What follows belongs to an exercise in optimizing a design on an open flow for small area; a production flow would make more cautious choices. In this exercise RTL edits were held to simulation tests only and were not proved equivalent to the original. Some runs may be left out. An edit can pass the tests and still lose a function that they never use. Power figures rest on the tool's default switching activity, not on a simulated workload.

[flow/run.sh]
#!/bin/bash
# synth_recipe.tcl (not shown) runs the flow's synth.tcl, then flattens the netlist and writes it again
# the make line also repeats each setting of config.mk as NAME=value (left out here)
make -C /OpenROAD-flow-scripts/flow DESIGN_CONFIG=/design/flow/config.mk WORK_HOME=/design/flow/orfs CLKGATE_MAP_FILE= SYNTH_SCRIPT=/design/flow/synth_recipe.tcl finish
[flow/design.v]
module RAM(din,clk,rst_n,rx_valid,dout,tx_valid);
parameter MEM_DEPTH = 256;
parameter ADDR_SIZE = 8;
reg[ADDR_SIZE-1:0] mem[MEM_DEPTH-1:0];
input clk,rst_n,rx_valid;
input[9:0] din;
output reg[ADDR_SIZE-1:0] dout;
output reg tx_valid;
reg[ADDR_SIZE-1:0] addr_wr;
reg[ADDR_SIZE-1:0] addr_rd;
always @(posedge clk or negedge rst_n) begin
	if (!rst_n) begin 
            dout<=0;
            addr_rd<=0;
            addr_wr<=0;
            tx_valid<=0;
	            end
	else begin
         tx_valid<=(din[9:8]==2'b11 && rx_valid)?1:0;
        if(rx_valid) begin
		case(din[9:8])
		2'b00 : addr_wr<=din[7:0];
		2'b10 : addr_rd<=din[7:0];
        2'b11 : dout<=mem[addr_rd];
        default : ;
          endcase
        end
	end
end
always @(posedge clk) begin
	if (rst_n && rx_valid && din[9:8]==2'b01) mem[addr_wr]<=din[7:0];
end
endmodule
module SPI_SLAVE(MOSI,tx_valid,tx_data,rst_n,SS_n,clk,MISO,rx_valid,rx_data);
parameter IDLE = 3'b000;
parameter CHK_CMD = 3'b001;
parameter WRITE = 3'b010;
parameter READ_DATA = 3'b011;
parameter READ_ADD = 3'b100;
input clk,rst_n,tx_valid,MOSI,SS_n;
input[7:0] tx_data;
output reg MISO;
output rx_valid;
output reg[9:0] rx_data;
reg[3:0] counter_1,counter_2;
reg stop,read_data;
reg[2:0] cs,ns;
always @(posedge clk or negedge rst_n) begin
	if (~rst_n) begin
	       cs<=IDLE;
	       read_data<=0;
	end
	else begin
	       cs<=ns;
	       if(cs==READ_ADD && counter_1<=10) read_data<=1;
	       else if(cs==READ_DATA && counter_1<=10) read_data<=0;
	end
end
always @(*) begin
	case(cs)
	IDLE : begin
		ns=SS_n?IDLE:CHK_CMD;
	end 
	CHK_CMD : begin
	    if(SS_n) ns=IDLE;
		else if(~MOSI) ns=WRITE;
		else if(~read_data) begin
			ns=READ_ADD;
		end
		else begin
			ns=READ_DATA;
		end 
	end
	WRITE: ns=SS_n?IDLE:WRITE;
    READ_ADD: ns=SS_n?IDLE:READ_ADD;
    READ_DATA: ns=SS_n?IDLE:READ_DATA;
    default : ns=IDLE;
    endcase  
end
always @(posedge clk) begin
	case(cs)
	IDLE: begin 
	    counter_1<=1;
	    counter_2<=1;
	end
	WRITE: begin
	if(counter_1<=10) begin
		rx_data[10-counter_1]<=MOSI;
	    counter_1<=counter_1+1;
	    end
	end
	READ_ADD: begin
		if(counter_1<=10) begin
		rx_data[10-counter_1]<=MOSI;
	    counter_1<=counter_1+1;
	    end
	end
    READ_DATA: begin
    	if(counter_1<=10) begin
    	rx_data[10-counter_1]<=MOSI;
	    counter_1<=counter_1+1;
	    end
	    if(tx_valid && counter_2<=8) begin
	    	MISO<=tx_data[8-counter_2];
	    	counter_2<=counter_2+1;
	    end
    end
    default: begin
    	counter_1<=1;
	    counter_2<=1;
    end
    endcase
end
assign rx_valid = ((cs==WRITE || cs==READ_DATA || cs==READ_ADD) && counter_1>10)?1:0;
endmodule 
module SPI_Wrapper(MISO,MOSI,SS_n,clk,rst_n);
parameter MEM_DEPTH = 256;
parameter ADDR_SIZE = 8;
input MOSI,SS_n,clk,rst_n;
output MISO;
wire[9:0] rx_data;
wire[7:0] tx_data;
wire tx_valid,rx_valid;
RAM #(MEM_DEPTH,ADDR_SIZE) ram(rx_data,clk,rst_n,rx_valid,tx_data,tx_valid);
SPI_SLAVE spi(MOSI,tx_valid,tx_data,rst_n,SS_n,clk,MISO,rx_valid,rx_data);
endmodule
[flow/constraint.sdc]
create_clock -name core_clock -period 5.0 [get_ports {clk}]
set_input_delay 1.0000 -clock core_clock [delete_from_list [all_inputs] [get_ports {clk}]]
set_output_delay 1.0000 -clock core_clock [all_outputs]
set_load 0.01 [all_outputs]
[flow/config.mk]
export PLATFORM = sky130hd
export DESIGN_NAME = SPI_Wrapper
export DESIGN_NICKNAME = SPI_Wrapper
export VERILOG_FILES = /design/flow/design.v
export SDC_FILE = /design/flow/constraint.sdc
export NUM_CORES = 4
export LEC_CHECK = 0
export CAP_MARGIN = 20
export CORE_MARGIN = 2
export CORE_UTILIZATION = 40
export SLEW_MARGIN = 20
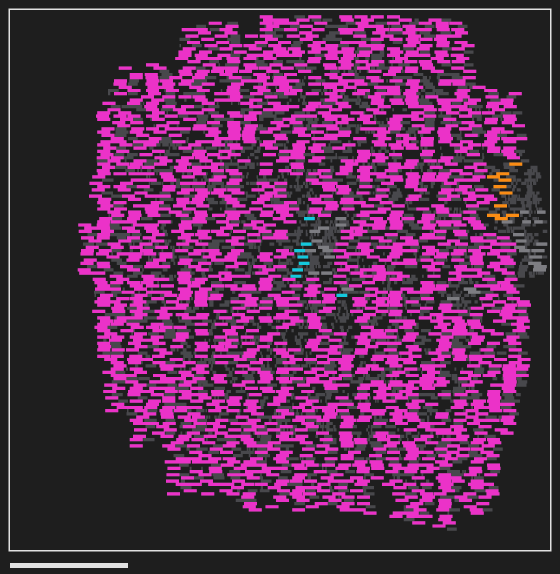
run_1/ff_map.png
Bar = 100 um. Other sequential cells in the stronger grey, the rest of the logic in the fainter grey.
orange -> spi.rx_data  # placed flops 10
cyan -> ram.dout  # placed flops 8, where centre
magenta -> ram.mem  # placed flops 2048, where widely spread
not coloured = 30
Core Util, Final: 45.1%
register area: 0.0628 mm^2
sequential portion of the cell area: 67.9%
sequential logic power: 20.0 mW

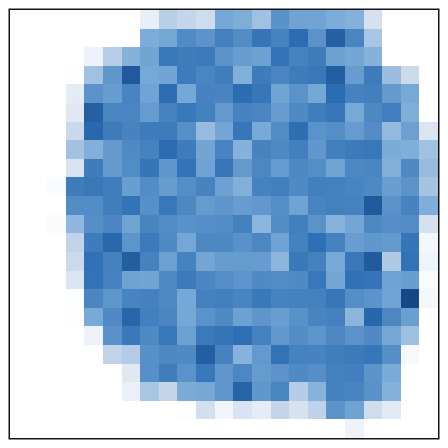
run_1/util_map.png
The die is cut into 23 by 23 equal tiles; white is low, dark blue is high, 0 to 100% covered.
mean over tiles = 42%
fullest tile = 91%
tiles over 75% full = 3.6%

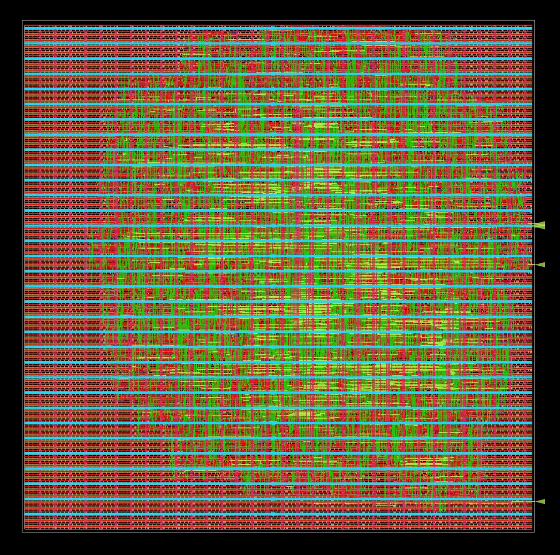
run_1/top_view.png
floorplan die height: 459 um
total number of placement rows: 166
post-route design area: 0.0925 mm^2
DIE AREA: 0.210 mm^2

==> impl_summary.log, run 1 <==
[metrics] status: finished clean
[metrics] sink of the worst hold path: ram.dout[7]
[metrics] maximum clock frequency: between 0.2 and 0.25 GHz
[metrics] maximum vdd drop: about 0.35 mV
[metrics] number of warnings reported in the yosys synthesis log: 2
[metrics] Compound-Gate Fraction of Synth Area: 2.79%
[metrics] initial antenna violation count: 7
[metrics] minimum clock period after layout: about 4300 ps
[metrics] type of the most critical hold path: flop to flop
[metrics] DRT iter0 DRCs: 5053
[metrics] ratio of routed vias to standard cells: ~6
[metrics] Synth Flop Type: sky130_fd_sc_hd__edfxtp_1
[metrics] overall via count from detail_route: just over 40000
[metrics] detailed-routed wire length on met3: 20.5 mm
[metrics] number of cells on the worst hold path: 2
[metrics] total number of H-tree levels: 4
[metrics] data arrival time of the worst path: 4810 ps
[metrics] start point of the worst hold path: ram.dout[7]
[metrics] final number of setup-violating endpoints: 0
[metrics] Clock Tree Buf Depth: 3
[metrics] number of global-route vias before repair: ~40000
[metrics] antenna violation net count after detailed routing: 0
[metrics] net count of the mapped netlist: roughly 4000
[metrics] quantity of gates resized following cts: 0
[metrics] average detailed-routed wire length per instance: around 31 um
[metrics] area of the placeable core: a little over 0.2 mm^2
[metrics] library cell with the largest summed area after synthesis: sky130_fd_sc_hd__edfxtp_1
[metrics] total congestion overflow: 0
[metrics] die outline width: around 460 um
[metrics] post-synthesis to final-layout area growth: 11.8%
[metrics] post-synth top area share: roughly 75%
[metrics] max-slew headroom at the worst pin: between 10% and 20%
[metrics] final net count: around 4100
[metrics] global-route wire length before repair: just over 300 mm
[metrics] global-route usage over all layers: 20.6%
[metrics] Initial Utilization: 40.3%
[metrics] family with the most delay on the worst path: simple AND/OR/NAND/NOR gates
[metrics] Clock Skews: roughly 46 ps
[metrics] switching pwr: roughly 7.8 mW
[metrics] standard cell with the maximum stage delay on the critical path: sky130_fd_sc_hd__nor2_1
[metrics] share of power burned in combinational logic: 3.5%
[metrics] synthesized-area fraction occupied by xor and xnor cells: 0.0741%
[metrics] share of flip-flops with an asynchronous set or reset after synthesis: under 10%
[metrics] met3 demand-to-capacity share in global routing: 5.23%
[metrics] share of total power in sequential cells: 54.7%
[metrics] number of iterations in the first detailed-routing pass: 8
[metrics] met1 Resource Use GR: between 20% and 30%
[metrics] reg-to-reg setup timing slack: around 650 ps
[metrics] main combinational cell family by area after synthesis: multiplexers
[metrics] post-route clock period utilization: 87.0%
[metrics] sum of negative setup slack: 0 ps
[metrics] required time at the worst-slack endpoint: ~5500 ps
[metrics] port bufs: 4
[metrics] global placer's final weighted congestion: ~0.87
[metrics] length of routed met2 wiring: 101 mm
[metrics] highest cell delay on the worst timing path: 840 ps
[metrics] internal power: 28.8 mW
[metrics] critical path launch point type: flop
[metrics] clock slew seen by the registers of the worst setup and hold paths: about 60 ps
[metrics] Least-Margin Pin Slew: ~1200 ps
[metrics] cells traversed along the worst timing path: nor2b_1 -> o2111a_1 -> nand3b_1 -> nor3_1 -> nand2_1 -> nor2_1
[metrics] Cell variety after synth: 79
[metrics] most repeated cell in the gate-level netlist after synthesis: sky130_fd_sc_hd__edfxtp_1
[metrics] share of total power consumed by net switching: 21.3%
[metrics] worst hold slack: 513 ps
[metrics] clock sink count: roughly 2100
[metrics] relative contribution of the clock network to total power: about two fifths
[metrics] CTS tree: done
[metrics] Slew Limit Fails: 0
[metrics] critical register-to-register path endpoint: ram.mem[25][3]
[metrics] count of flip-flops with a built-in enable after synthesis: roughly 2100
[metrics] average footprint of a synthesized cell: 20.7 um^2
[metrics] Post-route DRC: 0
[metrics] most frequent standard cell in the layout excluding fill and tap cells: sky130_fd_sc_hd__edfxtp_1
[metrics] share of post-route cells with drive strength above 1: 21.3%
[metrics] Commonest cells post-synth: sky130_fd_sc_hd__edfxtp_1, sky130_fd_sc_hd__mux4_2, sky130_fd_sc_hd__nor2_1, sky130_fd_sc_hd__mux2i_1, sky130_fd_sc_hd__nand2_1
[metrics] Max Cap Viol: 0
[metrics] Most Crowded Layer GR: met2
[metrics] filler cell count in the final layout: 17000
[metrics] maximum number of pins on one net before global-route repair: around 200
[metrics] synthesized netlist cell count: approximately 4000
[metrics] power density normalized to cell area: between 300 and 400 mW/mm^2
[metrics] highest routing layer actually used: met4
[metrics] combined area of all synthesized cells: 0.0827 mm^2
[metrics] multiplexer fraction of the synthesized cell area: 15.6%
[metrics] Worst Setup End Kind: flop
[metrics] reg-to-reg critical path startpoint: spi.cs[1]
[metrics] post-CTS repair timing setup buffer count: 0
[metrics] biggest fanout along the worst timing path: 16
[metrics] number of synthesized register bits: 2096
[metrics] Leak Pwr: approximately 27 nW
[metrics] commonest cells after routing, fill and taps aside: sky130_fd_sc_hd__edfxtp_1, sky130_fd_sc_hd__mux4_2, sky130_fd_sc_hd__nor2_1
[metrics] Synth Area in Simple Gates: 3.40%
[metrics] DP Wirelength: between 100 and 150 mm
[metrics] post-layout power: approximately 37 mW
[metrics] Total Wirelength: about 220 mm
[metrics] clock latency on the worst-skew pair: roughly 860 ps
[metrics] routed length on met1: about 89 mm
[metrics] cells taking the most area after synthesis: sky130_fd_sc_hd__edfxtp_1, sky130_fd_sc_hd__mux4_2, sky130_fd_sc_hd__mux2i_1
[metrics] number of failing hold endpoints at the final stage: 0
[metrics] Adder-Cell Fraction of Synth Area: 0.182%
[metrics] critical path class: flop to flop
[metrics] area of combinational cells with multiple inputs: between 0.015 and 0.02 mm^2
[metrics] hold_buf cts: 0
[metrics] RSZ-0062 raised after global routing: false
[metrics] Worst setup startpoint: spi.cs[1]
[metrics] endpoint of the most critical setup path: ram.mem[25][3]
[metrics] R2R depth: 6
[metrics] sequential area share after synthesis: approximately three quarters
[metrics] WP depth: 6
[metrics] fraction of met2 tracks used by global routing: a little under a third
[metrics] Clock Tree Root: sky130_fd_sc_hd__clkbuf_16
[metrics] total clock buffers created by CTS: just over 200
[metrics] Buffers & Inverters on Critical Path: 0
[metrics] io pins: 5
run 1: cell type report:
class / count / share of cell area (%)
Tap cell: 2688 / 3.64
Antenna cell: 1 / 0.00271
Clock inverter: 122 / 1.33
Sequential cell: 2096 / 67.9
Clock buffer: 262 / 5.87
Inverter: 15 / 0.0663
Timing Repair Buffer: 141 / 1.47
Multi-Input combinational cell: 1658 / 19.8
run 1: state kept, by name (all words and copies together), names as in the netlist:
name / cells
spi.counter_1: 4
ram.addr_rd: 8
ram.dout: 8
spi.cs: 3
ram.tx_valid: 1
ram.mem: 2048
spi.MISO: 1
spi.counter_2: 4
spi.rx_data: 10
spi.read_data: 1
ram.addr_wr: 8
run 1: power groups by stage:
stage	registers (mW)	logic, mW	clock network [mW]
2_1_floorplan	20.9	0.265	0
3_3_place_gp	20.4	1.26	0
3_5_place_dp	20.4	1.29	0
4_1_cts	20.0	1.29	15.5
5_1_grt	20.0	1.39	16.2
6_report	20.0	1.28	15.3
run 1: metrics by stage:
stage	area [um^2]	setup slack, ps	std cells
floorplan	82700	908	3999
global placement	85800	351	6597
finish	92500	650	6983
global route	92500	512	6983
detailed placement	85800	378	6597
CTS	92500	749	6981
==> run 2, diff against run 1 <==
==> flow/design.v (replaced) <==
module RAM(clk,rst_n,ld_wa,ld_ra,ld_wr,rx_byte,rx_last,tx_data);
parameter MEM_DEPTH = 256;
parameter ADDR_SIZE = 8;
localparam NW = 18;           
localparam NR = 19;           
input clk,rst_n,ld_wa,ld_ra,ld_wr;
input[7:0] rx_byte,rx_last;
output reg[7:0] tx_data;
reg[ADDR_SIZE-1:0] addr_wr;
reg[ADDR_SIZE-1:0] addr_rd;
reg[ADDR_SIZE-1:0] wp_addr;   
reg[7:0] wp_data;             
reg[7:0] c;
reg[8*MEM_DEPTH-1:0] ring;
function integer wtap;        
	input integer k;
	wtap = (k * MEM_DEPTH) / NW;
endfunction
function integer iswtap;      
	input integer s;
	integer k;
	begin
		iswtap = 0;
		for (k = 0; k < NW; k = k + 1)
			if (wtap(k) == s) iswtap = 1;
	end
endfunction
function integer rtap;        
	input integer k;
	rtap = (k * MEM_DEPTH) / NR;
endfunction
always @(posedge clk or negedge rst_n) begin
	if (!rst_n) begin
		addr_wr <= 0;
		addr_rd <= 0;
	end else begin
		if (ld_wa) addr_wr <= rx_last;
		if (ld_ra) addr_rd <= rx_last;
	end
end
always @(posedge clk) begin
	c <= c + 8'd1;
	if (ld_wr) begin
		wp_addr <= addr_wr;
		wp_data <= rx_byte;
	end
end
wire[7:0] u = wp_addr + c + 8'd1;
wire[7:0] v = addr_rd + c;
genvar s, k;
generate
	for (s = 0; s < MEM_DEPTH; s = s + 1) begin : st
		wire[7:0] prev = ring[8*((s+MEM_DEPTH-1)%MEM_DEPTH) +: 8];
		if (iswtap(s)) begin : wt
			always @(posedge clk)
				ring[8*s +: 8] <= (u == s) ? wp_data : prev;
		end else begin : pl
			always @(posedge clk)
				ring[8*s +: 8] <= prev;
		end
	end
endgenerate
wire[8*NR-1:0] rterm;
generate
	for (k = 0; k < NR; k = k + 1) begin : rt
		assign rterm[8*k +: 8] = (v == rtap(k)) ? ring[8*rtap(k) +: 8] : 8'd0;
	end
endgenerate
reg[7:0] rword;
reg rhit;
integer i;
always @(*) begin
	rword = 8'd0;
	rhit = 1'b0;
	for (i = 0; i < NR; i = i + 1) begin
		rword = rword | rterm[8*i +: 8];
		rhit = rhit | (v == rtap(i));
	end
end
always @(posedge clk) begin
	if (wp_addr == addr_rd) tx_data <= wp_data;
	else if (rhit) tx_data <= rword;
end
endmodule
module SPI_SLAVE(MOSI,SS_n,clk,rst_n,tx_data,MISO,ld_wa,ld_ra,ld_wr,rx_byte,rx_last);
input clk,rst_n,MOSI,SS_n;
input[7:0] tx_data;           
output reg MISO;
output ld_wa;                 
output ld_ra;                 
output ld_wr;                 
output[7:0] rx_byte;          
output[7:0] rx_last;          
localparam IDLE = 2'd0;
localparam CHK  = 2'd1;
localparam DATA = 2'd2;
reg[1:0] cs;
reg[4:0] cnt;                 
reg[9:0] rx;
reg read_data;                
reg rdd;                      
always @(posedge clk or negedge rst_n) begin
	if (~rst_n) begin
		cs <= IDLE;
		read_data <= 1'b0;
	end else begin
		case (cs)
		IDLE: cs <= SS_n ? IDLE : CHK;
		CHK: begin
			cs <= SS_n ? IDLE : DATA;
			if (~SS_n && MOSI) read_data <= ~read_data;
		end
		DATA: cs <= SS_n ? IDLE : DATA;
		default: cs <= IDLE;
		endcase
	end
end
always @(posedge clk) begin
	rx <= {rx[8:0], MOSI};
	if (cs == CHK) begin
		cnt <= 5'd1;
		rdd <= MOSI & read_data;
	end else begin
		if (cnt != 5'd20) cnt <= cnt + 5'd1;
		if (cnt == 5'd1 || cnt == 5'd2) rdd <= rdd & MOSI;
	end
	if (cs == DATA && rdd && cnt >= 5'd12 && cnt <= 5'd19)
		MISO <= tx_data[5'd19 - cnt];
end
wire at11 = (cs == DATA) && (cnt == 5'd10) && ~SS_n;
assign ld_wa = at11 && rx[8:7] == 2'b00;
assign ld_ra = at11 && rx[8:7] == 2'b10;
assign ld_wr = (cs == DATA) && (cnt == 5'd11) && rx[9:8] == 2'b01;
assign rx_byte = rx[7:0];
assign rx_last = {rx[6:0], MOSI};
endmodule
module SPI_Wrapper(MISO,MOSI,SS_n,clk,rst_n);
parameter MEM_DEPTH = 256;
parameter ADDR_SIZE = 8;
input MOSI,SS_n,clk,rst_n;
output MISO;
wire[7:0] tx_data,rx_byte,rx_last;
wire ld_wa,ld_ra,ld_wr;
RAM #(MEM_DEPTH,ADDR_SIZE) ram(clk,rst_n,ld_wa,ld_ra,ld_wr,rx_byte,rx_last,tx_data);
SPI_SLAVE spi(MOSI,SS_n,clk,rst_n,tx_data,MISO,ld_wa,ld_ra,ld_wr,rx_byte,rx_last);
endmodule
==> impl_summary.log, run 2 <==
[metrics] post-CTS repair timing setup buffer count: 0 (unchanged)
[metrics] biggest fanout along the worst timing path: 11 (was 16)
[metrics] standard cell with the maximum stage delay on the critical path: sky130_fd_sc_hd__fa_1 (was sky130_fd_sc_hd__nor2_1)
[metrics] library cell with the largest summed area after synthesis: sky130_fd_sc_hd__dfxtp_1 (was sky130_fd_sc_hd__edfxtp_1)
[metrics] most frequent standard cell in the layout excluding fill and tap cells: sky130_fd_sc_hd__dfxtp_1 (was sky130_fd_sc_hd__edfxtp_1)
[metrics] Max Cap Viol: 0 (unchanged)
[metrics] post-layout power: 31.4 mW (was 36.5 mW)
[metrics] clock slew seen by the registers of the worst setup and hold paths: 70 ps (was 60 ps)
[metrics] DP Area: 0.0499 mm^2 (was 0.0858 mm^2)
[metrics] filler cell count in the final layout: 9967 (was 17000)
[metrics] total congestion overflow: 0 (unchanged)
[metrics] total number of placement rows: 126 (was 166)
[metrics] main combinational cell family by area after synthesis: multiplexers (unchanged)
[metrics] highest cell delay on the worst timing path: 540 ps (was 840 ps)
[metrics] number of synthesized register bits: 2116 (was 2096)
[metrics] average footprint of a synthesized cell: 17.4 um^2 (was 20.7 um^2)
[metrics] number of placed instances, taps included: 4333 (was 6597)
[metrics] family with the most delay on the worst path: simple AND/OR/NAND/NOR gates (unchanged)
[metrics] Initial Utilization: 40.5% (was 40.3%)
[metrics] DRT iter0 DRCs: 1162 (was 5053)
[metrics] port bufs: 4 (unchanged)
[metrics] cells taking the most area after synthesis: sky130_fd_sc_hd__dfxtp_1, sky130_fd_sc_hd__mux2_2, sky130_fd_sc_hd__edfxtp_1 (was sky130_fd_sc_hd__edfxtp_1, sky130_fd_sc_hd__mux4_2, sky130_fd_sc_hd__mux2i_1)
[metrics] Worst setup startpoint: ram.c[0] (was spi.cs[1])
[metrics] slack of the critical path: 813 ps (was 650 ps)
[metrics] antenna violation net count after detailed routing: 0 (unchanged)
[metrics] global placer's final weighted congestion: 0.825 (was 0.865)
[metrics] maximum vdd drop: 0.367 mV (was 0.346 mV)
[metrics] status: finished clean (unchanged)
[metrics] DP Wirelength: 54.3 mm (was 132 mm)
[metrics] CTS tree: done (unchanged)
[metrics] global-route wire length before repair: 123 mm (was 309 mm)
[metrics] area of the placeable core: 0.118 mm^2 (was 0.205 mm^2)
[metrics] type of the most critical hold path: flop to flop (unchanged)
[metrics] length of routed met2 wiring: 35.4 mm (was 101 mm)
[metrics] power density normalized to cell area: 558 mW/mm^2 (was 395 mW/mm^2)
[metrics] worst hold slack: 303 ps (was 513 ps)
[metrics] post-synth top area share: 86.6% (was 74.9%)
[metrics] quantity of gates resized following cts: 0 (unchanged)
[metrics] critical path class: flop to flop (unchanged)
[metrics] max-slew headroom at the worst pin: 31.4% (was 18.7%)
[metrics] Least-Margin Pin Slew: 1030 ps (was 1200 ps)
[metrics] Synth Area in Simple Gates: 2.41% (was 3.40%)
[metrics] routed length on met1: 42.1 mm (was 89.1 mm)
[metrics] count of flip-flops with a built-in enable after synthesis: 26 (was 2063)
[metrics] final number of setup-violating endpoints: 0 (unchanged)
[metrics] synthesized-area fraction occupied by xor and xnor cells: 0.677% (was 0.0741%)
[metrics] maximum number of pins on one net before global-route repair: 20 (was 202)
[metrics] commonest cells after routing, fill and taps aside: sky130_fd_sc_hd__dfxtp_1, sky130_fd_sc_hd__clkbuf_16, sky130_fd_sc_hd__mux2_2 (was sky130_fd_sc_hd__edfxtp_1, sky130_fd_sc_hd__mux4_2, sky130_fd_sc_hd__nor2_1)
[metrics] number of global-route vias before repair: 19000 (was 41100)
[metrics] ratio of routed vias to standard cells: 4.17 (was 5.88)
[metrics] critical register-to-register path endpoint: ram.tx_data[4] (was ram.mem[25][3])
[metrics] final net count: 2944 (was 4134)
[metrics] Leak Pwr: 22.4 nW (was 26.5 nW)
[metrics] most repeated cell in the gate-level netlist after synthesis: sky130_fd_sc_hd__dfxtp_1 (was sky130_fd_sc_hd__edfxtp_1)
[metrics] Worst Setup End Kind: flop (unchanged)
[metrics] reg-to-reg setup timing slack: 810 ps (was 650 ps)
[metrics] required time at the worst-slack endpoint: 5350 ps (was 5470 ps)
[metrics] post-route design area: 0.0562 mm^2 (was 0.0925 mm^2)
[metrics] clock sink count: 2116 (was 2096)
[metrics] worst slack at placement: 861 ps (was 378 ps)
[metrics] sink of the worst hold path: ram.ring[951] (was ram.dout[7])
[metrics] Synth Flop Type: sky130_fd_sc_hd__dfxtp_1 (was sky130_fd_sc_hd__edfxtp_1)
[metrics] highest routing layer actually used: met4 (unchanged)
[metrics] post-route clock period utilization: 83.7% (was 87.0%)
[metrics] Cell variety after synth: 83 (was 79)
[metrics] critical path launch point type: flop (unchanged)
[metrics] detailed-routed wire length on met3: 4.65 mm (was 20.5 mm)
[metrics] reg-to-reg critical path startpoint: ram.c[0] (was spi.cs[1])
[metrics] Clock Tree Buf Depth: 3 (unchanged)
[metrics] synthesized netlist cell count: 2751 (was 3999)
[metrics] cells traversed along the worst timing path: ha_1 -> inv_1 -> fa_1 -> nand2b_1 -> a21oi_1 -> xor2_2 -> nor4b_1 -> and2_1 -> or3_1 -> nor4_1 -> nand4b_1 (was nor2b_1 -> o2111a_1 -> nand3b_1 -> nor3_1 -> nand2_1 -> nor2_1)
[metrics] largest registers: ram.ring x2048, spi.rx x10 (was ram.mem x2048, spi.rx_data x10)
[metrics] sequential area share after synthesis: 89.2% (was 75.9%)
[metrics] share of post-route cells with drive strength above 1: 16.0% (was 21.3%)
[metrics] flip-flop count of the largest register after layout: 2048 (unchanged)
[metrics] total number of H-tree levels: 4 (unchanged)
[metrics] Slew Limit Fails: 0 (unchanged)
[metrics] net count of the mapped netlist: 2780 (was 4015)
[metrics] number of failing hold endpoints at the final stage: 0 (unchanged)
[metrics] multiplexer fraction of the synthesized cell area: 3.90% (was 15.6%)
[metrics] clock latency on the worst-skew pair: 790 ps (was 860 ps)
[metrics] number of iterations in the first detailed-routing pass: 7 (was 8)
[metrics] Commonest cells post-synth: sky130_fd_sc_hd__dfxtp_1, sky130_fd_sc_hd__mux2_2, sky130_fd_sc_hd__nor2_1, sky130_fd_sc_hd__edfxtp_1, sky130_fd_sc_hd__nand2_1 (was sky130_fd_sc_hd__edfxtp_1, sky130_fd_sc_hd__mux4_2, sky130_fd_sc_hd__nor2_1, sky130_fd_sc_hd__mux2i_1, sky130_fd_sc_hd__nand2_1)
[metrics] minimum clock period after layout: 4190 ps (was 4350 ps)
[metrics] RSZ-0062 raised after global routing: false (unchanged)
[metrics] Clock Skews: 28.1 ps (was 46.1 ps)
[metrics] Buffers & Inverters on Critical Path: 1 (was 0)
[metrics] initial antenna violation count: 21 (was 7)
[metrics] start point of the worst hold path: ram.ring[943] (was ram.dout[7])
[metrics] data arrival time of the worst path: 4540 ps (was 4810 ps)
[metrics] sum of negative setup slack: 0 ps (unchanged)
[metrics] Post-route DRC: 0 (unchanged)
[metrics] R2R depth: 11 (was 6)
[metrics] number of warnings reported in the yosys synthesis log: 2 (unchanged)
[metrics] hold_buf cts: 0 (unchanged)
[metrics] endpoint of the most critical setup path: ram.tx_data[4] (was ram.mem[25][3])
[metrics] number of cells on the worst hold path: 0 (was 2)
[metrics] combined area of all synthesized cells: 0.0479 mm^2 (was 0.0827 mm^2)
[metrics] maximum clock frequency: 0.239 GHz (was 0.230 GHz)
[metrics] register with the most flip-flops: ram.ring (was ram.mem)
[metrics] Clock Tree Root: sky130_fd_sc_hd__clkbuf_16 (unchanged)
[metrics] Adder-Cell Fraction of Synth Area: 0.684% (was 0.182%)
[metrics] share of flip-flops with an asynchronous set or reset after synthesis: 0.898% (was 1.38%)
[metrics] total clock buffers created by CTS: 180 (was 206)
[metrics] WP depth: 11 (was 6)
[metrics] post-synthesis to final-layout area growth: 17.2% (was 11.8%)
[metrics] Compound-Gate Fraction of Synth Area: 2.60% (was 2.79%)
run 2: cell count changes in the layout (fill, tap and decap cells not counted), sizes merged, moves of 28 or more:
cell	change
edfxtp	-2037
o21ai	-36
buf	-116
clkinv	-59
nor2	-281
mux4	-459
o22ai	-66
dfxtp	+2067
mux2	+119
mux2i	-188
nand2	-84
o221ai	-28
run 2: report_power, final:
| group | switching (mW) | leakage [nW] | total [mW] | internal, mW |
|---|---|---|---|---|
| clock | 5.91 | 3.06 | 14.1 | 8.23 |
| sequential | 0.0708 | 17.2 | 17.0 | 16.9 |
| combinational | 0.107 | 2.16 | 0.192 | 0.0855 |
run 2: layout make-up:
class	count	area, um^2	share of cell area, %
diodes	4	10.0	0.0178
clock buffers	270	5390	9.59
clock inverters	57	841	1.50
inverters	17	63.8	0.114
multi-input cells	575	4930	8.79
flip-flops and latches	2116	42700	76.1
well taps	1600	2000	3.57
repair buffers	25	198	0.352
run 2: layer usage:
layer,global-route usage [%],vias up
li1,-,9421
met1,20.0,9459
met2,20.4,414
met3,3.56,161
met4,6.03,0
met5,0,-
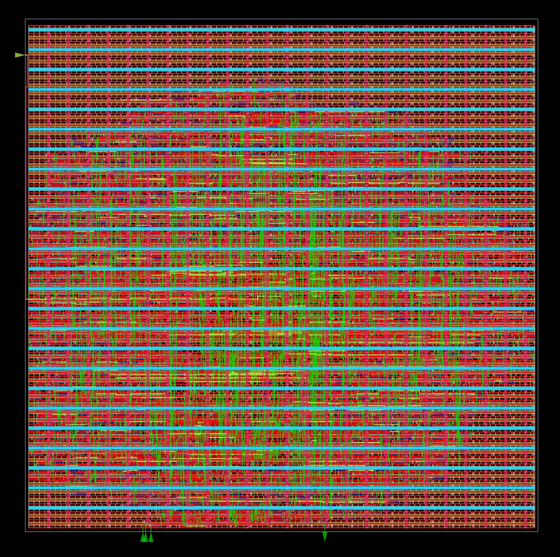
run_2/top_view.png
Core Util, Final: 47.4%
count of placed standard cells in the final layout, fillers left out: 4664
io pins: 5
die outline width: 350 um
DIE AREA: 0.123 mm^2

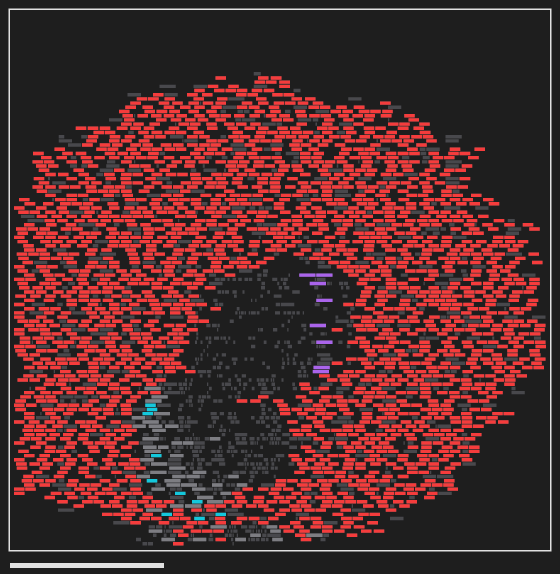
run_2/ff_map.png
Bar = 100 um. Other sequential cells in the stronger grey, the rest of the logic in the fainter grey.
purple -> ram.tx_data  # placed flops 8, where centre
cyan -> spi.rx  # placed flops 10, where south-west
red -> ram.ring  # placed flops 2048, where widely spread
not coloured = 50

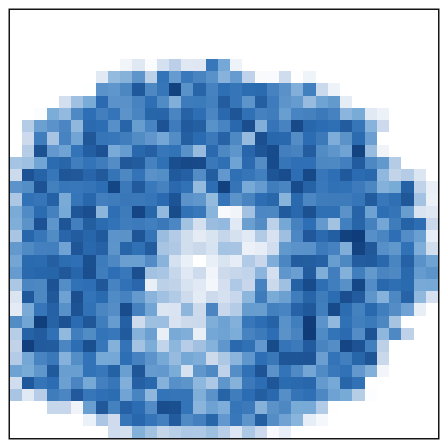
run_2/util_map.png
The die is cut into 35 by 35 equal tiles; white is low, dark blue is high, 0 to 100% covered.
tiles over 75% full = 19%
densest ninth of the die = west
fullest tile = 95%
emptiest ninth of the die = north-east
mean over tiles = 44%

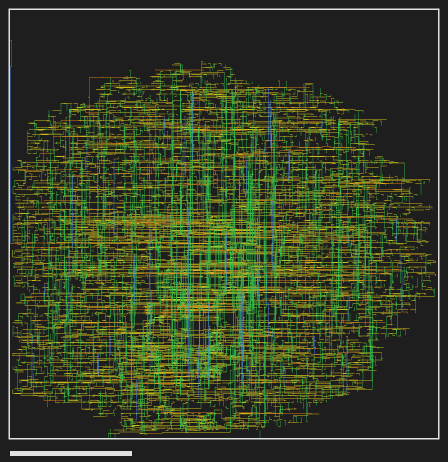
run_2/layers.png
Bar = 100 um.
orange -> M3  # wire length 4650 um
blue -> M4  # wire length 2650 um
yellow -> M1  # wire length 42.1 mm
green -> M2  # wire length 35.4 mm
global-route usage over all layers: 14.1%
overall via count from detail_route: 19500
average detailed-routed wire length per instance: 18.2 um
Total Wirelength: 84.8 mm

==> run 3, diff against run 2 <==
--- a/flow/config.mk
+++ b/flow/config.mk
@@ -8,4 +8,7 @@
 export CAP_MARGIN = 20
 export CORE_MARGIN = 2
 export CORE_UTILIZATION = 40
+export CTS_BUF_LIST = sky130_fd_sc_hd__clkbuf_8
+export CTS_CLUSTER_DIAMETER = 60
+export CTS_CLUSTER_SIZE = 20
 export SLEW_MARGIN = 20
==> impl_summary.log, run 3 <==
[metrics] count of placed standard cells in the final layout, fillers left out: 4487 (was 4664)
[metrics] register with the most flip-flops: ram.ring (unchanged)
[metrics] routed length on met1: 41.2 mm (was 42.1 mm)
[metrics] DRT iter0 DRCs: 1173 (was 1162)
[metrics] sum of negative setup slack: 0 ps (unchanged)
[metrics] met1 Resource Use GR: 19.7% (was 20.0%)
[metrics] worst slack at placement: 861 ps (unchanged)
[metrics] commonest cells after routing, fill and taps aside: sky130_fd_sc_hd__dfxtp_1, sky130_fd_sc_hd__mux2_2, sky130_fd_sc_hd__clkbuf_8 (was sky130_fd_sc_hd__dfxtp_1, sky130_fd_sc_hd__clkbuf_16, sky130_fd_sc_hd__mux2_2)
[metrics] Cell variety after synth: 83 (unchanged)
[metrics] average footprint of a synthesized cell: 17.4 um^2 (unchanged)
[metrics] critical path launch point type: flop (unchanged)
[metrics] DP Area: 0.0499 mm^2 (unchanged)
[metrics] total clock buffers created by CTS: 119 (was 180)
[metrics] number of failing hold endpoints at the final stage: 0 (unchanged)
[metrics] required time at the worst-slack endpoint: 5390 ps (was 5350 ps)
[metrics] global-route usage over all layers: 13.4% (was 14.1%)
[metrics] number of synthesized register bits: 2116 (unchanged)
[metrics] filler cell count in the final layout: 10400 (was 9967)
[metrics] net count of the mapped netlist: 2780 (unchanged)
[metrics] global-route wire length before repair: 118 mm (was 123 mm)
[metrics] floorplan die height: 350 um (unchanged)
[metrics] Clock Skews: 43.3 ps (was 28.1 ps)
[metrics] status: finished clean (unchanged)
[metrics] maximum vdd drop: 0.306 mV (was 0.367 mV)
[metrics] Leak Pwr: 20.4 nW (was 22.4 nW)
[metrics] highest routing layer actually used: met4 (unchanged)
[metrics] final net count: 2883 (was 2944)
[metrics] port bufs: 4 (unchanged)
[metrics] clock latency on the worst-skew pair: 840 ps (was 790 ps)
[metrics] critical path class: flop to flop (unchanged)
[metrics] number of global-route vias before repair: 18000 (was 19000)
[metrics] final number of setup-violating endpoints: 0 (unchanged)
[metrics] post-layout power: 24.2 mW (was 31.4 mW)
[metrics] length of routed met2 wiring: 33.7 mm (was 35.4 mm)
[metrics] post-route design area: 0.0519 mm^2 (was 0.0562 mm^2)
[metrics] post-route clock period utilization: 83.9% (was 83.7%)
[metrics] hold_buf cts: 0 (unchanged)
[metrics] antenna violation net count after detailed routing: 0 (unchanged)
[metrics] Post-route DRC: 0 (unchanged)
[metrics] total congestion overflow: 0 (unchanged)
[metrics] cells taking the most area after synthesis: sky130_fd_sc_hd__dfxtp_1, sky130_fd_sc_hd__mux2_2, sky130_fd_sc_hd__edfxtp_1 (unchanged)
[metrics] post-synthesis to final-layout area growth: 8.28% (was 17.2%)
[metrics] family with the most delay on the worst path: simple AND/OR/NAND/NOR gates (unchanged)
[metrics] DIE AREA: 0.123 mm^2 (unchanged)
[metrics] maximum number of pins on one net before global-route repair: 22 (was 20)
[metrics] quantity of gates resized following cts: 0 (unchanged)
[metrics] Clock Tree Buf Depth: 3 (unchanged)
[metrics] minimum clock period after layout: 4190 ps (about the same)
[metrics] type of the most critical hold path: flop to flop (unchanged)
[metrics] highest cell delay on the worst timing path: 540 ps (about the same)
[metrics] average detailed-routed wire length per instance: 18.2 um (about the same)
[metrics] RSZ-0062 raised after global routing: false (unchanged)
[metrics] DP Wirelength: 54.3 mm (unchanged)
[metrics] Commonest cells post-synth: sky130_fd_sc_hd__dfxtp_1, sky130_fd_sc_hd__mux2_2, sky130_fd_sc_hd__nor2_1, sky130_fd_sc_hd__edfxtp_1, sky130_fd_sc_hd__nand2_1 (unchanged)
[metrics] WP depth: 11 (unchanged)
[metrics] Synth Flop Type: sky130_fd_sc_hd__dfxtp_1 (unchanged)
[metrics] standard cell with the maximum stage delay on the critical path: sky130_fd_sc_hd__fa_1 (unchanged)
[metrics] total number of placement rows: 126 (unchanged)
[metrics] clock slew seen by the registers of the worst setup and hold paths: 120 ps (was 70 ps)
[metrics] clock sink count: 2116 (unchanged)
[metrics] Max Cap Viol: 0 (unchanged)
[metrics] most repeated cell in the gate-level netlist after synthesis: sky130_fd_sc_hd__dfxtp_1 (unchanged)
[metrics] die outline width: 350 um (unchanged)
[metrics] maximum clock frequency: 0.238 GHz (was 0.239 GHz)
[metrics] share of flip-flops with an asynchronous set or reset after synthesis: 0.898% (unchanged)
[metrics] cells traversed along the worst timing path: ha_1 -> inv_1 -> fa_1 -> nand2b_1 -> a21oi_1 -> xor2_2 -> nor4b_1 -> and2_1 -> or3_1 -> nor4_1 -> nand4b_1 (unchanged)
[metrics] biggest fanout along the worst timing path: 11 (unchanged)
[metrics] synthesized netlist cell count: 2751 (unchanged)
[metrics] reg-to-reg setup timing slack: 810 ps (about the same)
==> run 3: changes by cell type in the layout (fill, tap and decap cells not counted), sizes merged <==
cell and delta:
clkinvlp -1, bufinv -12, clkinv -28, clkbuf -148, diode +2, inv +10
==> run 3: kinds of logic after synthesis <==
family / Yosys count / synth area share, %
simple gates: 196 / 2.41
xor+xnor: 37 / 0.677
mux: 164 / 3.90
flops: 2116 / 89.2
fa+ha+maj: 25 / 0.684
compound gates: 153 / 2.60
buf+inv: 60 / 0.541
==> run 3: cell type report <==
| cell class | count | area, um^2 | area share (%) |
|---|---|---|---|
| Sequential cell | 2116 | 42700 | 82.4 |
| Antenna cell | 6 | 15.0 | 0.0290 |
| Clock inverter | 26 | 253 | 0.487 |
| Timing Repair Buffer | 25 | 198 | 0.381 |
| Inverter | 17 | 63.8 | 0.123 |
| Tap cell | 1600 | 2000 | 3.86 |
| Clock buffer | 122 | 1680 | 3.24 |
| Multi-Input combinational cell | 575 | 4930 | 9.51 |
==> run 3: report_power, final <==
group	internal [mW]	total, mW	leakage (nW)	switching [mW]
clock	2.38	7.04	1.04	4.66
sequential	16.9	17.0	17.2	0.0709
combinational	0.0856	0.192	2.16	0.107
total	19.4	24.2	20.4	4.84
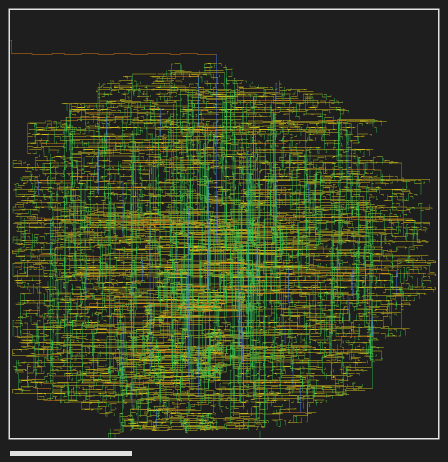
run_3/layers.png
Bar = 100 um.
orange -> M3  # wire length 4120 um
blue -> M4  # wire length 2420 um
yellow -> M1  # wire length 41.2 mm
green -> M2  # wire length 33.7 mm

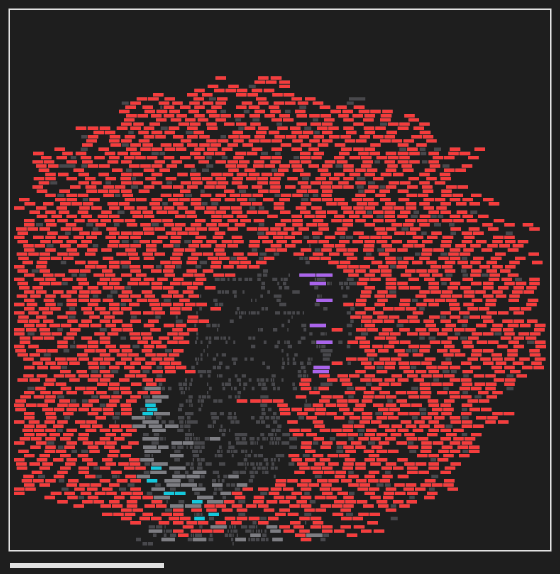
run_3/ff_map.png
Bar = 100 um. Other sequential cells in the stronger grey, the rest of the logic in the fainter grey.
purple -> ram.tx_data  # placed flops 8, where centre
red -> ram.ring  # placed flops 2048, where widely spread
cyan -> spi.rx  # placed flops 10, where south-west

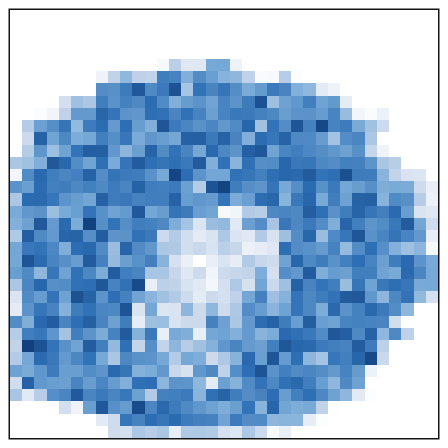
run_3/util_map.png
The die is cut into 35 by 35 equal tiles; white is low, dark blue is high, 0 to 100% covered.
mean over tiles = 41%
fullest tile = 94%
nearly empty tiles = 26%
densest ninth of the die = west
tiles over 75% full = 10%
area of the placeable core: 0.118 mm^2
Initial Utilization: 40.5%
Core Util, Final: 43.8%

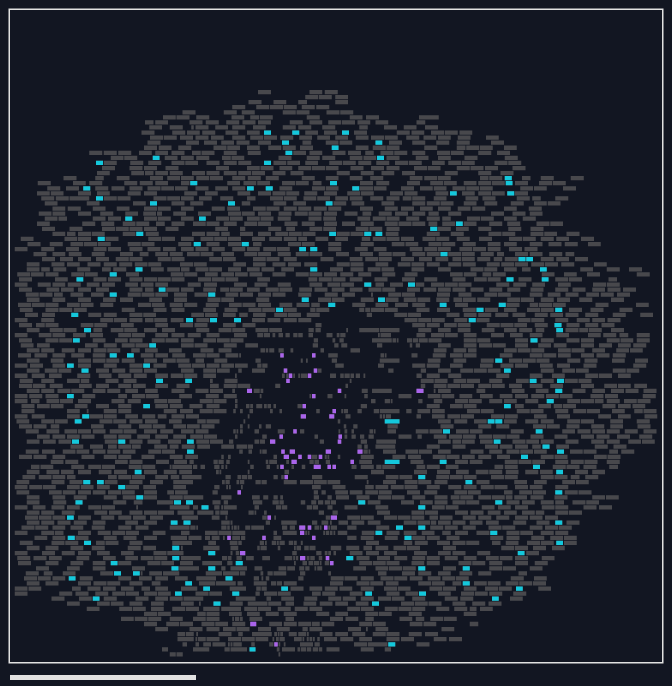
run_3/gates.png
Bar = 100 um.
cyan -> mux cells  # cells 164
purple -> and/or cells  # cells 51

==> run 4, diff against run 3 <==
--- a/flow/config.mk
+++ b/flow/config.mk
@@ -7,7 +7,7 @@
 export LEC_CHECK = 0
 export CAP_MARGIN = 20
 export CORE_MARGIN = 2
-export CORE_UTILIZATION = 40
+export CORE_UTILIZATION = 65
 export CTS_BUF_LIST = sky130_fd_sc_hd__clkbuf_8
 export CTS_CLUSTER_DIAMETER = 60
 export CTS_CLUSTER_SIZE = 20
==> impl_summary.log, run 4 <==
[metrics] status: finished clean (unchanged)
[metrics] io pins: 5 (unchanged)
[metrics] number of cells on the worst hold path: 0 (unchanged)
[metrics] most repeated cell in the gate-level netlist after synthesis: sky130_fd_sc_hd__dfxtp_1 (unchanged)
[metrics] Commonest cells post-synth: sky130_fd_sc_hd__dfxtp_1, sky130_fd_sc_hd__mux2_2, sky130_fd_sc_hd__nor2_1, sky130_fd_sc_hd__edfxtp_1, sky130_fd_sc_hd__nand2_1 (unchanged)
[metrics] global-route wire length before repair: 123 mm (was 118 mm)
[metrics] worst slack at placement: 904 ps (was 861 ps)
[metrics] overall via count from detail_route: 18800 (about the same)
[metrics] number of warnings reported in the yosys synthesis log: 2 (unchanged)
[metrics] highest routing layer actually used: met4 (unchanged)
[metrics] reg-to-reg critical path startpoint: ram.addr_rd[0] (unchanged)
[metrics] cells taking the most area after synthesis: sky130_fd_sc_hd__dfxtp_1, sky130_fd_sc_hd__mux2_2, sky130_fd_sc_hd__edfxtp_1 (unchanged)
[metrics] reg-to-reg setup timing slack: 870 ps (was 810 ps)
[metrics] DIE AREA: 0.0759 mm^2 (was 0.123 mm^2)
[metrics] synthesized netlist cell count: 2751 (unchanged)
[metrics] initial antenna violation count: 18 (was 24)
[metrics] register area: 0.0427 mm^2 (unchanged)
[metrics] start point of the worst hold path: ram.ring[1414] (was ram.ring[1302])
[metrics] Initial Utilization: 65.6% (was 40.5%)
[metrics] filler cell count in the final layout: 4428 (was 10400)
[metrics] Post-route DRC: 0 (unchanged)
[metrics] maximum vdd drop: 0.429 mV (was 0.306 mV)
[metrics] post-CTS repair timing setup buffer count: 0 (unchanged)
[metrics] R2R depth: 12 (was 11)
[metrics] routed length on met1: 41.0 mm (was 41.2 mm)
[metrics] required time at the worst-slack endpoint: 5620 ps (was 5390 ps)
[metrics] minimum clock period after layout: 4130 ps (was 4190 ps)
[metrics] ratio of routed vias to standard cells: 4.89 (was 4.18)
[metrics] slack of the critical path: 866 ps (was 807 ps)
[metrics] flip-flop count of the largest register after layout: 2048 (unchanged)
[metrics] post-synthesis to final-layout area growth: 6.41% (was 8.28%)
[metrics] count of flip-flops with a built-in enable after synthesis: 26 (unchanged)
[metrics] total clock buffers created by CTS: 118 (was 119)
[metrics] max-slew headroom at the worst pin: 23.6% (was 29.7%)
[metrics] Buffers & Inverters on Critical Path: 2 (was 1)
[metrics] met3 demand-to-capacity share in global routing: 3.65% (was 2.92%)
[metrics] sink of the worst hold path: ram.ring[1422] (was ram.ring[1310])
[metrics] critical path launch point type: flop (unchanged)
[metrics] biggest fanout along the worst timing path: 14 (was 11)
[metrics] switching pwr: 4.78 mW (was 4.84 mW)
[metrics] Worst setup startpoint: ram.addr_rd[0] (unchanged)
[metrics] detailed-routed wire length on met3: 3.25 mm (was 4.12 mm)
[metrics] type of the most critical hold path: flop to flop (unchanged)
[metrics] number of combinational gates with multiple inputs: 575 (unchanged)
[metrics] clock slew seen by the registers of the worst setup and hold paths: 120 ps (about the same)
[metrics] fraction of met2 tracks used by global routing: 36.5% (was 19.6%)
[metrics] total number of placement rows: 99 (was 126)
[metrics] quantity of gates resized following cts: 0 (unchanged)
[metrics] post-synth top area share: 86.6% (unchanged)
[metrics] hold_buf cts: 0 (unchanged)
[metrics] power density normalized to cell area: 473 mW/mm^2 (was 467 mW/mm^2)
[metrics] Layout clock area frac: 3.68% (was 3.73%)
[metrics] family with the most delay on the worst path: simple AND/OR/NAND/NOR gates (unchanged)
[metrics] net count of the mapped netlist: 2780 (unchanged)
[metrics] number of placed instances, taps included: 3689 (was 4333)
[metrics] number of inverters outside the clock class in the layout: 17 (unchanged)
[metrics] Cell variety after synth: 83 (unchanged)
[metrics] maximum clock frequency: 0.242 GHz (was 0.238 GHz)
[metrics] internal power: 19.3 mW (was 19.4 mW)
[metrics] post-route clock period utilization: 82.7% (was 83.9%)
[metrics] final net count: 2879 (was 2883)
[metrics] Least-Margin Pin Slew: 1140 ps (was 1050 ps)
[metrics] share of total power consumed by net switching: 19.9% (was 20.0%)
[metrics] endpoint of the most critical setup path: ram.tx_data[3] (was ram.tx_data[4])
[metrics] sequential portion of the cell area: 83.8% (was 82.4%)
[metrics] share of post-route cells with drive strength above 1: 11.4% (was 11.8%)
[run 4: logic make-up (layout without fill, tap and decap cells)]
kind of cell / after synthesis / after routing / synth area share, %
compound gates: 153 / 153 / 2.60
xor+xnor: 37 / 37 / 0.677
fa+ha+maj: 25 / 25 / 0.684
buf+inv: 60 / 180 / 0.541
flops: 2116 / 2116 / 89.2
mux: 164 / 164 / 3.90
other cells: 0 / 3 / 0
simple gates: 196 / 196 / 2.41
[run 4: through the flow]
step                power, mW  area [um^2]  hold WS, ps
global placement         17.6        49100          309
floorplan                17.5        47900          310
global route             24.9        51000          277
CTS                      24.2        51000          284
finish                   24.1        51000          287
detailed placement       17.6        49100          312
[run 4: power by group through the flow]
stage / Clock [mW] / Combinational (mW) / Sequential (mW)
after CTS: 7.03 / 0.197 / 17.0
after detailed placement: 0 / 0.196 / 17.4
after global routing: 7.63 / 0.217 / 17.0
final: 6.87 / 0.198 / 17.0
after global placement: 0 / 0.186 / 17.4
after floorplan: 0 / 0.145 / 17.4
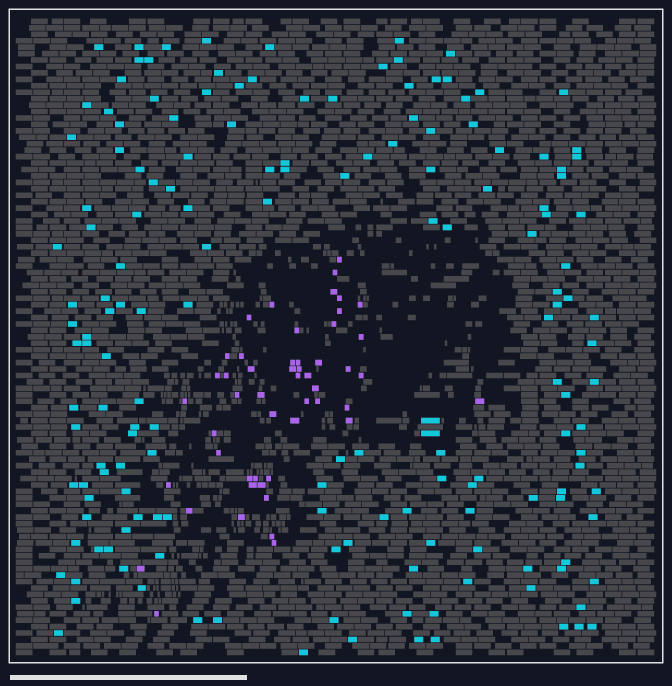
run_4/gates.png
Bar = 100 um.
cyan -> mux cells  # cells 164, where widely spread
purple -> and/or cells  # cells 51
count of placed standard cells in the final layout, fillers left out: 3833
proportion of cell area occupied by multi-input gates: 9.67%
most frequent standard cell in the layout excluding fill and tap cells: sky130_fd_sc_hd__dfxtp_1

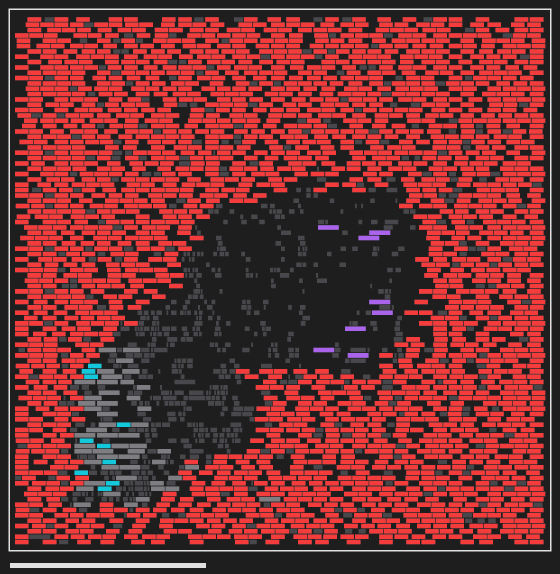
run_4/ff_map.png
Bar = 100 um. Other sequential cells in the stronger grey, the rest of the logic in the fainter grey.
purple -> ram.tx_data  # placed flops 8
cyan -> spi.rx  # placed flops 10, where south-west
red -> ram.ring  # placed flops 2048, where widely spread
not coloured = 50

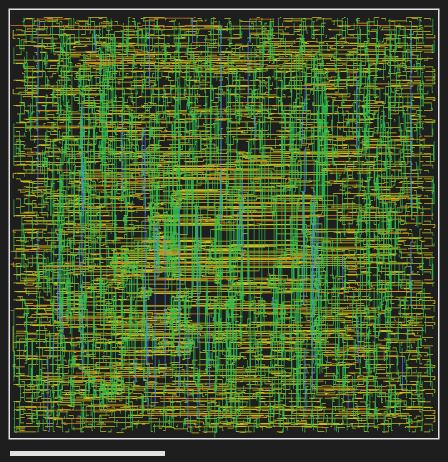
run_4/layers.png
Bar = 100 um.
green -> M2  # wire length 39.1 mm
orange -> M3  # wire length 3250 um
yellow -> M1  # wire length 41.0 mm
blue -> M4  # wire length 2440 um

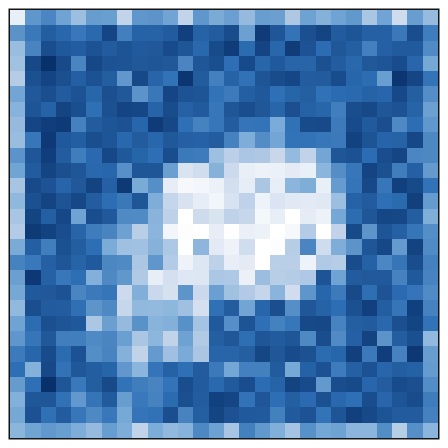
run_4/util_map.png
The die is cut into 28 by 28 equal tiles; white is low, dark blue is high, 0 to 100% covered.
emptiest ninth of the die = centre
fullest tile = 100%
tiles over 75% full = 48%
nearly empty tiles = 1.4%
mean over tiles = 66%
Core Util, Final: 69.9%
area of the placeable core: 0.0730 mm^2

==> run 5, diff against run 4 <==
--- a/flow/config.mk
+++ b/flow/config.mk
@@ -5,10 +5,11 @@
 export SDC_FILE = /design/flow/constraint.sdc
 export NUM_CORES = 4
 export LEC_CHECK = 0
+export ABC_AREA = 1
 export CAP_MARGIN = 20
 export CORE_MARGIN = 2
 export CORE_UTILIZATION = 65
 export CTS_BUF_LIST = sky130_fd_sc_hd__clkbuf_8
 export CTS_CLUSTER_DIAMETER = 60
-export CTS_CLUSTER_SIZE = 20
+export CTS_CLUSTER_SIZE = 18
 export SLEW_MARGIN = 20
==> impl_summary.log, run 5 <==
[metrics] worst hold slack: 133 ps (was 287 ps)
[metrics] number of failing hold endpoints at the final stage: 0 (unchanged)
[metrics] power density normalized to cell area: 483 mW/mm^2 (was 473 mW/mm^2)
[metrics] reported clock group power: 7.46 mW (was 6.87 mW)
[metrics] Commonest cells post-synth: sky130_fd_sc_hd__dfxtp_1, sky130_fd_sc_hd__nand2_1, sky130_fd_sc_hd__nand3_1, sky130_fd_sc_hd__o21ai_0, sky130_fd_sc_hd__nor2_1 (was sky130_fd_sc_hd__dfxtp_1, sky130_fd_sc_hd__mux2_2, sky130_fd_sc_hd__nor2_1, sky130_fd_sc_hd__edfxtp_1, sky130_fd_sc_hd__nand2_1)
[metrics] group with the largest share of power: registers (unchanged)
[metrics] die outline width: 275 um (about the same)
[metrics] routed length on met1: 41.1 mm (was 41.0 mm)
[metrics] Most Crowded Layer GR: met2 (unchanged)
[metrics] count of placed standard cells in the final layout, fillers left out: 4255 (was 3833)
[metrics] fraction of met2 tracks used by global routing: 36.7% (was 36.5%)
[metrics] number of placed instances, taps included: 4086 (was 3689)
[metrics] maximum number of pins on one net before global-route repair: 36 (was 22)
[metrics] register with the most flip-flops: ram.ring (unchanged)
[metrics] RSZ-0062 raised after global routing: false (unchanged)
[metrics] most repeated cell in the gate-level netlist after synthesis: sky130_fd_sc_hd__dfxtp_1 (unchanged)
[metrics] maximum vdd drop: 0.438 mV (was 0.429 mV)
[metrics] met1 Resource Use GR: 32.7% (was 32.8%)
[metrics] Compound-Gate Fraction of Synth Area: 1.97% (was 2.60%)
[metrics] slack of the critical path: 1460 ps (was 866 ps)
[metrics] R2R depth: 10 (was 12)
[metrics] quantity of gates resized following cts: 0 (unchanged)
[metrics] DP Area: 0.0490 mm^2 (was 0.0491 mm^2)
[metrics] required time at the worst-slack endpoint: 5460 ps (was 5620 ps)
[metrics] critical path launch point type: flop (unchanged)
[metrics] Clock Tree Buf Depth: 3 (unchanged)
[metrics] data arrival time of the worst path: 4000 ps (was 4750 ps)
[metrics] total number of placement rows: 99 (unchanged)
[metrics] combined area of all synthesized cells: 0.0479 mm^2 (about the same)
[metrics] post-CTS repair timing setup buffer count: 0 (unchanged)
[metrics] Worst Setup End Kind: flop (unchanged)
[metrics] critical register-to-register path endpoint: ram.tx_data[6] (was ram.tx_data[3])
[metrics] commonest cells after routing, fill and taps aside: sky130_fd_sc_hd__dfxtp_1, sky130_fd_sc_hd__nand2_1, sky130_fd_sc_hd__nand3_1 (was sky130_fd_sc_hd__dfxtp_1, sky130_fd_sc_hd__mux2_2, sky130_fd_sc_hd__clkbuf_8)
[metrics] port bufs: 4 (unchanged)
[metrics] met3 demand-to-capacity share in global routing: 3.73% (was 3.65%)
[metrics] number of global-route vias before repair: 20800 (was 19100)
[metrics] Leak Pwr: 20.7 nW (was 20.4 nW)
[metrics] multiplexer fraction of the synthesized cell area: 0.353% (was 3.90%)
[metrics] biggest fanout along the worst timing path: 14 (unchanged)
[metrics] share of post-route cells with drive strength above 1: 7.13% (was 11.4%)
[metrics] area of the placeable core: 0.0730 mm^2 (unchanged)
[metrics] sequential area share after synthesis: 89.2% (about the same)
[metrics] total number of H-tree levels: 4 (was 3)
[metrics] max-slew headroom at the worst pin: 36.4% (was 23.6%)
[metrics] worst slack at placement: 1470 ps (was 904 ps)
[metrics] total clock buffers created by CTS: 138 (was 118)
[metrics] DRT iter0 DRCs: 1402 (was 1105)
[metrics] count of flip-flops with a built-in enable after synthesis: 26 (unchanged)
[metrics] post-synth top area share: 86.5% (was 86.6%)
[metrics] number of warnings reported in the yosys synthesis log: 2 (unchanged)
[metrics] post-route design area: 0.0512 mm^2 (was 0.0510 mm^2)
[metrics] CTS tree: done (unchanged)
[metrics] Worst setup startpoint: ram.addr_rd[0] (unchanged)
[metrics] io pins: 5 (unchanged)
[metrics] status: finished clean (unchanged)
[metrics] synthesized-area fraction occupied by xor and xnor cells: 0.418% (was 0.677%)
[metrics] critical path class: flop to flop (unchanged)
[metrics] antenna violation net count after detailed routing: 0 (unchanged)
[metrics] floorplan die height: 275 um (about the same)
[metrics] library cell with the largest summed area after synthesis: sky130_fd_sc_hd__dfxtp_1 (unchanged)
[metrics] Clock Tree Root: sky130_fd_sc_hd__clkbuf_8 (unchanged)
[metrics] Max Cap Viol: 0 (unchanged)
[metrics] share of power burned in combinational logic: 1.2% (was 0.8%)
[metrics] post-synthesis to final-layout area growth: 6.88% (was 6.41%)
## run 5: cell count changes after synthesis, sizes merged, moves of 57 or more
cell | before | now
nand2 | 24 | 324
o21ai | 13 | 162
mux2 | 161 | 15
nand3 | 21 | 152
nor2 | 36 | 133
inv | 17 | 74
## run 5: area by class of cell
class,instances,area [um^2]
diodes,2,5.00
clock buffers,144,1980
clock inverters,23,231
fillers,4685,21800
inverters,74,278
multi-input cells,923,4680
flip-flops and latches,2116,42700
well taps,959,1200
repair buffers,14,110
## run 5: worst max-delay path, cell delays in order (launching register included)
cell	delay (ps)
sky130_fd_sc_hd__dfrtp_1	420
sky130_fd_sc_hd__ha_1	220
sky130_fd_sc_hd__inv_1	70
sky130_fd_sc_hd__fa_1	480
sky130_fd_sc_hd__xor2_2	460
sky130_fd_sc_hd__nand2_1	180
sky130_fd_sc_hd__nor2_2	490
sky130_fd_sc_hd__nand3_1	230
sky130_fd_sc_hd__nand4_1	180
sky130_fd_sc_hd__nor2_1	90
sky130_fd_sc_hd__nand4_1	350
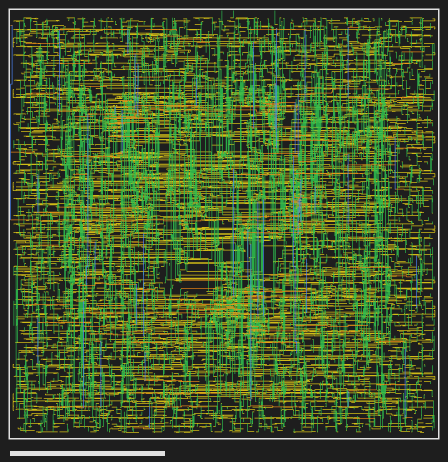
run_5/layers.png
Bar = 100 um.
yellow -> M1  # wire length 41.1 mm
blue -> M4  # wire length 1820 um
green -> M2  # wire length 39.2 mm
orange -> M3  # wire length 2990 um
average detailed-routed wire length per instance: 20.0 um
global-route usage over all layers: 23.0%
Total Wirelength: 85.1 mm
overall via count from detail_route: 20800

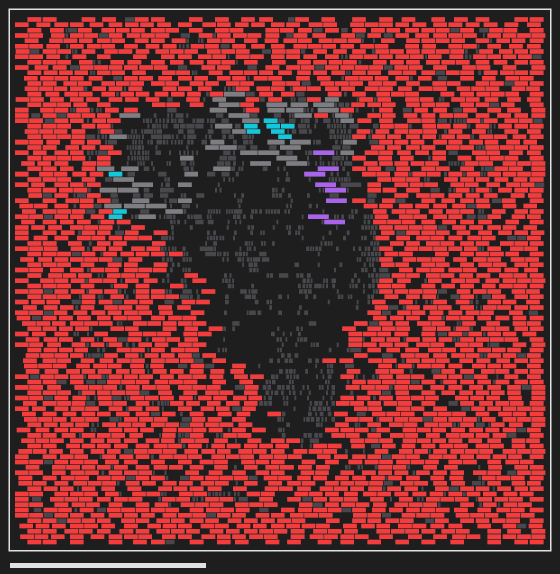
run_5/ff_map.png
Bar = 100 um. Other sequential cells in the stronger grey, the rest of the logic in the fainter grey.
cyan -> spi.rx  # placed flops 10, where north
purple -> ram.tx_data  # placed flops 8
red -> ram.ring  # placed flops 2048, where widely spread

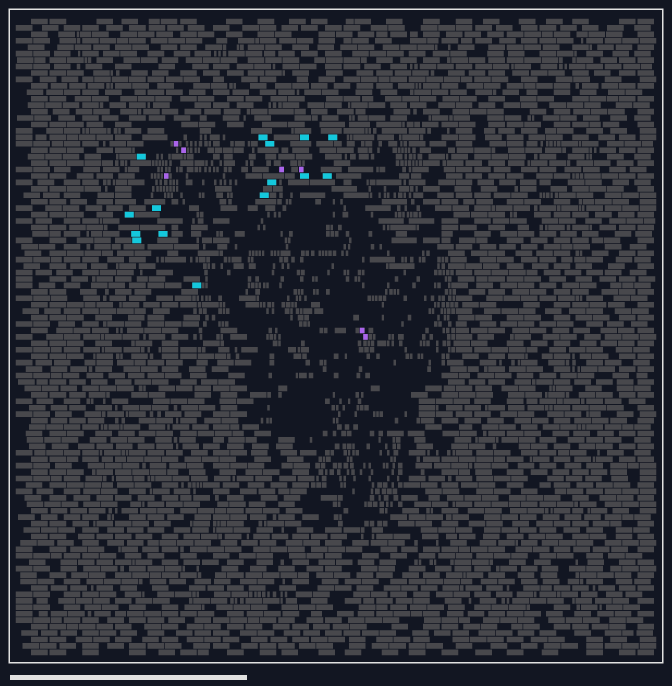
run_5/gates.png
Bar = 100 um.
cyan -> mux cells  # cells 15
purple -> and/or cells  # cells 7, where north

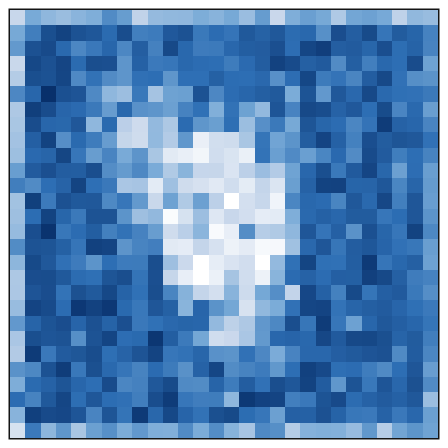
run_5/util_map.png
The die is cut into 28 by 28 equal tiles; white is low, dark blue is high, 0 to 100% covered.
fullest tile = 100%
mean over tiles = 66%
emptiest ninth of the die = centre
tiles over 75% full = 45%
nearly empty tiles = 0.50%
Initial Utilization: 65.7%
Core Util, Final: 70.2%

==> run 6, diff against run 5 <==
--- a/flow/design.v
+++ b/flow/design.v
@@ -2,7 +2,7 @@
 parameter MEM_DEPTH = 256;
 parameter ADDR_SIZE = 8;
 localparam NW = 18;           
-localparam NR = 19;           
+localparam NR = 18;           
 input clk,rst_n,ld_wa,ld_ra,ld_wr;
 input[7:0] rx_byte,rx_last;
 output reg[7:0] tx_data;
@@ -84,8 +84,8 @@
 endmodule
 module SPI_SLAVE(MOSI,SS_n,clk,rst_n,tx_data,MISO,ld_wa,ld_ra,ld_wr,rx_byte,rx_last);
 input clk,rst_n,MOSI,SS_n;
-input[7:0] tx_data;           
-output reg MISO;
+input[7:0] tx_data;
+output MISO;
 output ld_wa;                 
 output ld_ra;                 
 output ld_wr;                 
@@ -95,7 +95,7 @@
 localparam CHK  = 2'd1;
 localparam DATA = 2'd2;
 reg[1:0] cs;
-reg[4:0] cnt;                 
+reg[4:0] cnt;
 reg[9:0] rx;
 reg read_data;                
 reg rdd;                      
@@ -118,19 +118,18 @@
 always @(posedge clk) begin
 	rx <= {rx[8:0], MOSI};
 	if (cs == CHK) begin
-		cnt <= 5'd1;
+		cnt <= 5'd4;
 		rdd <= MOSI & read_data;
 	end else begin
-		if (cnt != 5'd20) cnt <= cnt + 5'd1;
-		if (cnt == 5'd1 || cnt == 5'd2) rdd <= rdd & MOSI;
+		if (cnt != 5'd31) cnt <= cnt + 5'd1;
+		if (cnt == 5'd4 || cnt == 5'd5) rdd <= rdd & MOSI;
 	end
-	if (cs == DATA && rdd && cnt >= 5'd12 && cnt <= 5'd19)
-		MISO <= tx_data[5'd19 - cnt];
 end
-wire at11 = (cs == DATA) && (cnt == 5'd10) && ~SS_n;
+assign MISO = rdd && cnt[4:3] == 2'b10 && tx_data[3'd7 - cnt[2:0]];
+wire at11 = (cs == DATA) && (cnt == 5'd13) && ~SS_n;
 assign ld_wa = at11 && rx[8:7] == 2'b00;
 assign ld_ra = at11 && rx[8:7] == 2'b10;
-assign ld_wr = (cs == DATA) && (cnt == 5'd11) && rx[9:8] == 2'b01;
+assign ld_wr = (cs == DATA) && (cnt == 5'd14) && rx[9:8] == 2'b01;
 assign rx_byte = rx[7:0];
 assign rx_last = {rx[6:0], MOSI};
 endmodule
--- a/flow/config.mk
+++ b/flow/config.mk
@@ -11,5 +11,5 @@
 export CORE_UTILIZATION = 65
 export CTS_BUF_LIST = sky130_fd_sc_hd__clkbuf_8
 export CTS_CLUSTER_DIAMETER = 60
-export CTS_CLUSTER_SIZE = 18
+export CTS_CLUSTER_SIZE = 20
 export SLEW_MARGIN = 20
==> impl_summary.log, run 6 <==
[metrics] status: finished clean (unchanged)
[metrics] initial antenna violation count: 17 (was 10)
[metrics] Least-Margin Pin Slew: 969 ps (was 952 ps)
[metrics] switching pwr: 4.91 mW (was 4.99 mW)
[metrics] post-layout power: 24.4 mW (was 24.7 mW)
[metrics] Core Util, Final: 69.7% (was 70.2%)
[metrics] Layout clock area frac: 3.81% (was 4.32%)
[metrics] multiplexer fraction of the synthesized cell area: 0% (was 0.353%)
[metrics] area of combinational cells with multiple inputs: 0.00448 mm^2 (was 0.00468 mm^2)
[metrics] number of iterations in the first detailed-routing pass: 8 (was 5)
[metrics] Adder-Cell Fraction of Synth Area: 0.713% (was 0.684%)
[metrics] Clock Tree Root: sky130_fd_sc_hd__clkbuf_8 (unchanged)
[metrics] sequential area share after synthesis: 89.4% (was 89.2%)
[metrics] filler cell count in the final layout: 4957 (was 4685)
[metrics] critical path launch point type: flop (unchanged)
[metrics] proportion of cell area occupied by multi-input gates: 8.83% (was 9.14%)
[metrics] port bufs: 4 (unchanged)
[metrics] number of cells on the worst hold path: 0
[metrics] RSZ-0062 raised after global routing: false (unchanged)
[metrics] clock slew seen by the registers of the worst setup and hold paths: 120 ps (was 110 ps)
[metrics] DP Wirelength: 53.6 mm (was 57.6 mm)
[metrics] antenna violation net count after detailed routing: 0 (unchanged)
[metrics] sum of negative setup slack: 0 ps (unchanged)
[metrics] number of failing hold endpoints at the final stage: 0 (unchanged)
[metrics] post-CTS repair timing setup buffer count: 0 (unchanged)
[metrics] slack of the critical path: 1010 ps (was 1460 ps)
[metrics] number of placed instances, taps included: 4053 (was 4086)
[metrics] share of power burned in combinational logic: 1.5% (was 1.2%)
[metrics] highest cell delay on the worst timing path: 580 ps (was 490 ps)
[metrics] final number of setup-violating endpoints: 0 (unchanged)
[metrics] Initial Utilization: 65.6% (was 65.7%)
[metrics] worst slack at placement: 1590 ps (was 1470 ps)
[metrics] post-synthesis to final-layout area growth: 6.25% (was 6.88%)
[metrics] number of synthesized register bits: 2115 (was 2116)
[metrics] R2R depth: 14 (was 10)
[metrics] io pins: 5 (unchanged)
[metrics] DRT iter0 DRCs: 1553 (was 1402)
[metrics] required time at the worst-slack endpoint: 4000 ps (was 5460 ps)
[metrics] area of the placeable core: 0.0728 mm^2 (was 0.0730 mm^2)
[metrics] post-route clock period utilization: 79.9% (was 70.8%)
[metrics] largest cell class by area: registers (unchanged)
[metrics] max-slew headroom at the worst pin: 35.2% (was 36.4%)
[metrics] net count of the mapped netlist: 3162 (was 3188)
[metrics] non-clock buffer area fraction after layout: 0.242% (was 0.215%)
[metrics] overall via count from detail_route: 20200 (was 20800)
[metrics] share of post-route cells with drive strength above 1: 6.61% (was 7.13%)
[metrics] Worst Setup End Kind: primary output (was flop)
[metrics] Synth Flop Type: sky130_fd_sc_hd__dfxtp_1 (unchanged)
[metrics] FF+latch count: 2115 (was 2116)
[metrics] post-route design area: 0.0507 mm^2 (was 0.0512 mm^2)
[metrics] count of flip-flops with a built-in enable after synthesis: 25 (was 26)
[metrics] number of combinational gates with multiple inputs: 882 (was 923)
[metrics] maximum clock frequency: 0.250 GHz (was 0.282 GHz)
[metrics] Clock Tree Buf Depth: 3 (unchanged)
[metrics] global placer's final weighted congestion: 0.968 (was 0.857)
[metrics] biggest fanout along the worst timing path: 8 (was 14)
[metrics] CTS tree: done (unchanged)
[metrics] Synth Area in Simple Gates: 6.14% (was 6.32%)
[metrics] # clk buffers: 120 (was 144)
[metrics] share of flip-flops with an asynchronous set or reset after synthesis: 0.898% (about the same)
[metrics] main combinational cell family by area after synthesis: simple AND/OR/NAND/NOR gates (unchanged)
[metrics] most frequent standard cell in the layout excluding fill and tap cells: sky130_fd_sc_hd__dfxtp_1 (unchanged)
[metrics] type of the most critical hold path: flop to flop (was primary input to asynchronous set/reset pin)
[metrics] average footprint of a synthesized cell: 15.2 um^2 (about the same)
[metrics] global-route usage over all layers: 21.0% (was 23.0%)
[metrics] largest registers: ram.ring x2048, spi.rx x10 (unchanged)
[metrics] synthesized netlist cell count: 3132 (was 3159)
[metrics] minimum clock period after layout: 3990 ps (was 3540 ps)
[metrics] relative contribution of the clock network to total power: 28.7% (was 30.2%)
[metrics] Compound-Gate Fraction of Synth Area: 2.18% (was 1.97%)
[metrics] Commonest cells post-synth: sky130_fd_sc_hd__dfxtp_1, sky130_fd_sc_hd__nand2_1, sky130_fd_sc_hd__nand3_1, sky130_fd_sc_hd__o21ai_1, sky130_fd_sc_hd__nor2_1 (was sky130_fd_sc_hd__dfxtp_1, sky130_fd_sc_hd__nand2_1, sky130_fd_sc_hd__nand3_1, sky130_fd_sc_hd__o21ai_0, sky130_fd_sc_hd__nor2_1)
[metrics] most repeated cell in the gate-level netlist after synthesis: sky130_fd_sc_hd__dfxtp_1 (unchanged)
[metrics] clock sink count: 2115 (was 2116)
[metrics] worst hold slack: 318 ps (was 133 ps)
[metrics] Clock Skews: 33.2 ps (was 49.9 ps)
[metrics] share of total power in sequential cells: 69.8% (was 68.7%)
[metrics] number of global-route vias before repair: 19600 (was 20800)
[metrics] critical path class: flop to primary output (was flop to flop)
[metrics] cells taking the most area after synthesis: sky130_fd_sc_hd__dfxtp_1, sky130_fd_sc_hd__nand2_1, sky130_fd_sc_hd__nand3_1 (was sky130_fd_sc_hd__dfxtp_1, sky130_fd_sc_hd__nand2_1, sky130_fd_sc_hd__edfxtp_1)
[metrics] hold_buf cts: 0 (unchanged)
[metrics] total clock buffers created by CTS: 119 (was 138)
[metrics] final net count: 3245 (was 3296)
[metrics] total number of H-tree levels: 3 (was 4)
[metrics] power density normalized to cell area: 481 mW/mm^2 (was 483 mW/mm^2)
[metrics] post-synth top area share: 86.8% (was 86.5%)
[metrics] Max Cap Viol: 0 (unchanged)
[metrics] number of warnings reported in the yosys synthesis log: 2 (unchanged)
[metrics] Leak Pwr: 20.4 nW (was 20.7 nW)
[metrics] Non-Clock Buffer Count: 15 (was 14)
[metrics] total inserted antenna cells: 5 (was 2)
[metrics] Post-route DRC: 0 (unchanged)
[metrics] quantity of gates resized following cts: 0 (unchanged)
[metrics] data arrival time of the worst path: 2990 ps (was 4000 ps)
[metrics] clock latency on the worst-skew pair: 790 ps (was 820 ps)
[metrics] share of total power consumed by net switching: 20.1% (was 20.2%)
[metrics] internal power: 19.5 mW (was 19.7 mW)
[metrics] register area: 0.0427 mm^2 (about the same)
[metrics] Cell variety after synth: 43 (was 42)
[metrics] total congestion overflow: 0 (unchanged)
[metrics] cells traversed along the worst timing path: inv_1 -> o21ai_0 -> o22ai_1 -> o2111ai_1 -> nor2_1 -> clkdlybuf4s50_1 (was ha_1 -> inv_1 -> fa_1 -> xor2_2 -> nand2_1 -> nor2_2 -> nand3_1 -> nand4_1 -> nor2_1 -> nand4_1)
[metrics] register with the most flip-flops: ram.ring (unchanged)
[metrics] average detailed-routed wire length per instance: 18.6 um (was 20.0 um)
[metrics] global-route wire length before repair: 116 mm (was 126 mm)
[metrics] number of inverters outside the clock class in the layout: 82 (was 74)
[metrics] Slew Limit Fails: 0 (unchanged)
[metrics] inserted tap cell count: 959 (unchanged)
[metrics] library cell with the largest summed area after synthesis: sky130_fd_sc_hd__dfxtp_1 (unchanged)
[metrics] maximum vdd drop: 0.375 mV (was 0.438 mV)
[metrics] commonest cells after routing, fill and taps aside: sky130_fd_sc_hd__dfxtp_1, sky130_fd_sc_hd__nand2_1, sky130_fd_sc_hd__nand3_1 (unchanged)
[metrics] DP Area: 0.0488 mm^2 (was 0.0490 mm^2)
[metrics] ratio of routed vias to standard cells: 4.81 (was 4.88)
[metrics] standard cell with the maximum stage delay on the critical path: sky130_fd_sc_hd__clkdlybuf4s50_1 (was sky130_fd_sc_hd__nor2_2)
[metrics] combined area of all synthesized cells: 0.0478 mm^2 (was 0.0479 mm^2)
[metrics] flip-flop count of the largest register after layout: 2048 (unchanged)
[metrics] synthesized-area fraction occupied by xor and xnor cells: 0.343% (was 0.418%)
[metrics] maximum number of pins on one net before global-route repair: 37 (was 36)
-- run 6: routing by layer --
layer	wire [um]	track usage [%]
met1	38900	31.0
met2	32500	30.7
met3	3520	3.82
met4	3260	8.62
met5	11	0
-- run 6: critical path, delay by kind of cell (launching register included) --
family / cells / cell delay [ps]
and+or+nand+nor: 1 / 220
DFF: 1 / 440
buffers and inverters: 2 / 860
AOI/OAI and AO/OA: 3 / 680
-- run 6: power by group through the flow --
stage / sequential [mW] / combinational, mW / clock, mW
2_1_floorplan: 17.4 / 0.256 / 0
3_3_place_gp: 17.4 / 0.327 / 0
3_5_place_dp: 17.4 / 0.350 / 0
4_1_cts: 17.0 / 0.352 / 7.21
5_1_grt: 17.1 / 0.401 / 7.82
6_report: 17.0 / 0.364 / 7.01
-- run 6: worst paths after layout --
check	slack (ps)	start	to
hold / removal	320	ram.ring[1125]	ram.ring[1133]
hold reg to reg	320	ram.ring[1125]	ram.ring[1133]
max in group asynchronous	3650	rst_n	ram.addr_rd[7]
min in group asynchronous	740	rst_n	spi.read_data
setup reg to reg	1520	ram.addr_rd[0]	ram.tx_data[0]
setup / recovery	1010	spi.cnt[0]	MISO
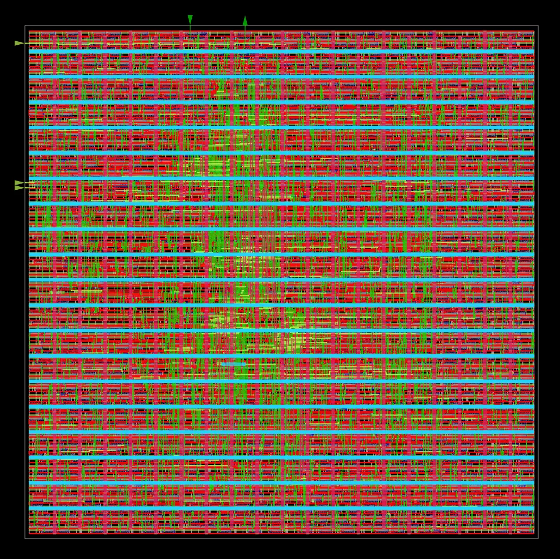
run_6/top_view.png
DIE AREA: 0.0757 mm^2
count of placed standard cells in the final layout, fillers left out: 4201
total number of placement rows: 99
Total Wirelength: 78.2 mm
die outline width: 275 um

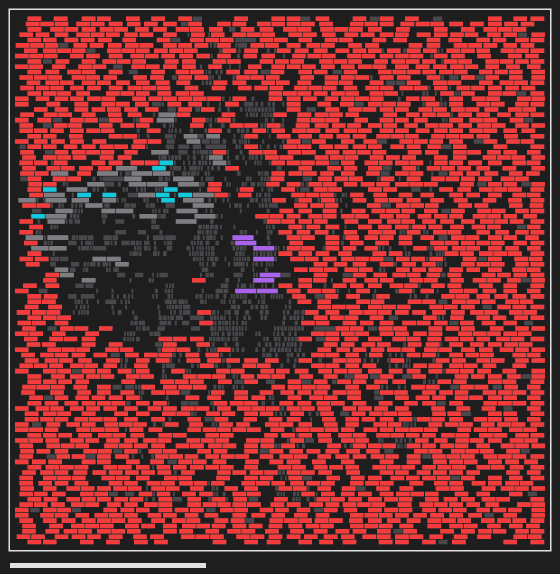
run_6/ff_map.png
Bar = 100 um. Other sequential cells in the stronger grey, the rest of the logic in the fainter grey.
cyan -> spi.rx  # placed flops 10
red -> ram.ring  # placed flops 2048, where widely spread
purple -> ram.tx_data  # placed flops 8, where centre
not coloured = 49
sequential portion of the cell area: 84.1%
sequential logic power: 17.0 mW

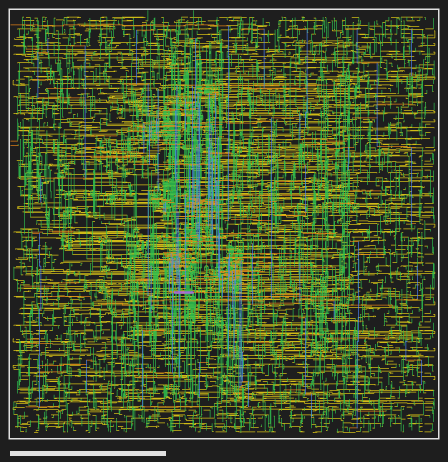
run_6/layers.png
Bar = 100 um.
yellow -> M1  # wire length 38.9 mm
green -> M2  # wire length 32.5 mm
orange -> M3  # wire length 3520 um
purple -> M5  # wire length 11.0 um
blue -> M4  # wire length 3260 um

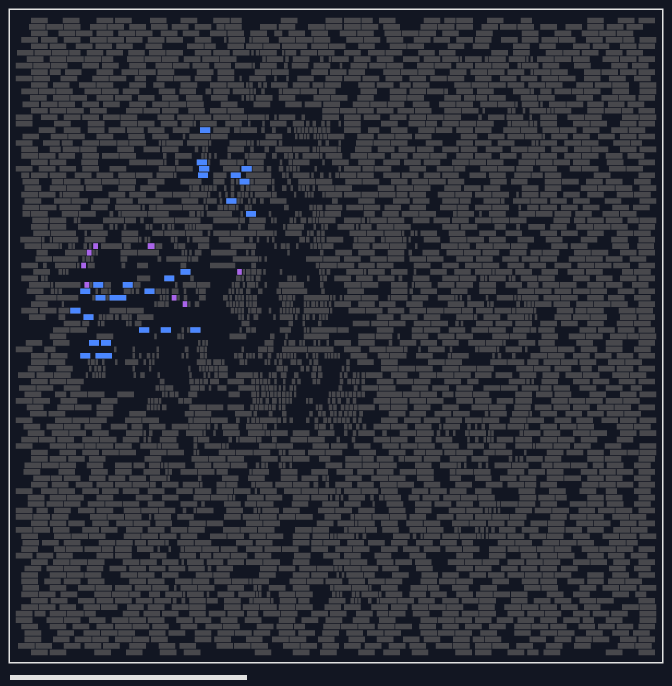
run_6/gates.png
Bar = 100 um.
purple -> and/or cells  # cells 8, where west
blue -> fa/ha/maj cells  # cells 26, where west

==> run 7, diff against run 6 <==
==> flow/flow/run.sh (new file) <==
#!/bin/bash
# The standard layout (standard.sh: standard synthesis, floorplan,
# placement, CTS, routing, finish), with clock tree synthesis run without
# dummy loads. Each step's own log is under orfs/logs/; make's output goes
# to standard.log here.
set -euo pipefail
export CTS_ARGS="-sink_clustering_enable -repair_clock_nets -dont_use_dummy_load -buf_list sky130_fd_sc_hd__clkbuf_8 -sink_clustering_size 20 -sink_clustering_max_diameter 60"
bash standard.sh finish > standard.log 2>&1
==> flow/standard.sh (new file) <==
#!/bin/bash
# synth_recipe.tcl (not shown) runs the flow's synth.tcl, then flattens the netlist and writes it again
# the make line also repeats each setting of config.mk as NAME=value (left out here)
make -C /OpenROAD-flow-scripts/flow DESIGN_CONFIG=/design/flow/config.mk WORK_HOME=/design/flow/orfs CLKGATE_MAP_FILE= SYNTH_SCRIPT=/design/flow/synth_recipe.tcl "${@:-finish}"
removed: flow/run.sh
==> impl_summary.log, run 7 <==
[metrics] number of placed instances, taps included: 4053 (unchanged)
[metrics] area of the placeable core: 0.0728 mm^2 (unchanged)
[metrics] global placer's final weighted congestion: 0.968 (unchanged)
[metrics] highest cell delay on the worst timing path: 580 ps (about the same)
[metrics] post-CTS repair timing setup buffer count: 0 (unchanged)
[metrics] power density normalized to cell area: 475 mW/mm^2 (was 481 mW/mm^2)
[metrics] total clock buffers created by CTS: 119 (unchanged)
[metrics] count of flip-flops with a built-in enable after synthesis: 25 (unchanged)
[metrics] Post-route DRC: 0 (unchanged)
[metrics] Initial Utilization: 65.6% (unchanged)
[metrics] synthesized netlist cell count: 3132 (unchanged)
[metrics] Leak Pwr: 20.2 nW (was 20.4 nW)
[metrics] number of failing hold endpoints at the final stage: 0 (unchanged)
[metrics] detailed-routed wire length on met3: 3.61 mm (was 3.52 mm)
[metrics] maximum number of pins on one net before global-route repair: 37 (unchanged)
[metrics] DP Wirelength: 53.6 mm (unchanged)
[metrics] number of iterations in the first detailed-routing pass: 6 (was 8)
[metrics] share of total power consumed by net switching: 19.8% (was 20.1%)
[metrics] DRT iter0 DRCs: 1642 (was 1553)
[metrics] RSZ-0062 raised after global routing: false (unchanged)
[metrics] biggest fanout along the worst timing path: 8 (unchanged)
[metrics] quantity of gates resized following cts: 0 (unchanged)
[metrics] internal power: 19.2 mW (was 19.5 mW)
[metrics] standard cell with the maximum stage delay on the critical path: sky130_fd_sc_hd__clkdlybuf4s50_1 (unchanged)
[metrics] post-route design area: 0.0504 mm^2 (was 0.0507 mm^2)
[metrics] R2R depth: 14 (unchanged)
[metrics] total combinational power: 0.359 mW (was 0.364 mW)
[metrics] slack of the critical path: 1090 ps (was 1010 ps)
[metrics] total congestion overflow: 0 (unchanged)
[metrics] filler cell count in the final layout: 4995 (was 4957)
[metrics] group with the largest share of power: registers (unchanged)
[metrics] total number of H-tree levels: 3 (unchanged)
[metrics] share of total power in sequential cells: 71.2% (was 69.8%)
[metrics] met3 demand-to-capacity share in global routing: 3.94% (was 3.82%)
[metrics] start point of the worst hold path: ram.ring[1272] (was ram.ring[1125])
[metrics] Least-Margin Pin Slew: 953 ps (was 969 ps)
[metrics] flip-flop count of the largest register after layout: 2048 (unchanged)
[metrics] share of post-route cells with drive strength above 1: 6.13% (was 6.61%)
[metrics] critical path launch point type: flop (unchanged)
[metrics] ratio of routed vias to standard cells: 4.85 (was 4.81)
[metrics] worst slack at placement: 1590 ps (unchanged)
[metrics] critical path class: flop to primary output (unchanged)
[metrics] CTS tree: done (unchanged)
[metrics] sum of negative setup slack: 0 ps (unchanged)
[metrics] port bufs: 4 (unchanged)
[metrics] number of warnings reported in the yosys synthesis log: 2 (unchanged)
[metrics] average footprint of a synthesized cell: 15.2 um^2 (unchanged)
[metrics] switching pwr: 4.74 mW (was 4.91 mW)
[metrics] antenna violation net count after detailed routing: 0 (unchanged)
[metrics] most repeated cell in the gate-level netlist after synthesis: sky130_fd_sc_hd__dfxtp_1 (unchanged)
[metrics] Slew Limit Fails: 0 (unchanged)
[metrics] global-route usage over all layers: 21.0% (about the same)
[metrics] post-synthesis to final-layout area growth: 5.62% (was 6.25%)
[metrics] routed length on met1: 38.8 mm (was 38.9 mm)
[metrics] final number of setup-violating endpoints: 0 (unchanged)
[metrics] Clock Tree Root: sky130_fd_sc_hd__clkbuf_8 (unchanged)
[metrics] register with the most flip-flops: ram.ring (unchanged)
[metrics] sequential logic power: 17.0 mW (about the same)
[metrics] post-synth top area share: 86.8% (unchanged)
[metrics] relative contribution of the clock network to total power: 27.3% (was 28.7%)
[metrics] commonest cells after routing, fill and taps aside: sky130_fd_sc_hd__dfxtp_1, sky130_fd_sc_hd__nand2_1, sky130_fd_sc_hd__nand3_1 (unchanged)
[metrics] number of global-route vias before repair: 19600 (about the same)
[metrics] post-route clock period utilization: 78.3% (was 79.9%)
[metrics] data arrival time of the worst path: 2910 ps (was 2990 ps)
[metrics] number of synthesized register bits: 2115 (unchanged)
[metrics] reg-to-reg critical path startpoint: ram.addr_rd[0] (unchanged)
[metrics] max-slew headroom at the worst pin: 36.3% (was 35.2%)
[metrics] Max Cap Viol: 0 (unchanged)
[metrics] DIE AREA: 0.0757 mm^2 (unchanged)
[metrics] post-layout power: 23.9 mW (was 24.4 mW)
[metrics] Most Crowded Layer GR: met1 (unchanged)
[metrics] average detailed-routed wire length per instance: 18.7 um (was 18.6 um)
[metrics] clock slew seen by the registers of the worst setup and hold paths: 120 ps (about the same)
[metrics] largest registers: ram.ring x2048, spi.rx x10 (unchanged)
[metrics] type of the most critical hold path: flop to flop (unchanged)
[metrics] maximum vdd drop: 0.374 mV (was 0.375 mV)
[metrics] met1 Resource Use GR: 31.0% (about the same)
[metrics] final net count: 3245 (unchanged)
[metrics] combined area of all synthesized cells: 0.0478 mm^2 (unchanged)
[metrics] Worst Setup End Kind: primary output (unchanged)
[metrics] highest routing layer actually used: met5 (unchanged)
[metrics] Clock Skews: 100 ps (was 33.2 ps)
[metrics] io pins: 5 (unchanged)
[metrics] die outline width: 275 um (unchanged)
[metrics] status: finished clean (unchanged)
[metrics] clock latency on the worst-skew pair: 780 ps (was 790 ps)
[metrics] Worst setup startpoint: spi.cnt[0] (unchanged)
[metrics] Synth Flop Type: sky130_fd_sc_hd__dfxtp_1 (unchanged)
[metrics] global-route wire length before repair: 116 mm (about the same)
[metrics] fraction of met2 tracks used by global routing: 30.6% (was 30.7%)
[metrics] overall via count from detail_route: 20200 (about the same)
[metrics] net count of the mapped netlist: 3162 (unchanged)
[metrics] hold_buf cts: 0 (unchanged)
[metrics] library cell with the largest summed area after synthesis: sky130_fd_sc_hd__dfxtp_1 (unchanged)
[metrics] initial antenna violation count: 15 (was 17)
[metrics] length of routed met2 wiring: 32.4 mm (was 32.5 mm)
[metrics] Commonest cells post-synth: sky130_fd_sc_hd__dfxtp_1, sky130_fd_sc_hd__nand2_1, sky130_fd_sc_hd__nand3_1, sky130_fd_sc_hd__o21ai_1, sky130_fd_sc_hd__nor2_1 (unchanged)
[metrics] Clock Tree Buf Depth: 3 (unchanged)
[metrics] sequential area share after synthesis: 89.4% (unchanged)
[metrics] total number of placement rows: 99 (unchanged)
[metrics] DP Area: 0.0488 mm^2 (unchanged)
[metrics] reported clock group power: 6.54 mW (was 7.01 mW)
[metrics] Cell variety after synth: 43 (unchanged)
[metrics] worst hold slack: 274 ps (was 318 ps)
[metrics] maximum clock frequency: 0.255 GHz (was 0.250 GHz)
[metrics] clock sink count: 2115 (unchanged)
[metrics] cells traversed along the worst timing path: inv_1 -> o21ai_0 -> o22ai_1 -> o2111ai_1 -> nor2_1 -> clkdlybuf4s50_1 (unchanged)
[metrics] share of power burned in combinational logic: 1.5% (about the same)
[metrics] required time at the worst-slack endpoint: 4000 ps (about the same)
[metrics] share of flip-flops with an asynchronous set or reset after synthesis: 0.898% (unchanged)
[metrics] minimum clock period after layout: 3910 ps (was 3990 ps)
[metrics] number of cells on the worst hold path: 0 (unchanged)
[metrics] cells taking the most area after synthesis: sky130_fd_sc_hd__dfxtp_1, sky130_fd_sc_hd__nand2_1, sky130_fd_sc_hd__nand3_1 (unchanged)
[metrics] most frequent standard cell in the layout excluding fill and tap cells: sky130_fd_sc_hd__dfxtp_1 (unchanged)
-- run 7: cell counts after synthesis --
No cell type changed its count.
-- run 7: cells by family (layout without fill, tap and decap cells) --
family                     count (synthesis)  count (layout)  share of synthesized area, %
AOI/OAI and AO/OA                        197             197                          2.18
other                                      0               3                             0
and+or+nand+nor                          642             642                          6.14
DFF                                     2115            2115                          89.4
buffers and inverters                    135             216                          1.25
xor gates and xnor gates                  17              17                         0.343
adders and majority gates                 26              26                         0.713
-- run 7: path summary, 6_finish.rpt --
check                                 end  slack, ps
min in group asynchronous  ram.addr_wr[1]        780
hold reg to reg            ram.ring[1280]        270
max in group asynchronous  ram.addr_wr[7]       3590
setup reg to reg           ram.tx_data[0]       1490
setup / recovery                     MISO       1090
hold / removal             ram.ring[1280]        270
-- run 7: area by class of cell --
type                    instances  area, um^2  area share, %
flip-flops and latches       2115       42700           84.6
multi-input cells             882        4480           8.89
clock buffers                 119        1640           3.25
well taps                     959        1200           2.38
inverters                      82         308          0.610
repair buffers                 15         123          0.243
diodes                          3        7.51         0.0149
-- run 7: critical path, delay by kind of cell, from the launching register on --
family	cells	cell delay [ps]
buf+inv	2	860
simple gates	1	220
flops	1	430
compound gates	3	670
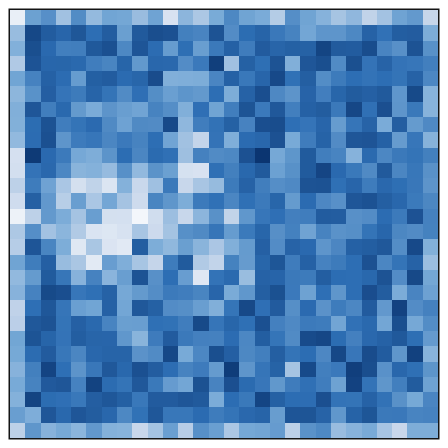
run_7/util_map.png
The die is cut into 28 by 28 equal tiles; white is low, dark blue is high, 0 to 100% covered.
emptiest ninth of the die = west
fullest tile = 98%
mean over tiles = 65%
tiles over 75% full = 34%

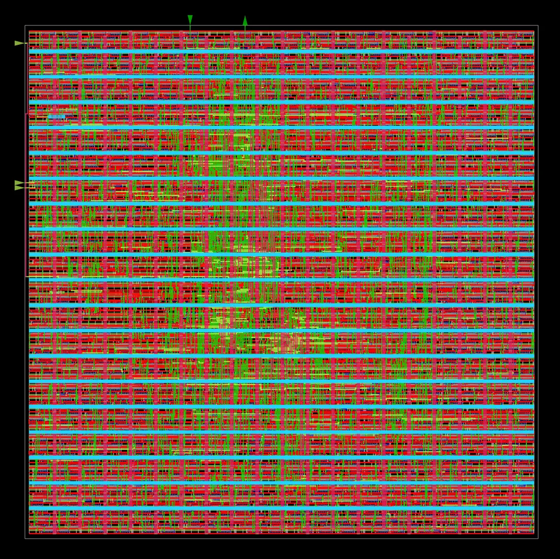
run_7/top_view.png
Core Util, Final: 69.3%
count of placed standard cells in the final layout, fillers left out: 4175
floorplan die height: 275 um
Total Wirelength: 78.0 mm

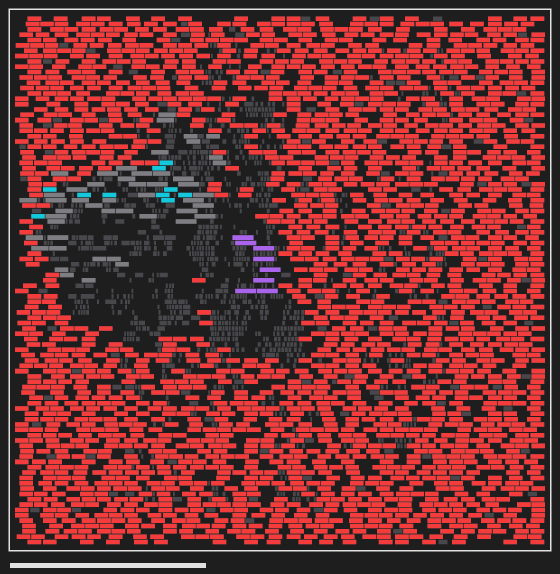
run_7/ff_map.png
Bar = 100 um. Other sequential cells in the stronger grey, the rest of the logic in the fainter grey.
purple -> ram.tx_data  # placed flops 8, where centre
red -> ram.ring  # placed flops 2048, where widely spread
cyan -> spi.rx  # placed flops 10
register area: 0.0427 mm^2
sequential portion of the cell area: 84.6%

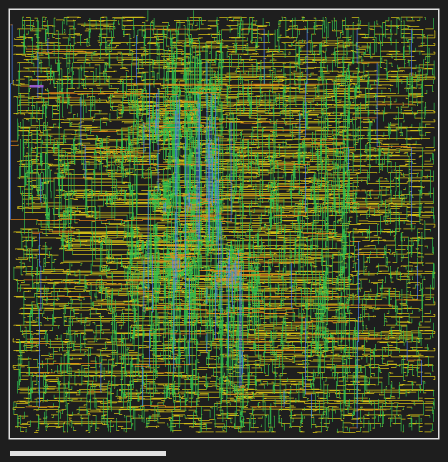
run_7/layers.png
Bar = 100 um.
purple -> M5  # wire length 7.40 um
blue -> M4  # wire length 3180 um
orange -> M3  # wire length 3610 um
green -> M2  # wire length 32.4 mm
yellow -> M1  # wire length 38.8 mm

==> run 8, diff against run 7 <==
--- a/flow/design.v
+++ b/flow/design.v
@@ -1,8 +1,6 @@
 module RAM(clk,rst_n,ld_wa,ld_ra,ld_wr,rx_byte,rx_last,tx_data);
 parameter MEM_DEPTH = 256;
 parameter ADDR_SIZE = 8;
-localparam NW = 18;           
-localparam NR = 18;           
 input clk,rst_n,ld_wa,ld_ra,ld_wr;
 input[7:0] rx_byte,rx_last;
 output reg[7:0] tx_data;
@@ -10,25 +8,9 @@
 reg[ADDR_SIZE-1:0] addr_rd;
 reg[ADDR_SIZE-1:0] wp_addr;   
 reg[7:0] wp_data;             
-reg[7:0] c;
-reg[8*MEM_DEPTH-1:0] ring;
-function integer wtap;        
-	input integer k;
-	wtap = (k * MEM_DEPTH) / NW;
-endfunction
-function integer iswtap;      
-	input integer s;
-	integer k;
-	begin
-		iswtap = 0;
-		for (k = 0; k < NW; k = k + 1)
-			if (wtap(k) == s) iswtap = 1;
-	end
-endfunction
-function integer rtap;        
-	input integer k;
-	rtap = (k * MEM_DEPTH) / NR;
-endfunction
+reg[7:0] w0;                  
+reg[3:0] c;
+reg[7:0] ring[0:15][0:15];    
 always @(posedge clk or negedge rst_n) begin
 	if (!rst_n) begin
 		addr_wr <= 0;
@@ -38,48 +20,39 @@
 		if (ld_ra) addr_rd <= rx_last;
 	end
 end
+wire wa0 = (addr_wr == 0);
 always @(posedge clk) begin
-	c <= c + 8'd1;
-	if (ld_wr) begin
+	c <= c + 4'd1;
+	if (ld_wr && wa0) w0 <= rx_byte;
+	if (ld_wr && !wa0) begin
 		wp_addr <= addr_wr;
 		wp_data <= rx_byte;
 	end
 end
-wire[7:0] u = wp_addr + c + 8'd1;
-wire[7:0] v = addr_rd + c;
-genvar s, k;
+wire wphase = ((wp_addr[7:4] ^ c) == 4'hf);
+genvar r, s;
 generate
-	for (s = 0; s < MEM_DEPTH; s = s + 1) begin : st
-		wire[7:0] prev = ring[8*((s+MEM_DEPTH-1)%MEM_DEPTH) +: 8];
-		if (iswtap(s)) begin : wt
+	for (r = 0; r < 16; r = r + 1) begin : rg
+		always @(posedge clk)
+			ring[r][0] <= (wphase && wp_addr[3:0] == r) ? wp_data : ring[r][15];
+		for (s = 1; s < 16; s = s + 1) begin : sl
 			always @(posedge clk)
-				ring[8*s +: 8] <= (u == s) ? wp_data : prev;
-		end else begin : pl
-			always @(posedge clk)
-				ring[8*s +: 8] <= prev;
+				ring[r][s] <= ring[r][s-1];
 		end
 	end
 endgenerate
-wire[8*NR-1:0] rterm;
-generate
-	for (k = 0; k < NR; k = k + 1) begin : rt
-		assign rterm[8*k +: 8] = (v == rtap(k)) ? ring[8*rtap(k) +: 8] : 8'd0;
+wire[3:0] rh = addr_rd[7:4] ^ c;
+wire rphase = (rh == 4'hf);
+wire rphase7 = (rh[2:0] == 3'h7);
+wire[7:0] w15 = ring[addr_rd[3:0]][15];
+wire[7:0] w7 = ring[addr_rd[3:0]][7];
+always @(posedge clk) begin
+	if (addr_rd == 0) tx_data <= w0;
+	else if (addr_rd == wp_addr) tx_data <= wp_data;
+	else begin
+		if (rphase) tx_data[6:0] <= w15[6:0];
+		if (rphase7) tx_data[7] <= rh[3] ? w15[7] : w7[7];
 	end
-endgenerate
-reg[7:0] rword;
-reg rhit;
-integer i;
-always @(*) begin
-	rword = 8'd0;
-	rhit = 1'b0;
-	for (i = 0; i < NR; i = i + 1) begin
-		rword = rword | rterm[8*i +: 8];
-		rhit = rhit | (v == rtap(i));
-	end
-end
-always @(posedge clk) begin
-	if (wp_addr == addr_rd) tx_data <= wp_data;
-	else if (rhit) tx_data <= rword;
 end
 endmodule
 module SPI_SLAVE(MOSI,SS_n,clk,rst_n,tx_data,MISO,ld_wa,ld_ra,ld_wr,rx_byte,rx_last);
==> impl_summary.log, run 8 <==
[metrics] share of total power consumed by net switching: 19.6% (was 19.8%)
[metrics] net count of the mapped netlist: 2917 (was 3162)
[metrics] Clock Tree Root: sky130_fd_sc_hd__clkbuf_8 (unchanged)
[metrics] Clock Skews: 63.9 ps (was 100 ps)
[metrics] detailed-routed wire length on met3: 2.71 mm (was 3.61 mm)
[metrics] maximum vdd drop: 0.420 mV (was 0.374 mV)
[metrics] Least-Margin Pin Slew: 986 ps (was 953 ps)
[metrics] number of global-route vias before repair: 18100 (was 19600)
[metrics] type of the most critical hold path: flop to flop (unchanged)
[metrics] met1 Resource Use GR: 27.2% (was 31.0%)
[metrics] Clock Tree Buf Depth: 3 (unchanged)
[metrics] required time at the worst-slack endpoint: 4000 ps (about the same)
[metrics] largest registers: ram.ring x2048, spi.rx x10 (unchanged)
[metrics] length of routed met2 wiring: 29.1 mm (was 32.4 mm)
[metrics] # clk buffers: 117 (was 119)
[metrics] group with the largest share of power: registers (unchanged)
[metrics] data arrival time of the worst path: 2340 ps (was 2910 ps)
[metrics] synthesized netlist cell count: 2903 (was 3132)
[metrics] Max Cap Viol: 0 (unchanged)
[metrics] number of iterations in the first detailed-routing pass: 5 (was 6)
[metrics] largest cell class by area: registers (unchanged)
[metrics] inserted tap cell count: 940 (was 959)
[metrics] biggest fanout along the worst timing path: 8 (unchanged)
[metrics] share of post-route cells with drive strength above 1: 4.56% (was 6.13%)
[metrics] sum of negative setup slack: 0 ps (unchanged)
[metrics] Initial Utilization: 65.9% (was 65.6%)
[metrics] family with the most delay on the worst path: buffers and inverters (unchanged)
[metrics] DRT iter0 DRCs: 1046 (was 1642)
[metrics] Synth Flop Type: sky130_fd_sc_hd__dfxtp_1 (unchanged)
[metrics] library cell with the largest summed area after synthesis: sky130_fd_sc_hd__dfxtp_1 (unchanged)
[metrics] power density normalized to cell area: 487 mW/mm^2 (was 475 mW/mm^2)
[metrics] highest routing layer actually used: met4 (was met5)
[metrics] flip-flop count of the largest register after layout: 2048 (unchanged)
[metrics] max-slew headroom at the worst pin: 34.2% (was 36.3%)
[metrics] status: finished clean (unchanged)
[metrics] number of combinational gates with multiple inputs: 698 (was 882)
[metrics] sequential area share after synthesis: 92.4% (was 89.4%)
[metrics] reg-to-reg critical path startpoint: ram.addr_rd[1] (was ram.addr_rd[0])
[metrics] Adder-Cell Fraction of Synth Area: 0.270% (was 0.713%)
[metrics] final net count: 3019 (was 3245)
[metrics] post-synthesis to final-layout area growth: 5.96% (was 5.62%)
[metrics] multiplexer fraction of the synthesized cell area: 0% (unchanged)
[metrics] sequential portion of the cell area: 87.2% (was 84.6%)
[metrics] Synth Area in Simple Gates: 4.41% (was 6.14%)
[metrics] synthesized-area fraction occupied by xor and xnor cells: 0.283% (was 0.343%)
[metrics] DP Wirelength: 44.3 mm (was 53.6 mm)
[metrics] start point of the worst hold path: ram.ring[185][0] (was ram.ring[1272])
[metrics] critical path class: flop to primary output (unchanged)
[metrics] internal power: 19.2 mW (about the same)
[metrics] port bufs: 4 (unchanged)
[metrics] most repeated cell in the gate-level netlist after synthesis: sky130_fd_sc_hd__dfxtp_1 (unchanged)
[metrics] clock slew seen by the registers of the worst setup and hold paths: 100 ps (was 120 ps)
[metrics] reported clock group power: 6.50 mW (was 6.54 mW)
[metrics] register with the most flip-flops: ram.ring (unchanged)
[metrics] Buffers & Inverters on Critical Path: 2 (unchanged)
[metrics] Post-route DRC: 0 (unchanged)
[metrics] cells traversed along the worst timing path: inv_1 -> nor2_1 -> o22ai_1 -> nand2_1 -> a21oi_1 -> clkdlybuf4s50_1 (was inv_1 -> o21ai_0 -> o22ai_1 -> o2111ai_1 -> nor2_1 -> clkdlybuf4s50_1)
[metrics] average detailed-routed wire length per instance: 17.2 um (was 18.7 um)
[metrics] worst slack at placement: 2420 ps (was 1590 ps)
[metrics] post-synth top area share: 89.2% (was 86.8%)
[metrics] number of inverters outside the clock class in the layout: 57 (was 82)
[metrics] slack of the critical path: 1660 ps (was 1090 ps)
[metrics] final number of setup-violating endpoints: 0 (unchanged)
[metrics] area of combinational cells with multiple inputs: 0.00320 mm^2 (was 0.00448 mm^2)
[metrics] io pins: 5 (unchanged)
[metrics] register area: 0.0428 mm^2 (was 0.0427 mm^2)
[metrics] non-clock buffer area fraction after layout: 0.204% (was 0.243%)
[metrics] routed length on met1: 33.5 mm (was 38.8 mm)
[metrics] total number of placement rows: 97 (was 99)
[metrics] Leak Pwr: 19.6 nW (was 20.2 nW)
[metrics] post-CTS repair timing setup buffer count: 0 (unchanged)
[metrics] highest cell delay on the worst timing path: 570 ps (was 580 ps)
[metrics] share of total power in sequential cells: 71.4% (was 71.2%)
[metrics] Worst setup startpoint: spi.cnt[0] (unchanged)
[metrics] number of failing hold endpoints at the final stage: 0 (unchanged)
[metrics] cells taking the most area after synthesis: sky130_fd_sc_hd__dfxtp_1, sky130_fd_sc_hd__nand2_1, sky130_fd_sc_hd__edfxtp_1 (was sky130_fd_sc_hd__dfxtp_1, sky130_fd_sc_hd__nand2_1, sky130_fd_sc_hd__nand3_1)
[metrics] total number of H-tree levels: 3 (unchanged)
[metrics] combined area of all synthesized cells: 0.0464 mm^2 (was 0.0478 mm^2)
[metrics] die outline width: 271 um (was 275 um)
[metrics] share of power burned in combinational logic: 1.4% (was 1.5%)
[metrics] most frequent standard cell in the layout excluding fill and tap cells: sky130_fd_sc_hd__dfxtp_1 (unchanged)
[metrics] Compound-Gate Fraction of Synth Area: 1.93% (was 2.18%)
[metrics] number of warnings reported in the yosys synthesis log: 3 (was 2)
[metrics] post-route clock period utilization: 66.7% (was 78.3%)
[metrics] Slew Limit Fails: 0 (unchanged)
[metrics] maximum clock frequency: 0.300 GHz (was 0.255 GHz)
[metrics] Commonest cells post-synth: sky130_fd_sc_hd__dfxtp_1, sky130_fd_sc_hd__nand2_1, sky130_fd_sc_hd__o21ai_0, sky130_fd_sc_hd__nor2_1, sky130_fd_sc_hd__inv_1 (was sky130_fd_sc_hd__dfxtp_1, sky130_fd_sc_hd__nand2_1, sky130_fd_sc_hd__nand3_1, sky130_fd_sc_hd__o21ai_1, sky130_fd_sc_hd__nor2_1)
[metrics] clock latency on the worst-skew pair: 750 ps (was 780 ps)
[metrics] FF+latch count: 2119 (was 2115)
[metrics] total congestion overflow: 0 (unchanged)
[metrics] sequential logic power: 17.1 mW (was 17.0 mW)
[metrics] Layout clock area frac: 3.28% (was 3.25%)
[metrics] global-route usage over all layers: 18.7% (was 21.0%)
[metrics] overall via count from detail_route: 18400 (was 20200)
[metrics] met3 demand-to-capacity share in global routing: 3.12% (was 3.94%)
[metrics] CTS tree: done (unchanged)
[metrics] number of synthesized register bits: 2119 (was 2115)
[metrics] main combinational cell family by area after synthesis: simple AND/OR/NAND/NOR gates (unchanged)
[metrics] clock sink count: 2119 (was 2115)
[metrics] critical path launch point type: flop (unchanged)
[metrics] share of flip-flops with an asynchronous set or reset after synthesis: 0.897% (was 0.898%)
[metrics] total inserted antenna cells: 2 (was 3)
[metrics] area of the placeable core: 0.0704 mm^2 (was 0.0728 mm^2)
[metrics] minimum clock period after layout: 3340 ps (was 3910 ps)
[metrics] relative contribution of the clock network to total power: 27.2% (was 27.3%)
[metrics] standard cell with the maximum stage delay on the critical path: sky130_fd_sc_hd__clkdlybuf4s50_1 (unchanged)
[metrics] filler cell count in the final layout: 4718 (was 4995)
[metrics] ratio of routed vias to standard cells: 4.67 (was 4.85)
[metrics] total clock buffers created by CTS: 117 (was 119)
[metrics] total combinational power: 0.337 mW (was 0.359 mW)
[metrics] average footprint of a synthesized cell: 16.0 um^2 (was 15.2 um^2)
[metrics] global-route wire length before repair: 103 mm (was 116 mm)
[metrics] switching pwr: 4.69 mW (was 4.74 mW)
[metrics] quantity of gates resized following cts: 0 (unchanged)
[metrics] Cell variety after synth: 31 (was 43)
[metrics] Non-Clock Buffer Count: 12 (was 15)
[metrics] global placer's final weighted congestion: 0.946 (was 0.968)
[metrics] commonest cells after routing, fill and taps aside: sky130_fd_sc_hd__dfxtp_1, sky130_fd_sc_hd__nand2_1, sky130_fd_sc_hd__o21ai_0 (was sky130_fd_sc_hd__dfxtp_1, sky130_fd_sc_hd__nand2_1, sky130_fd_sc_hd__nand3_1)
[metrics] hold_buf cts: 0 (unchanged)
[metrics] fraction of met2 tracks used by global routing: 28.5% (was 30.6%)
[metrics] maximum number of pins on one net before global-route repair: 21 (was 37)
[metrics] Most Crowded Layer GR: met2 (was met1)
[metrics] antenna violation net count after detailed routing: 0 (unchanged)
[metrics] Worst Setup End Kind: primary output (unchanged)
[metrics] count of flip-flops with a built-in enable after synthesis: 33 (was 25)
[metrics] RSZ-0062 raised after global routing: false (unchanged)
[metrics] initial antenna violation count: 1 (was 15)
-- run 8: cell types whose count changed in the layout (fill, tap and decap cells not counted), sizes merged, moves of 10 or more --
cell | before | now
ha | 24 | 10
inv | 80 | 57
nand2 | 308 | 360
nand3 | 168 | 32
nor2 | 116 | 61
o21ai | 171 | 161
-- run 8: worst paths after layout --
kind	slack (ps)	endpoint	cells after the start
max in group asynchronous	3590	spi.cs[1]	1
hold reg to reg	260	ram.ring[186][0]	0
hold / removal	260	ram.ring[186][0]	0
setup reg to reg	2530	ram.tx_data[3]	7
setup / recovery	1660	MISO	6
min in group asynchronous	790	ram.addr_wr[6]	1
-- run 8: stage by stage --
stage	power (mW)	instance area, um^2	instances	hold WS, ps	util, %
final	23.9	49100	3945	256	69.8
after global routing	24.8	49100	3944	248	69.8
after CTS	24.1	49100	3943	257	69.8
after detailed placement	17.8	47500	3826	312	67.5
after global placement	17.8	47500	3826	309	67.5
after floorplan	17.7	46400	2903	310	-
-- run 8: cells by family (layout without fill, tap and decap cells) --
family,after synthesis,count (layout)
adder cells (fa/ha/maj),10,10
XOR/XNOR,15,15
flip-flops,2119,2119
other,0,2
AO/OA/AOI/OAI,176,176
buffers and inverters,86,186
AND/OR/NAND/NOR,497,497
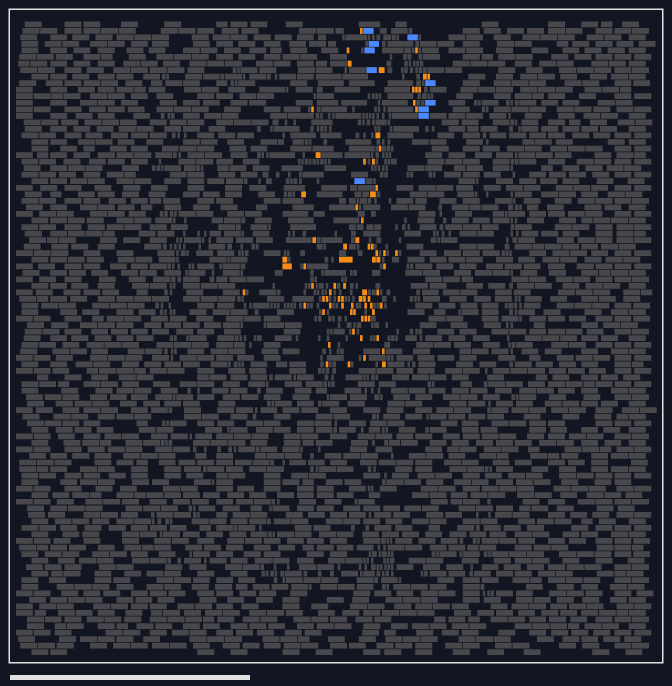
run_8/gates.png
Bar = 100 um.
blue -> fa/ha/maj cells  # cells 10, where north
orange -> nor cells  # cells 75
proportion of cell area occupied by multi-input gates: 6.50%
count of placed standard cells in the final layout, fillers left out: 3945

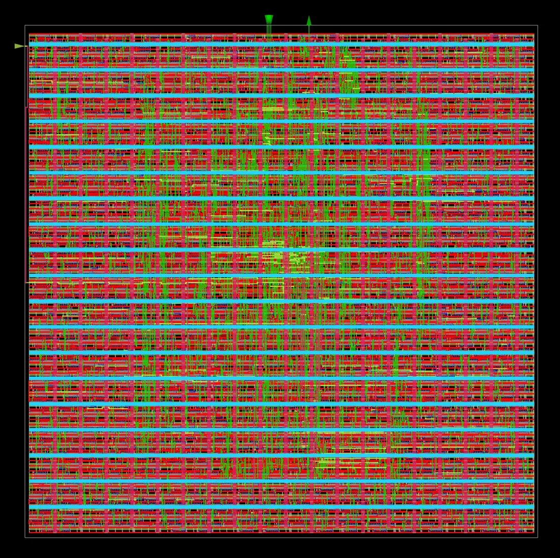
run_8/top_view.png
DIE AREA: 0.0735 mm^2
post-route design area: 0.0491 mm^2
Total Wirelength: 67.8 mm
floorplan die height: 271 um

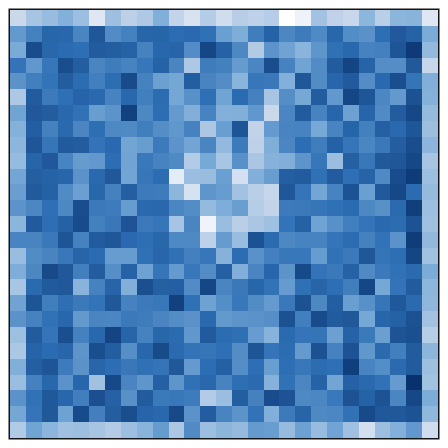
run_8/util_map.png
The die is cut into 27 by 27 equal tiles; white is low, dark blue is high, 0 to 100% covered.
mean over tiles = 65%
tiles over 75% full = 34%
nearly empty tiles = 0.10%
fullest tile = 100%

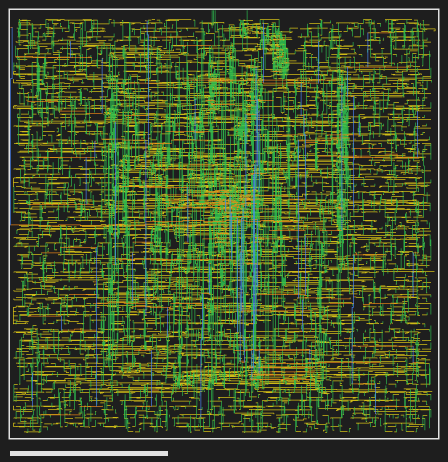
run_8/layers.png
Bar = 100 um.
green -> M2  # wire length 29.1 mm
blue -> M4  # wire length 2470 um
yellow -> M1  # wire length 33.5 mm
orange -> M3  # wire length 2710 um

==> run 9, diff against run 8 <==
==> flow/flow/run.sh (replaced) <==
#!/bin/bash
# The standard layout (standard.sh: standard synthesis, floorplan,
# placement, CTS, routing, finish), with clock tree synthesis run without
# dummy loads. Each step's own log is under orfs/logs/; make's output goes
# to standard.log here.
set -euo pipefail
export CTS_ARGS="-sink_clustering_enable -repair_clock_nets -dont_use_dummy_load -buf_list sky130_fd_sc_hd__clkbuf_8 -sink_clustering_size 22 -sink_clustering_max_diameter 60"
bash standard.sh finish > standard.log 2>&1
==> impl_summary.log, run 9 <==
[metrics] maximum clock frequency: 0.299 GHz (was 0.300 GHz)
[metrics] post-synth top area share: 89.2% (unchanged)
[metrics] floorplan die height: 271 um (unchanged)
[metrics] Worst Setup End Kind: primary output (unchanged)
[metrics] FF+latch count: 2119 (unchanged)
[metrics] Non-Clock Buffer Count: 12 (unchanged)
[metrics] Clock Tree Buf Depth: 3 (unchanged)
[metrics] Clock Tree Root: sky130_fd_sc_hd__clkbuf_8 (unchanged)
[metrics] multiplexer fraction of the synthesized cell area: 0% (unchanged)
[metrics] minimum clock period after layout: 3350 ps (was 3340 ps)
[metrics] critical path launch point type: flop (unchanged)
[metrics] clock latency on the worst-skew pair: 750 ps (about the same)
[metrics] main combinational cell family by area after synthesis: simple AND/OR/NAND/NOR gates (unchanged)
[metrics] Clock Skews: 68.6 ps (was 63.9 ps)
[metrics] total number of placement rows: 97 (unchanged)
[metrics] CTS tree: done (unchanged)
[metrics] synthesized-area fraction occupied by xor and xnor cells: 0.283% (unchanged)
[metrics] area of combinational cells with multiple inputs: 0.00320 mm^2 (unchanged)
[metrics] Most Crowded Layer GR: met2 (unchanged)
[metrics] Slew Limit Fails: 0 (unchanged)
[metrics] initial antenna violation count: 1 (unchanged)
[metrics] largest cell class by area: registers (unchanged)
[metrics] Initial Utilization: 65.9% (unchanged)
[metrics] met3 demand-to-capacity share in global routing: 3.63% (was 3.12%)
[metrics] Adder-Cell Fraction of Synth Area: 0.270% (unchanged)
[metrics] maximum number of pins on one net before global-route repair: 23 (was 21)
[metrics] highest cell delay on the worst timing path: 570 ps (about the same)
[metrics] synthesized netlist cell count: 2903 (unchanged)
[metrics] global-route usage over all layers: 18.6% (was 18.7%)
[metrics] total number of H-tree levels: 3 (unchanged)
[metrics] global-route wire length before repair: 103 mm (about the same)
[metrics] length of routed met2 wiring: 28.8 mm (was 29.1 mm)
[metrics] global placer's final weighted congestion: 0.946 (unchanged)
[metrics] fraction of met2 tracks used by global routing: 28.1% (was 28.5%)
[metrics] largest registers: ram.ring x2048, spi.rx x10 (unchanged)
[metrics] Compound-Gate Fraction of Synth Area: 1.93% (unchanged)
[metrics] average detailed-routed wire length per instance: 17.1 um (was 17.2 um)
[metrics] type of the most critical hold path: flop to flop (unchanged)
[metrics] most frequent standard cell in the layout excluding fill and tap cells: sky130_fd_sc_hd__dfxtp_1 (unchanged)
[metrics] post-route clock period utilization: 67.0% (was 66.7%)
[metrics] highest routing layer actually used: met4 (unchanged)
[metrics] Synth Area in Simple Gates: 4.41% (unchanged)
[metrics] Max Cap Viol: 0 (unchanged)
[metrics] clock slew seen by the registers of the worst setup and hold paths: 110 ps (was 100 ps)
[metrics] ratio of routed vias to standard cells: 4.68 (was 4.67)
[metrics] Worst setup startpoint: spi.cnt[0] (unchanged)
[metrics] quantity of gates resized following cts: 0 (unchanged)
[metrics] filler cell count in the final layout: 4730 (was 4718)
[metrics] Least-Margin Pin Slew: 1010 ps (was 986 ps)
[metrics] sum of negative setup slack: 0 ps (unchanged)
[metrics] commonest cells after routing, fill and taps aside: sky130_fd_sc_hd__dfxtp_1, sky130_fd_sc_hd__nand2_1, sky130_fd_sc_hd__o21ai_0 (unchanged)
[metrics] DRT iter0 DRCs: 1083 (was 1046)
[metrics] worst slack at placement: 2420 ps (unchanged)
[metrics] Leak Pwr: 19.6 nW (about the same)
[metrics] data arrival time of the worst path: 2350 ps (was 2340 ps)
[metrics] share of post-route cells with drive strength above 1: 4.28% (was 4.56%)
[metrics] cells traversed along the worst timing path: inv_1 -> nor2_1 -> o22ai_1 -> nand2_1 -> a21oi_1 -> clkdlybuf4s50_1 (unchanged)
[metrics] Post-route DRC: 0 (unchanged)
[metrics] number of iterations in the first detailed-routing pass: 5 (unchanged)
[metrics] # clk buffers: 108 (was 117)
[metrics] DIE AREA: 0.0735 mm^2 (unchanged)
[metrics] reg-to-reg critical path startpoint: ram.addr_rd[1] (unchanged)
[metrics] area of the placeable core: 0.0704 mm^2 (unchanged)
[metrics] final number of setup-violating endpoints: 0 (unchanged)
[metrics] count of flip-flops with a built-in enable after synthesis: 33 (unchanged)
[metrics] hold_buf cts: 0 (unchanged)
[metrics] clock sink count: 2119 (unchanged)
[metrics] antenna violation net count after detailed routing: 0 (unchanged)
[metrics] net count of the mapped netlist: 2917 (unchanged)
[metrics] number of global-route vias before repair: 18000 (was 18100)
[metrics] port bufs: 4 (unchanged)
[metrics] non-clock buffer area fraction after layout: 0.204% (about the same)
[metrics] library cell with the largest summed area after synthesis: sky130_fd_sc_hd__dfxtp_1 (unchanged)
[metrics] status: finished clean (unchanged)
[metrics] register with the most flip-flops: ram.ring (unchanged)
[metrics] total congestion overflow: 0 (unchanged)
[metrics] inserted tap cell count: 940 (unchanged)
[metrics] critical path class: flop to primary output (unchanged)
[metrics] number of warnings reported in the yosys synthesis log: 3 (unchanged)
[metrics] required time at the worst-slack endpoint: 4000 ps (about the same)
[metrics] post-synthesis to final-layout area growth: 5.69% (was 5.96%)
[metrics] power density normalized to cell area: 483 mW/mm^2 (was 487 mW/mm^2)
[metrics] io pins: 5 (unchanged)
[metrics] family with the most delay on the worst path: buffers and inverters (unchanged)
[metrics] number of combinational gates with multiple inputs: 698 (unchanged)
[metrics] DP Wirelength: 44.3 mm (unchanged)
[metrics] final net count: 3010 (was 3019)
[metrics] maximum vdd drop: 0.350 mV (was 0.420 mV)
[metrics] number of failing hold endpoints at the final stage: 0 (unchanged)
[metrics] met1 Resource Use GR: 26.9% (was 27.2%)
[metrics] total clock buffers created by CTS: 108 (was 117)
[metrics] max-slew headroom at the worst pin: 32.9% (was 34.2%)
[metrics] Cell variety after synth: 31 (unchanged)
[metrics] Commonest cells post-synth: sky130_fd_sc_hd__dfxtp_1, sky130_fd_sc_hd__nand2_1, sky130_fd_sc_hd__o21ai_0, sky130_fd_sc_hd__nor2_1, sky130_fd_sc_hd__inv_1 (unchanged)
[metrics] share of flip-flops with an asynchronous set or reset after synthesis: 0.897% (unchanged)
[metrics] sequential area share after synthesis: 92.4% (unchanged)
[metrics] Synth Flop Type: sky130_fd_sc_hd__dfxtp_1 (unchanged)
[metrics] biggest fanout along the worst timing path: 8 (unchanged)
[metrics] routed length on met1: 33.0 mm (was 33.5 mm)
run 9: where the power goes:
part / switching [mW] / internal, mW
clock: 4.33 / 1.95
sequential: 0.0624 / 17.0
combinational: 0.228 / 0.109
run 9: cell families (layout without fill, tap and decap cells):
kind of cell,after synthesis,in the layout
AND/OR/NAND/NOR,497,497
buffers and inverters,86,177
adder cells (fa/ha/maj),10,10
AO/OA/AOI/OAI,176,176
flip-flops,2119,2119
other,0,2
XOR/XNOR,15,15
run 9: stage by stage:
| step | area (um^2) | util (%) | cells | hold slack, ps |
|---|---|---|---|---|
| 6_report | 49000 | 69.6 | 3936 | 277 |
| 5_1_grt | 49000 | 69.6 | 3935 | 260 |
| 3_3_place_gp | 47500 | 67.5 | 3826 | 309 |
| 2_1_floorplan | 46400 | - | 2903 | 310 |
| 4_1_cts | 49000 | 69.6 | 3934 | 257 |
| 3_5_place_dp | 47500 | 67.5 | 3826 | 312 |
run 9: final timing paths:
kind	to	slack, ps	cells past startpoint
worst max-delay path	MISO	1650	6
min in group asynchronous	ram.addr_wr[6]	810	1
worst min register to register	ram.ring[52][0]	280	0
worst min-delay path	ram.ring[52][0]	280	0
worst max register to register	ram.tx_data[1]	2540	7
max in group asynchronous	spi.cs[1]	3590	1
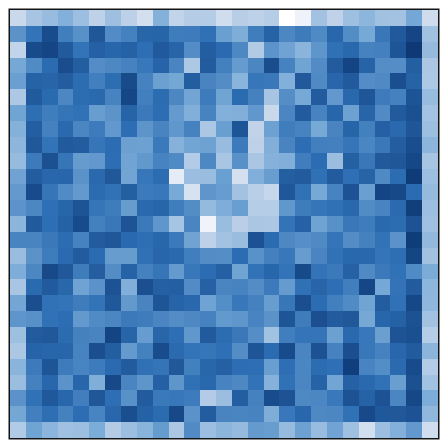
run_9/util_map.png
The die is cut into 27 by 27 equal tiles; white is low, dark blue is high, 0 to 100% covered.
nearly empty tiles = 0.10%
fullest tile = 96%
mean over tiles = 65%
tiles over 75% full = 33%

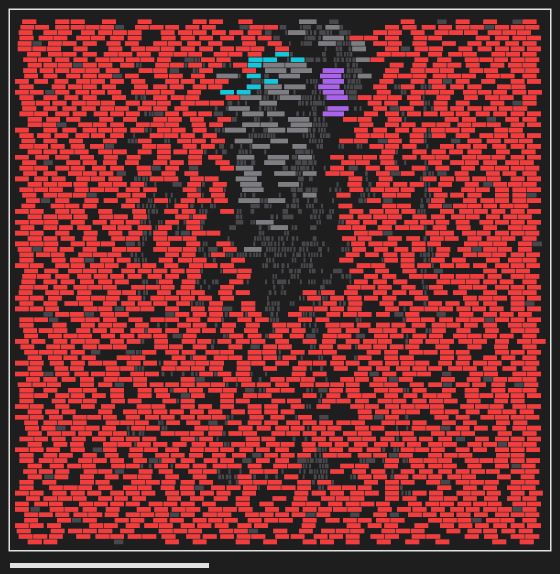
run_9/ff_map.png
Bar = 100 um. Other sequential cells in the stronger grey, the rest of the logic in the fainter grey.
purple -> ram.tx_data  # placed flops 8, where north
red -> ram.ring  # placed flops 2048, where widely spread
cyan -> spi.rx  # placed flops 10, where north
not coloured = 53
register area: 0.0428 mm^2
sequential logic power: 17.1 mW
sequential portion of the cell area: 87.4%

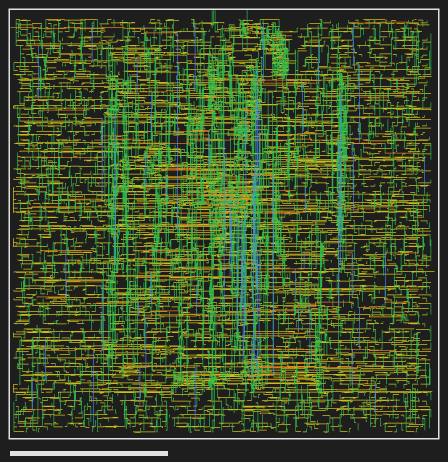
run_9/layers.png
Bar = 100 um.
green -> M2  # wire length 28.8 mm
blue -> M4  # wire length 2620 um
orange -> M3  # wire length 2790 um
yellow -> M1  # wire length 33.0 mm

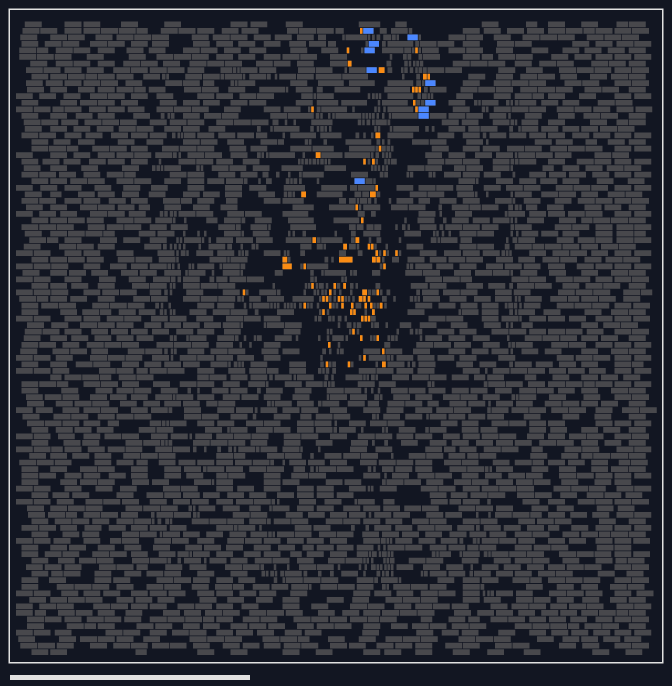
run_9/gates.png
Bar = 100 um.
blue -> fa/ha/maj cells  # cells 10, where north
orange -> nor cells  # cells 75
count of placed standard cells in the final layout, fillers left out: 3936
proportion of cell area occupied by multi-input gates: 6.52%


==> notes/layouts.md <==
Pictures saved along the way, in no particular order.

Full-chip view from the flow's report step.
image #1
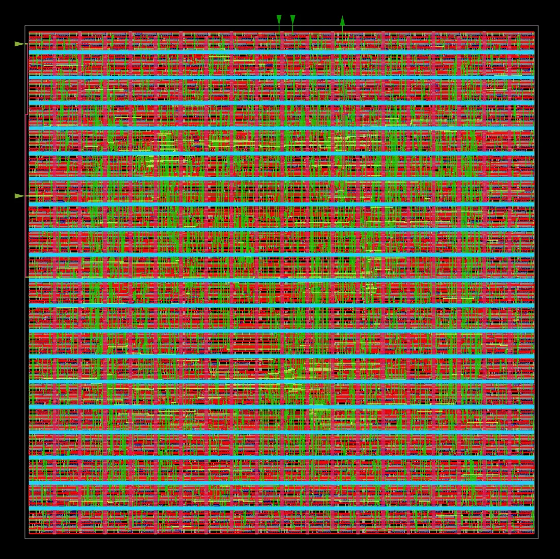
image #2
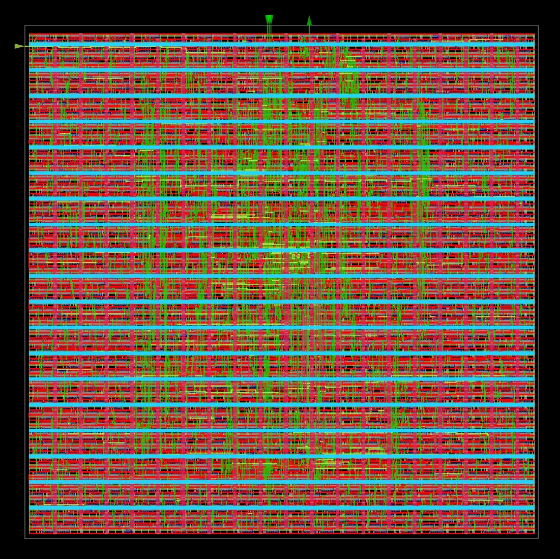
image #3
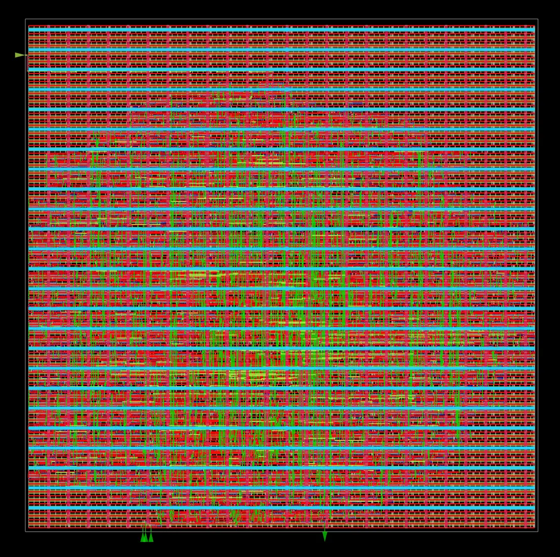
image #4
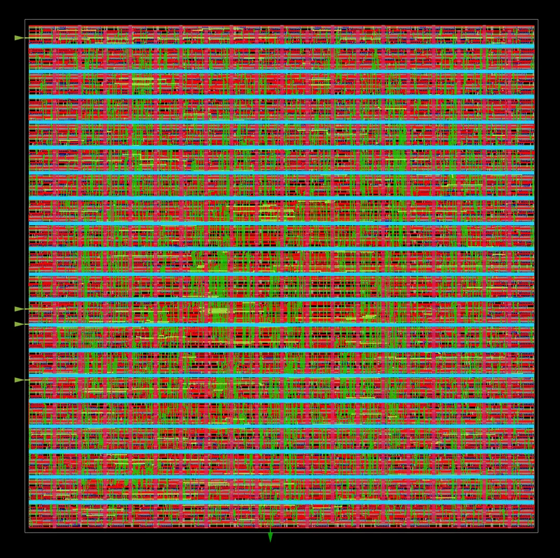
Image #3 comes from run 3.
Image #1 comes from run 5.
Image #4 comes from run 4.
Image #2 comes from run 9.
- least wire: image #2
- lowest utilization: image #3


## Gallery

Gate families picked out.
Bar = 100 um.
Plate I
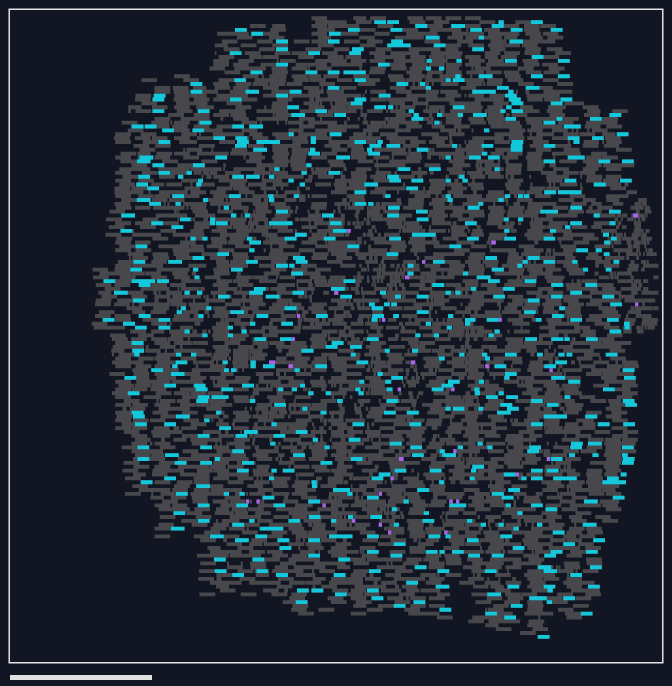
Plate II
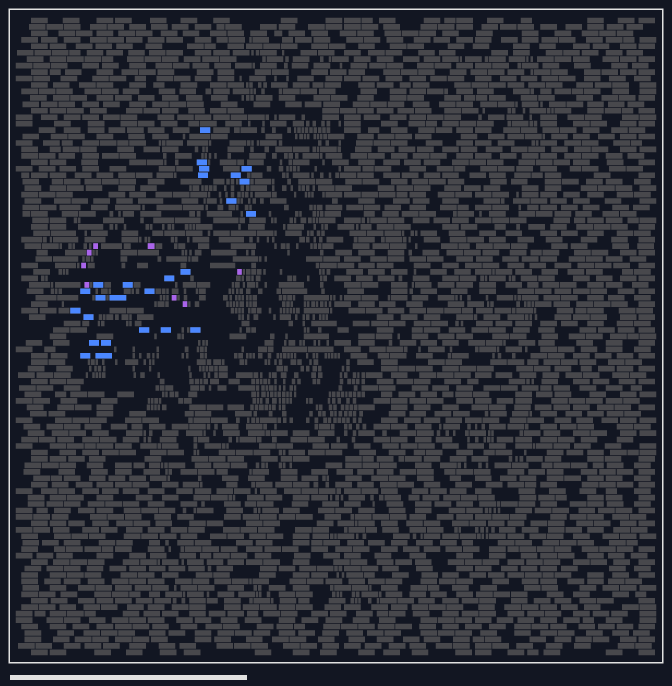
Plate III
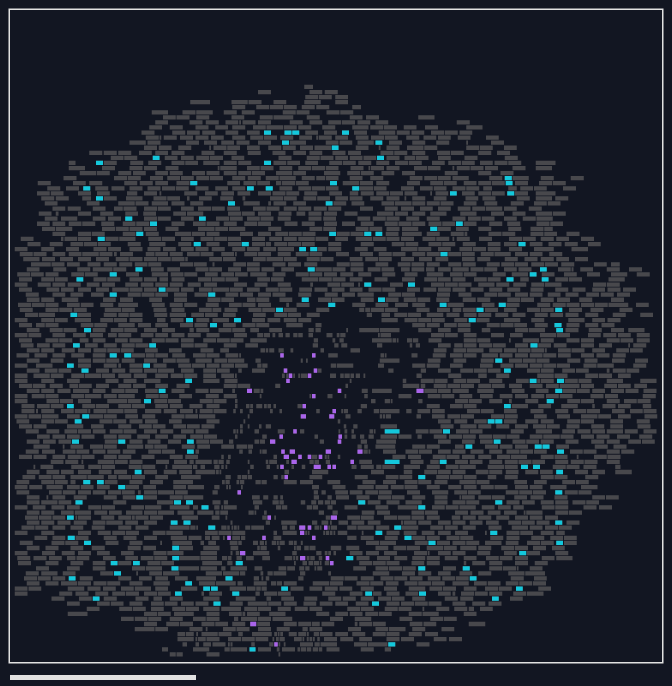
Of these, smallest die: Plate II
Of these, largest die: Plate I
| from | picture |
|---|---|
| run 2 | Plate III |
| run 1 | Plate I |
| run 7 | Plate II |

Key to Plate III:
cyan -> mux cells  # cells 164
purple -> and/or cells  # cells 51

[port drivers added, routing unchanged]
The flow's constraints put no driver on any port. The routed layouts listed below were extracted and timed again, unchanged, in two steps.
Step 1 assumes that a clkbuf_16 drives the clock port and a buf_2 every other input.
Step 2 times the ports against the registers' clock, not the clock port: input delays grow and output delays shrink by t, the midpoint of the rising clock arrivals with the driver on.
a / b / c = ideal ports / drivers / drivers and shift; a / b = the first two.
run | t (ns) | setup WS [ns] | clock arrival spread, ns
run 1 | 0.929 | 0.650 / 0.650 / 0.284 | 0.053 / 0.052
run 2 | 0.843 | 0.813 / 0.813 / 0.813 | 0.031 / 0.031
run 3 | 0.881 | 0.807 / 0.807 / 0.807 | 0.046 / 0.047
run 4 | 0.814 | 0.866 / 0.866 / 0.866 | 0.063 / 0.062
run 5 | 0.855 | 1.458 / 1.458 / 1.458 | 0.055 / 0.055
run 6 | 0.837 | 1.007 / 0.943 / 1.517 | 0.038 / 0.039
run 7 | 0.784 | 1.086 / 1.029 / 1.488 | 0.107 / 0.108
run 8 | 0.770 | 1.664 / 1.605 / 2.376 | 0.072 / 0.073
run 9 | 0.775 | 1.651 / 1.591 / 2.367 | 0.079 / 0.079
After both steps every run listed still meets setup and hold. The setup slack of run 1, which loses most, moves by 0.000 ns with the drivers and by -0.366 ns with both steps.
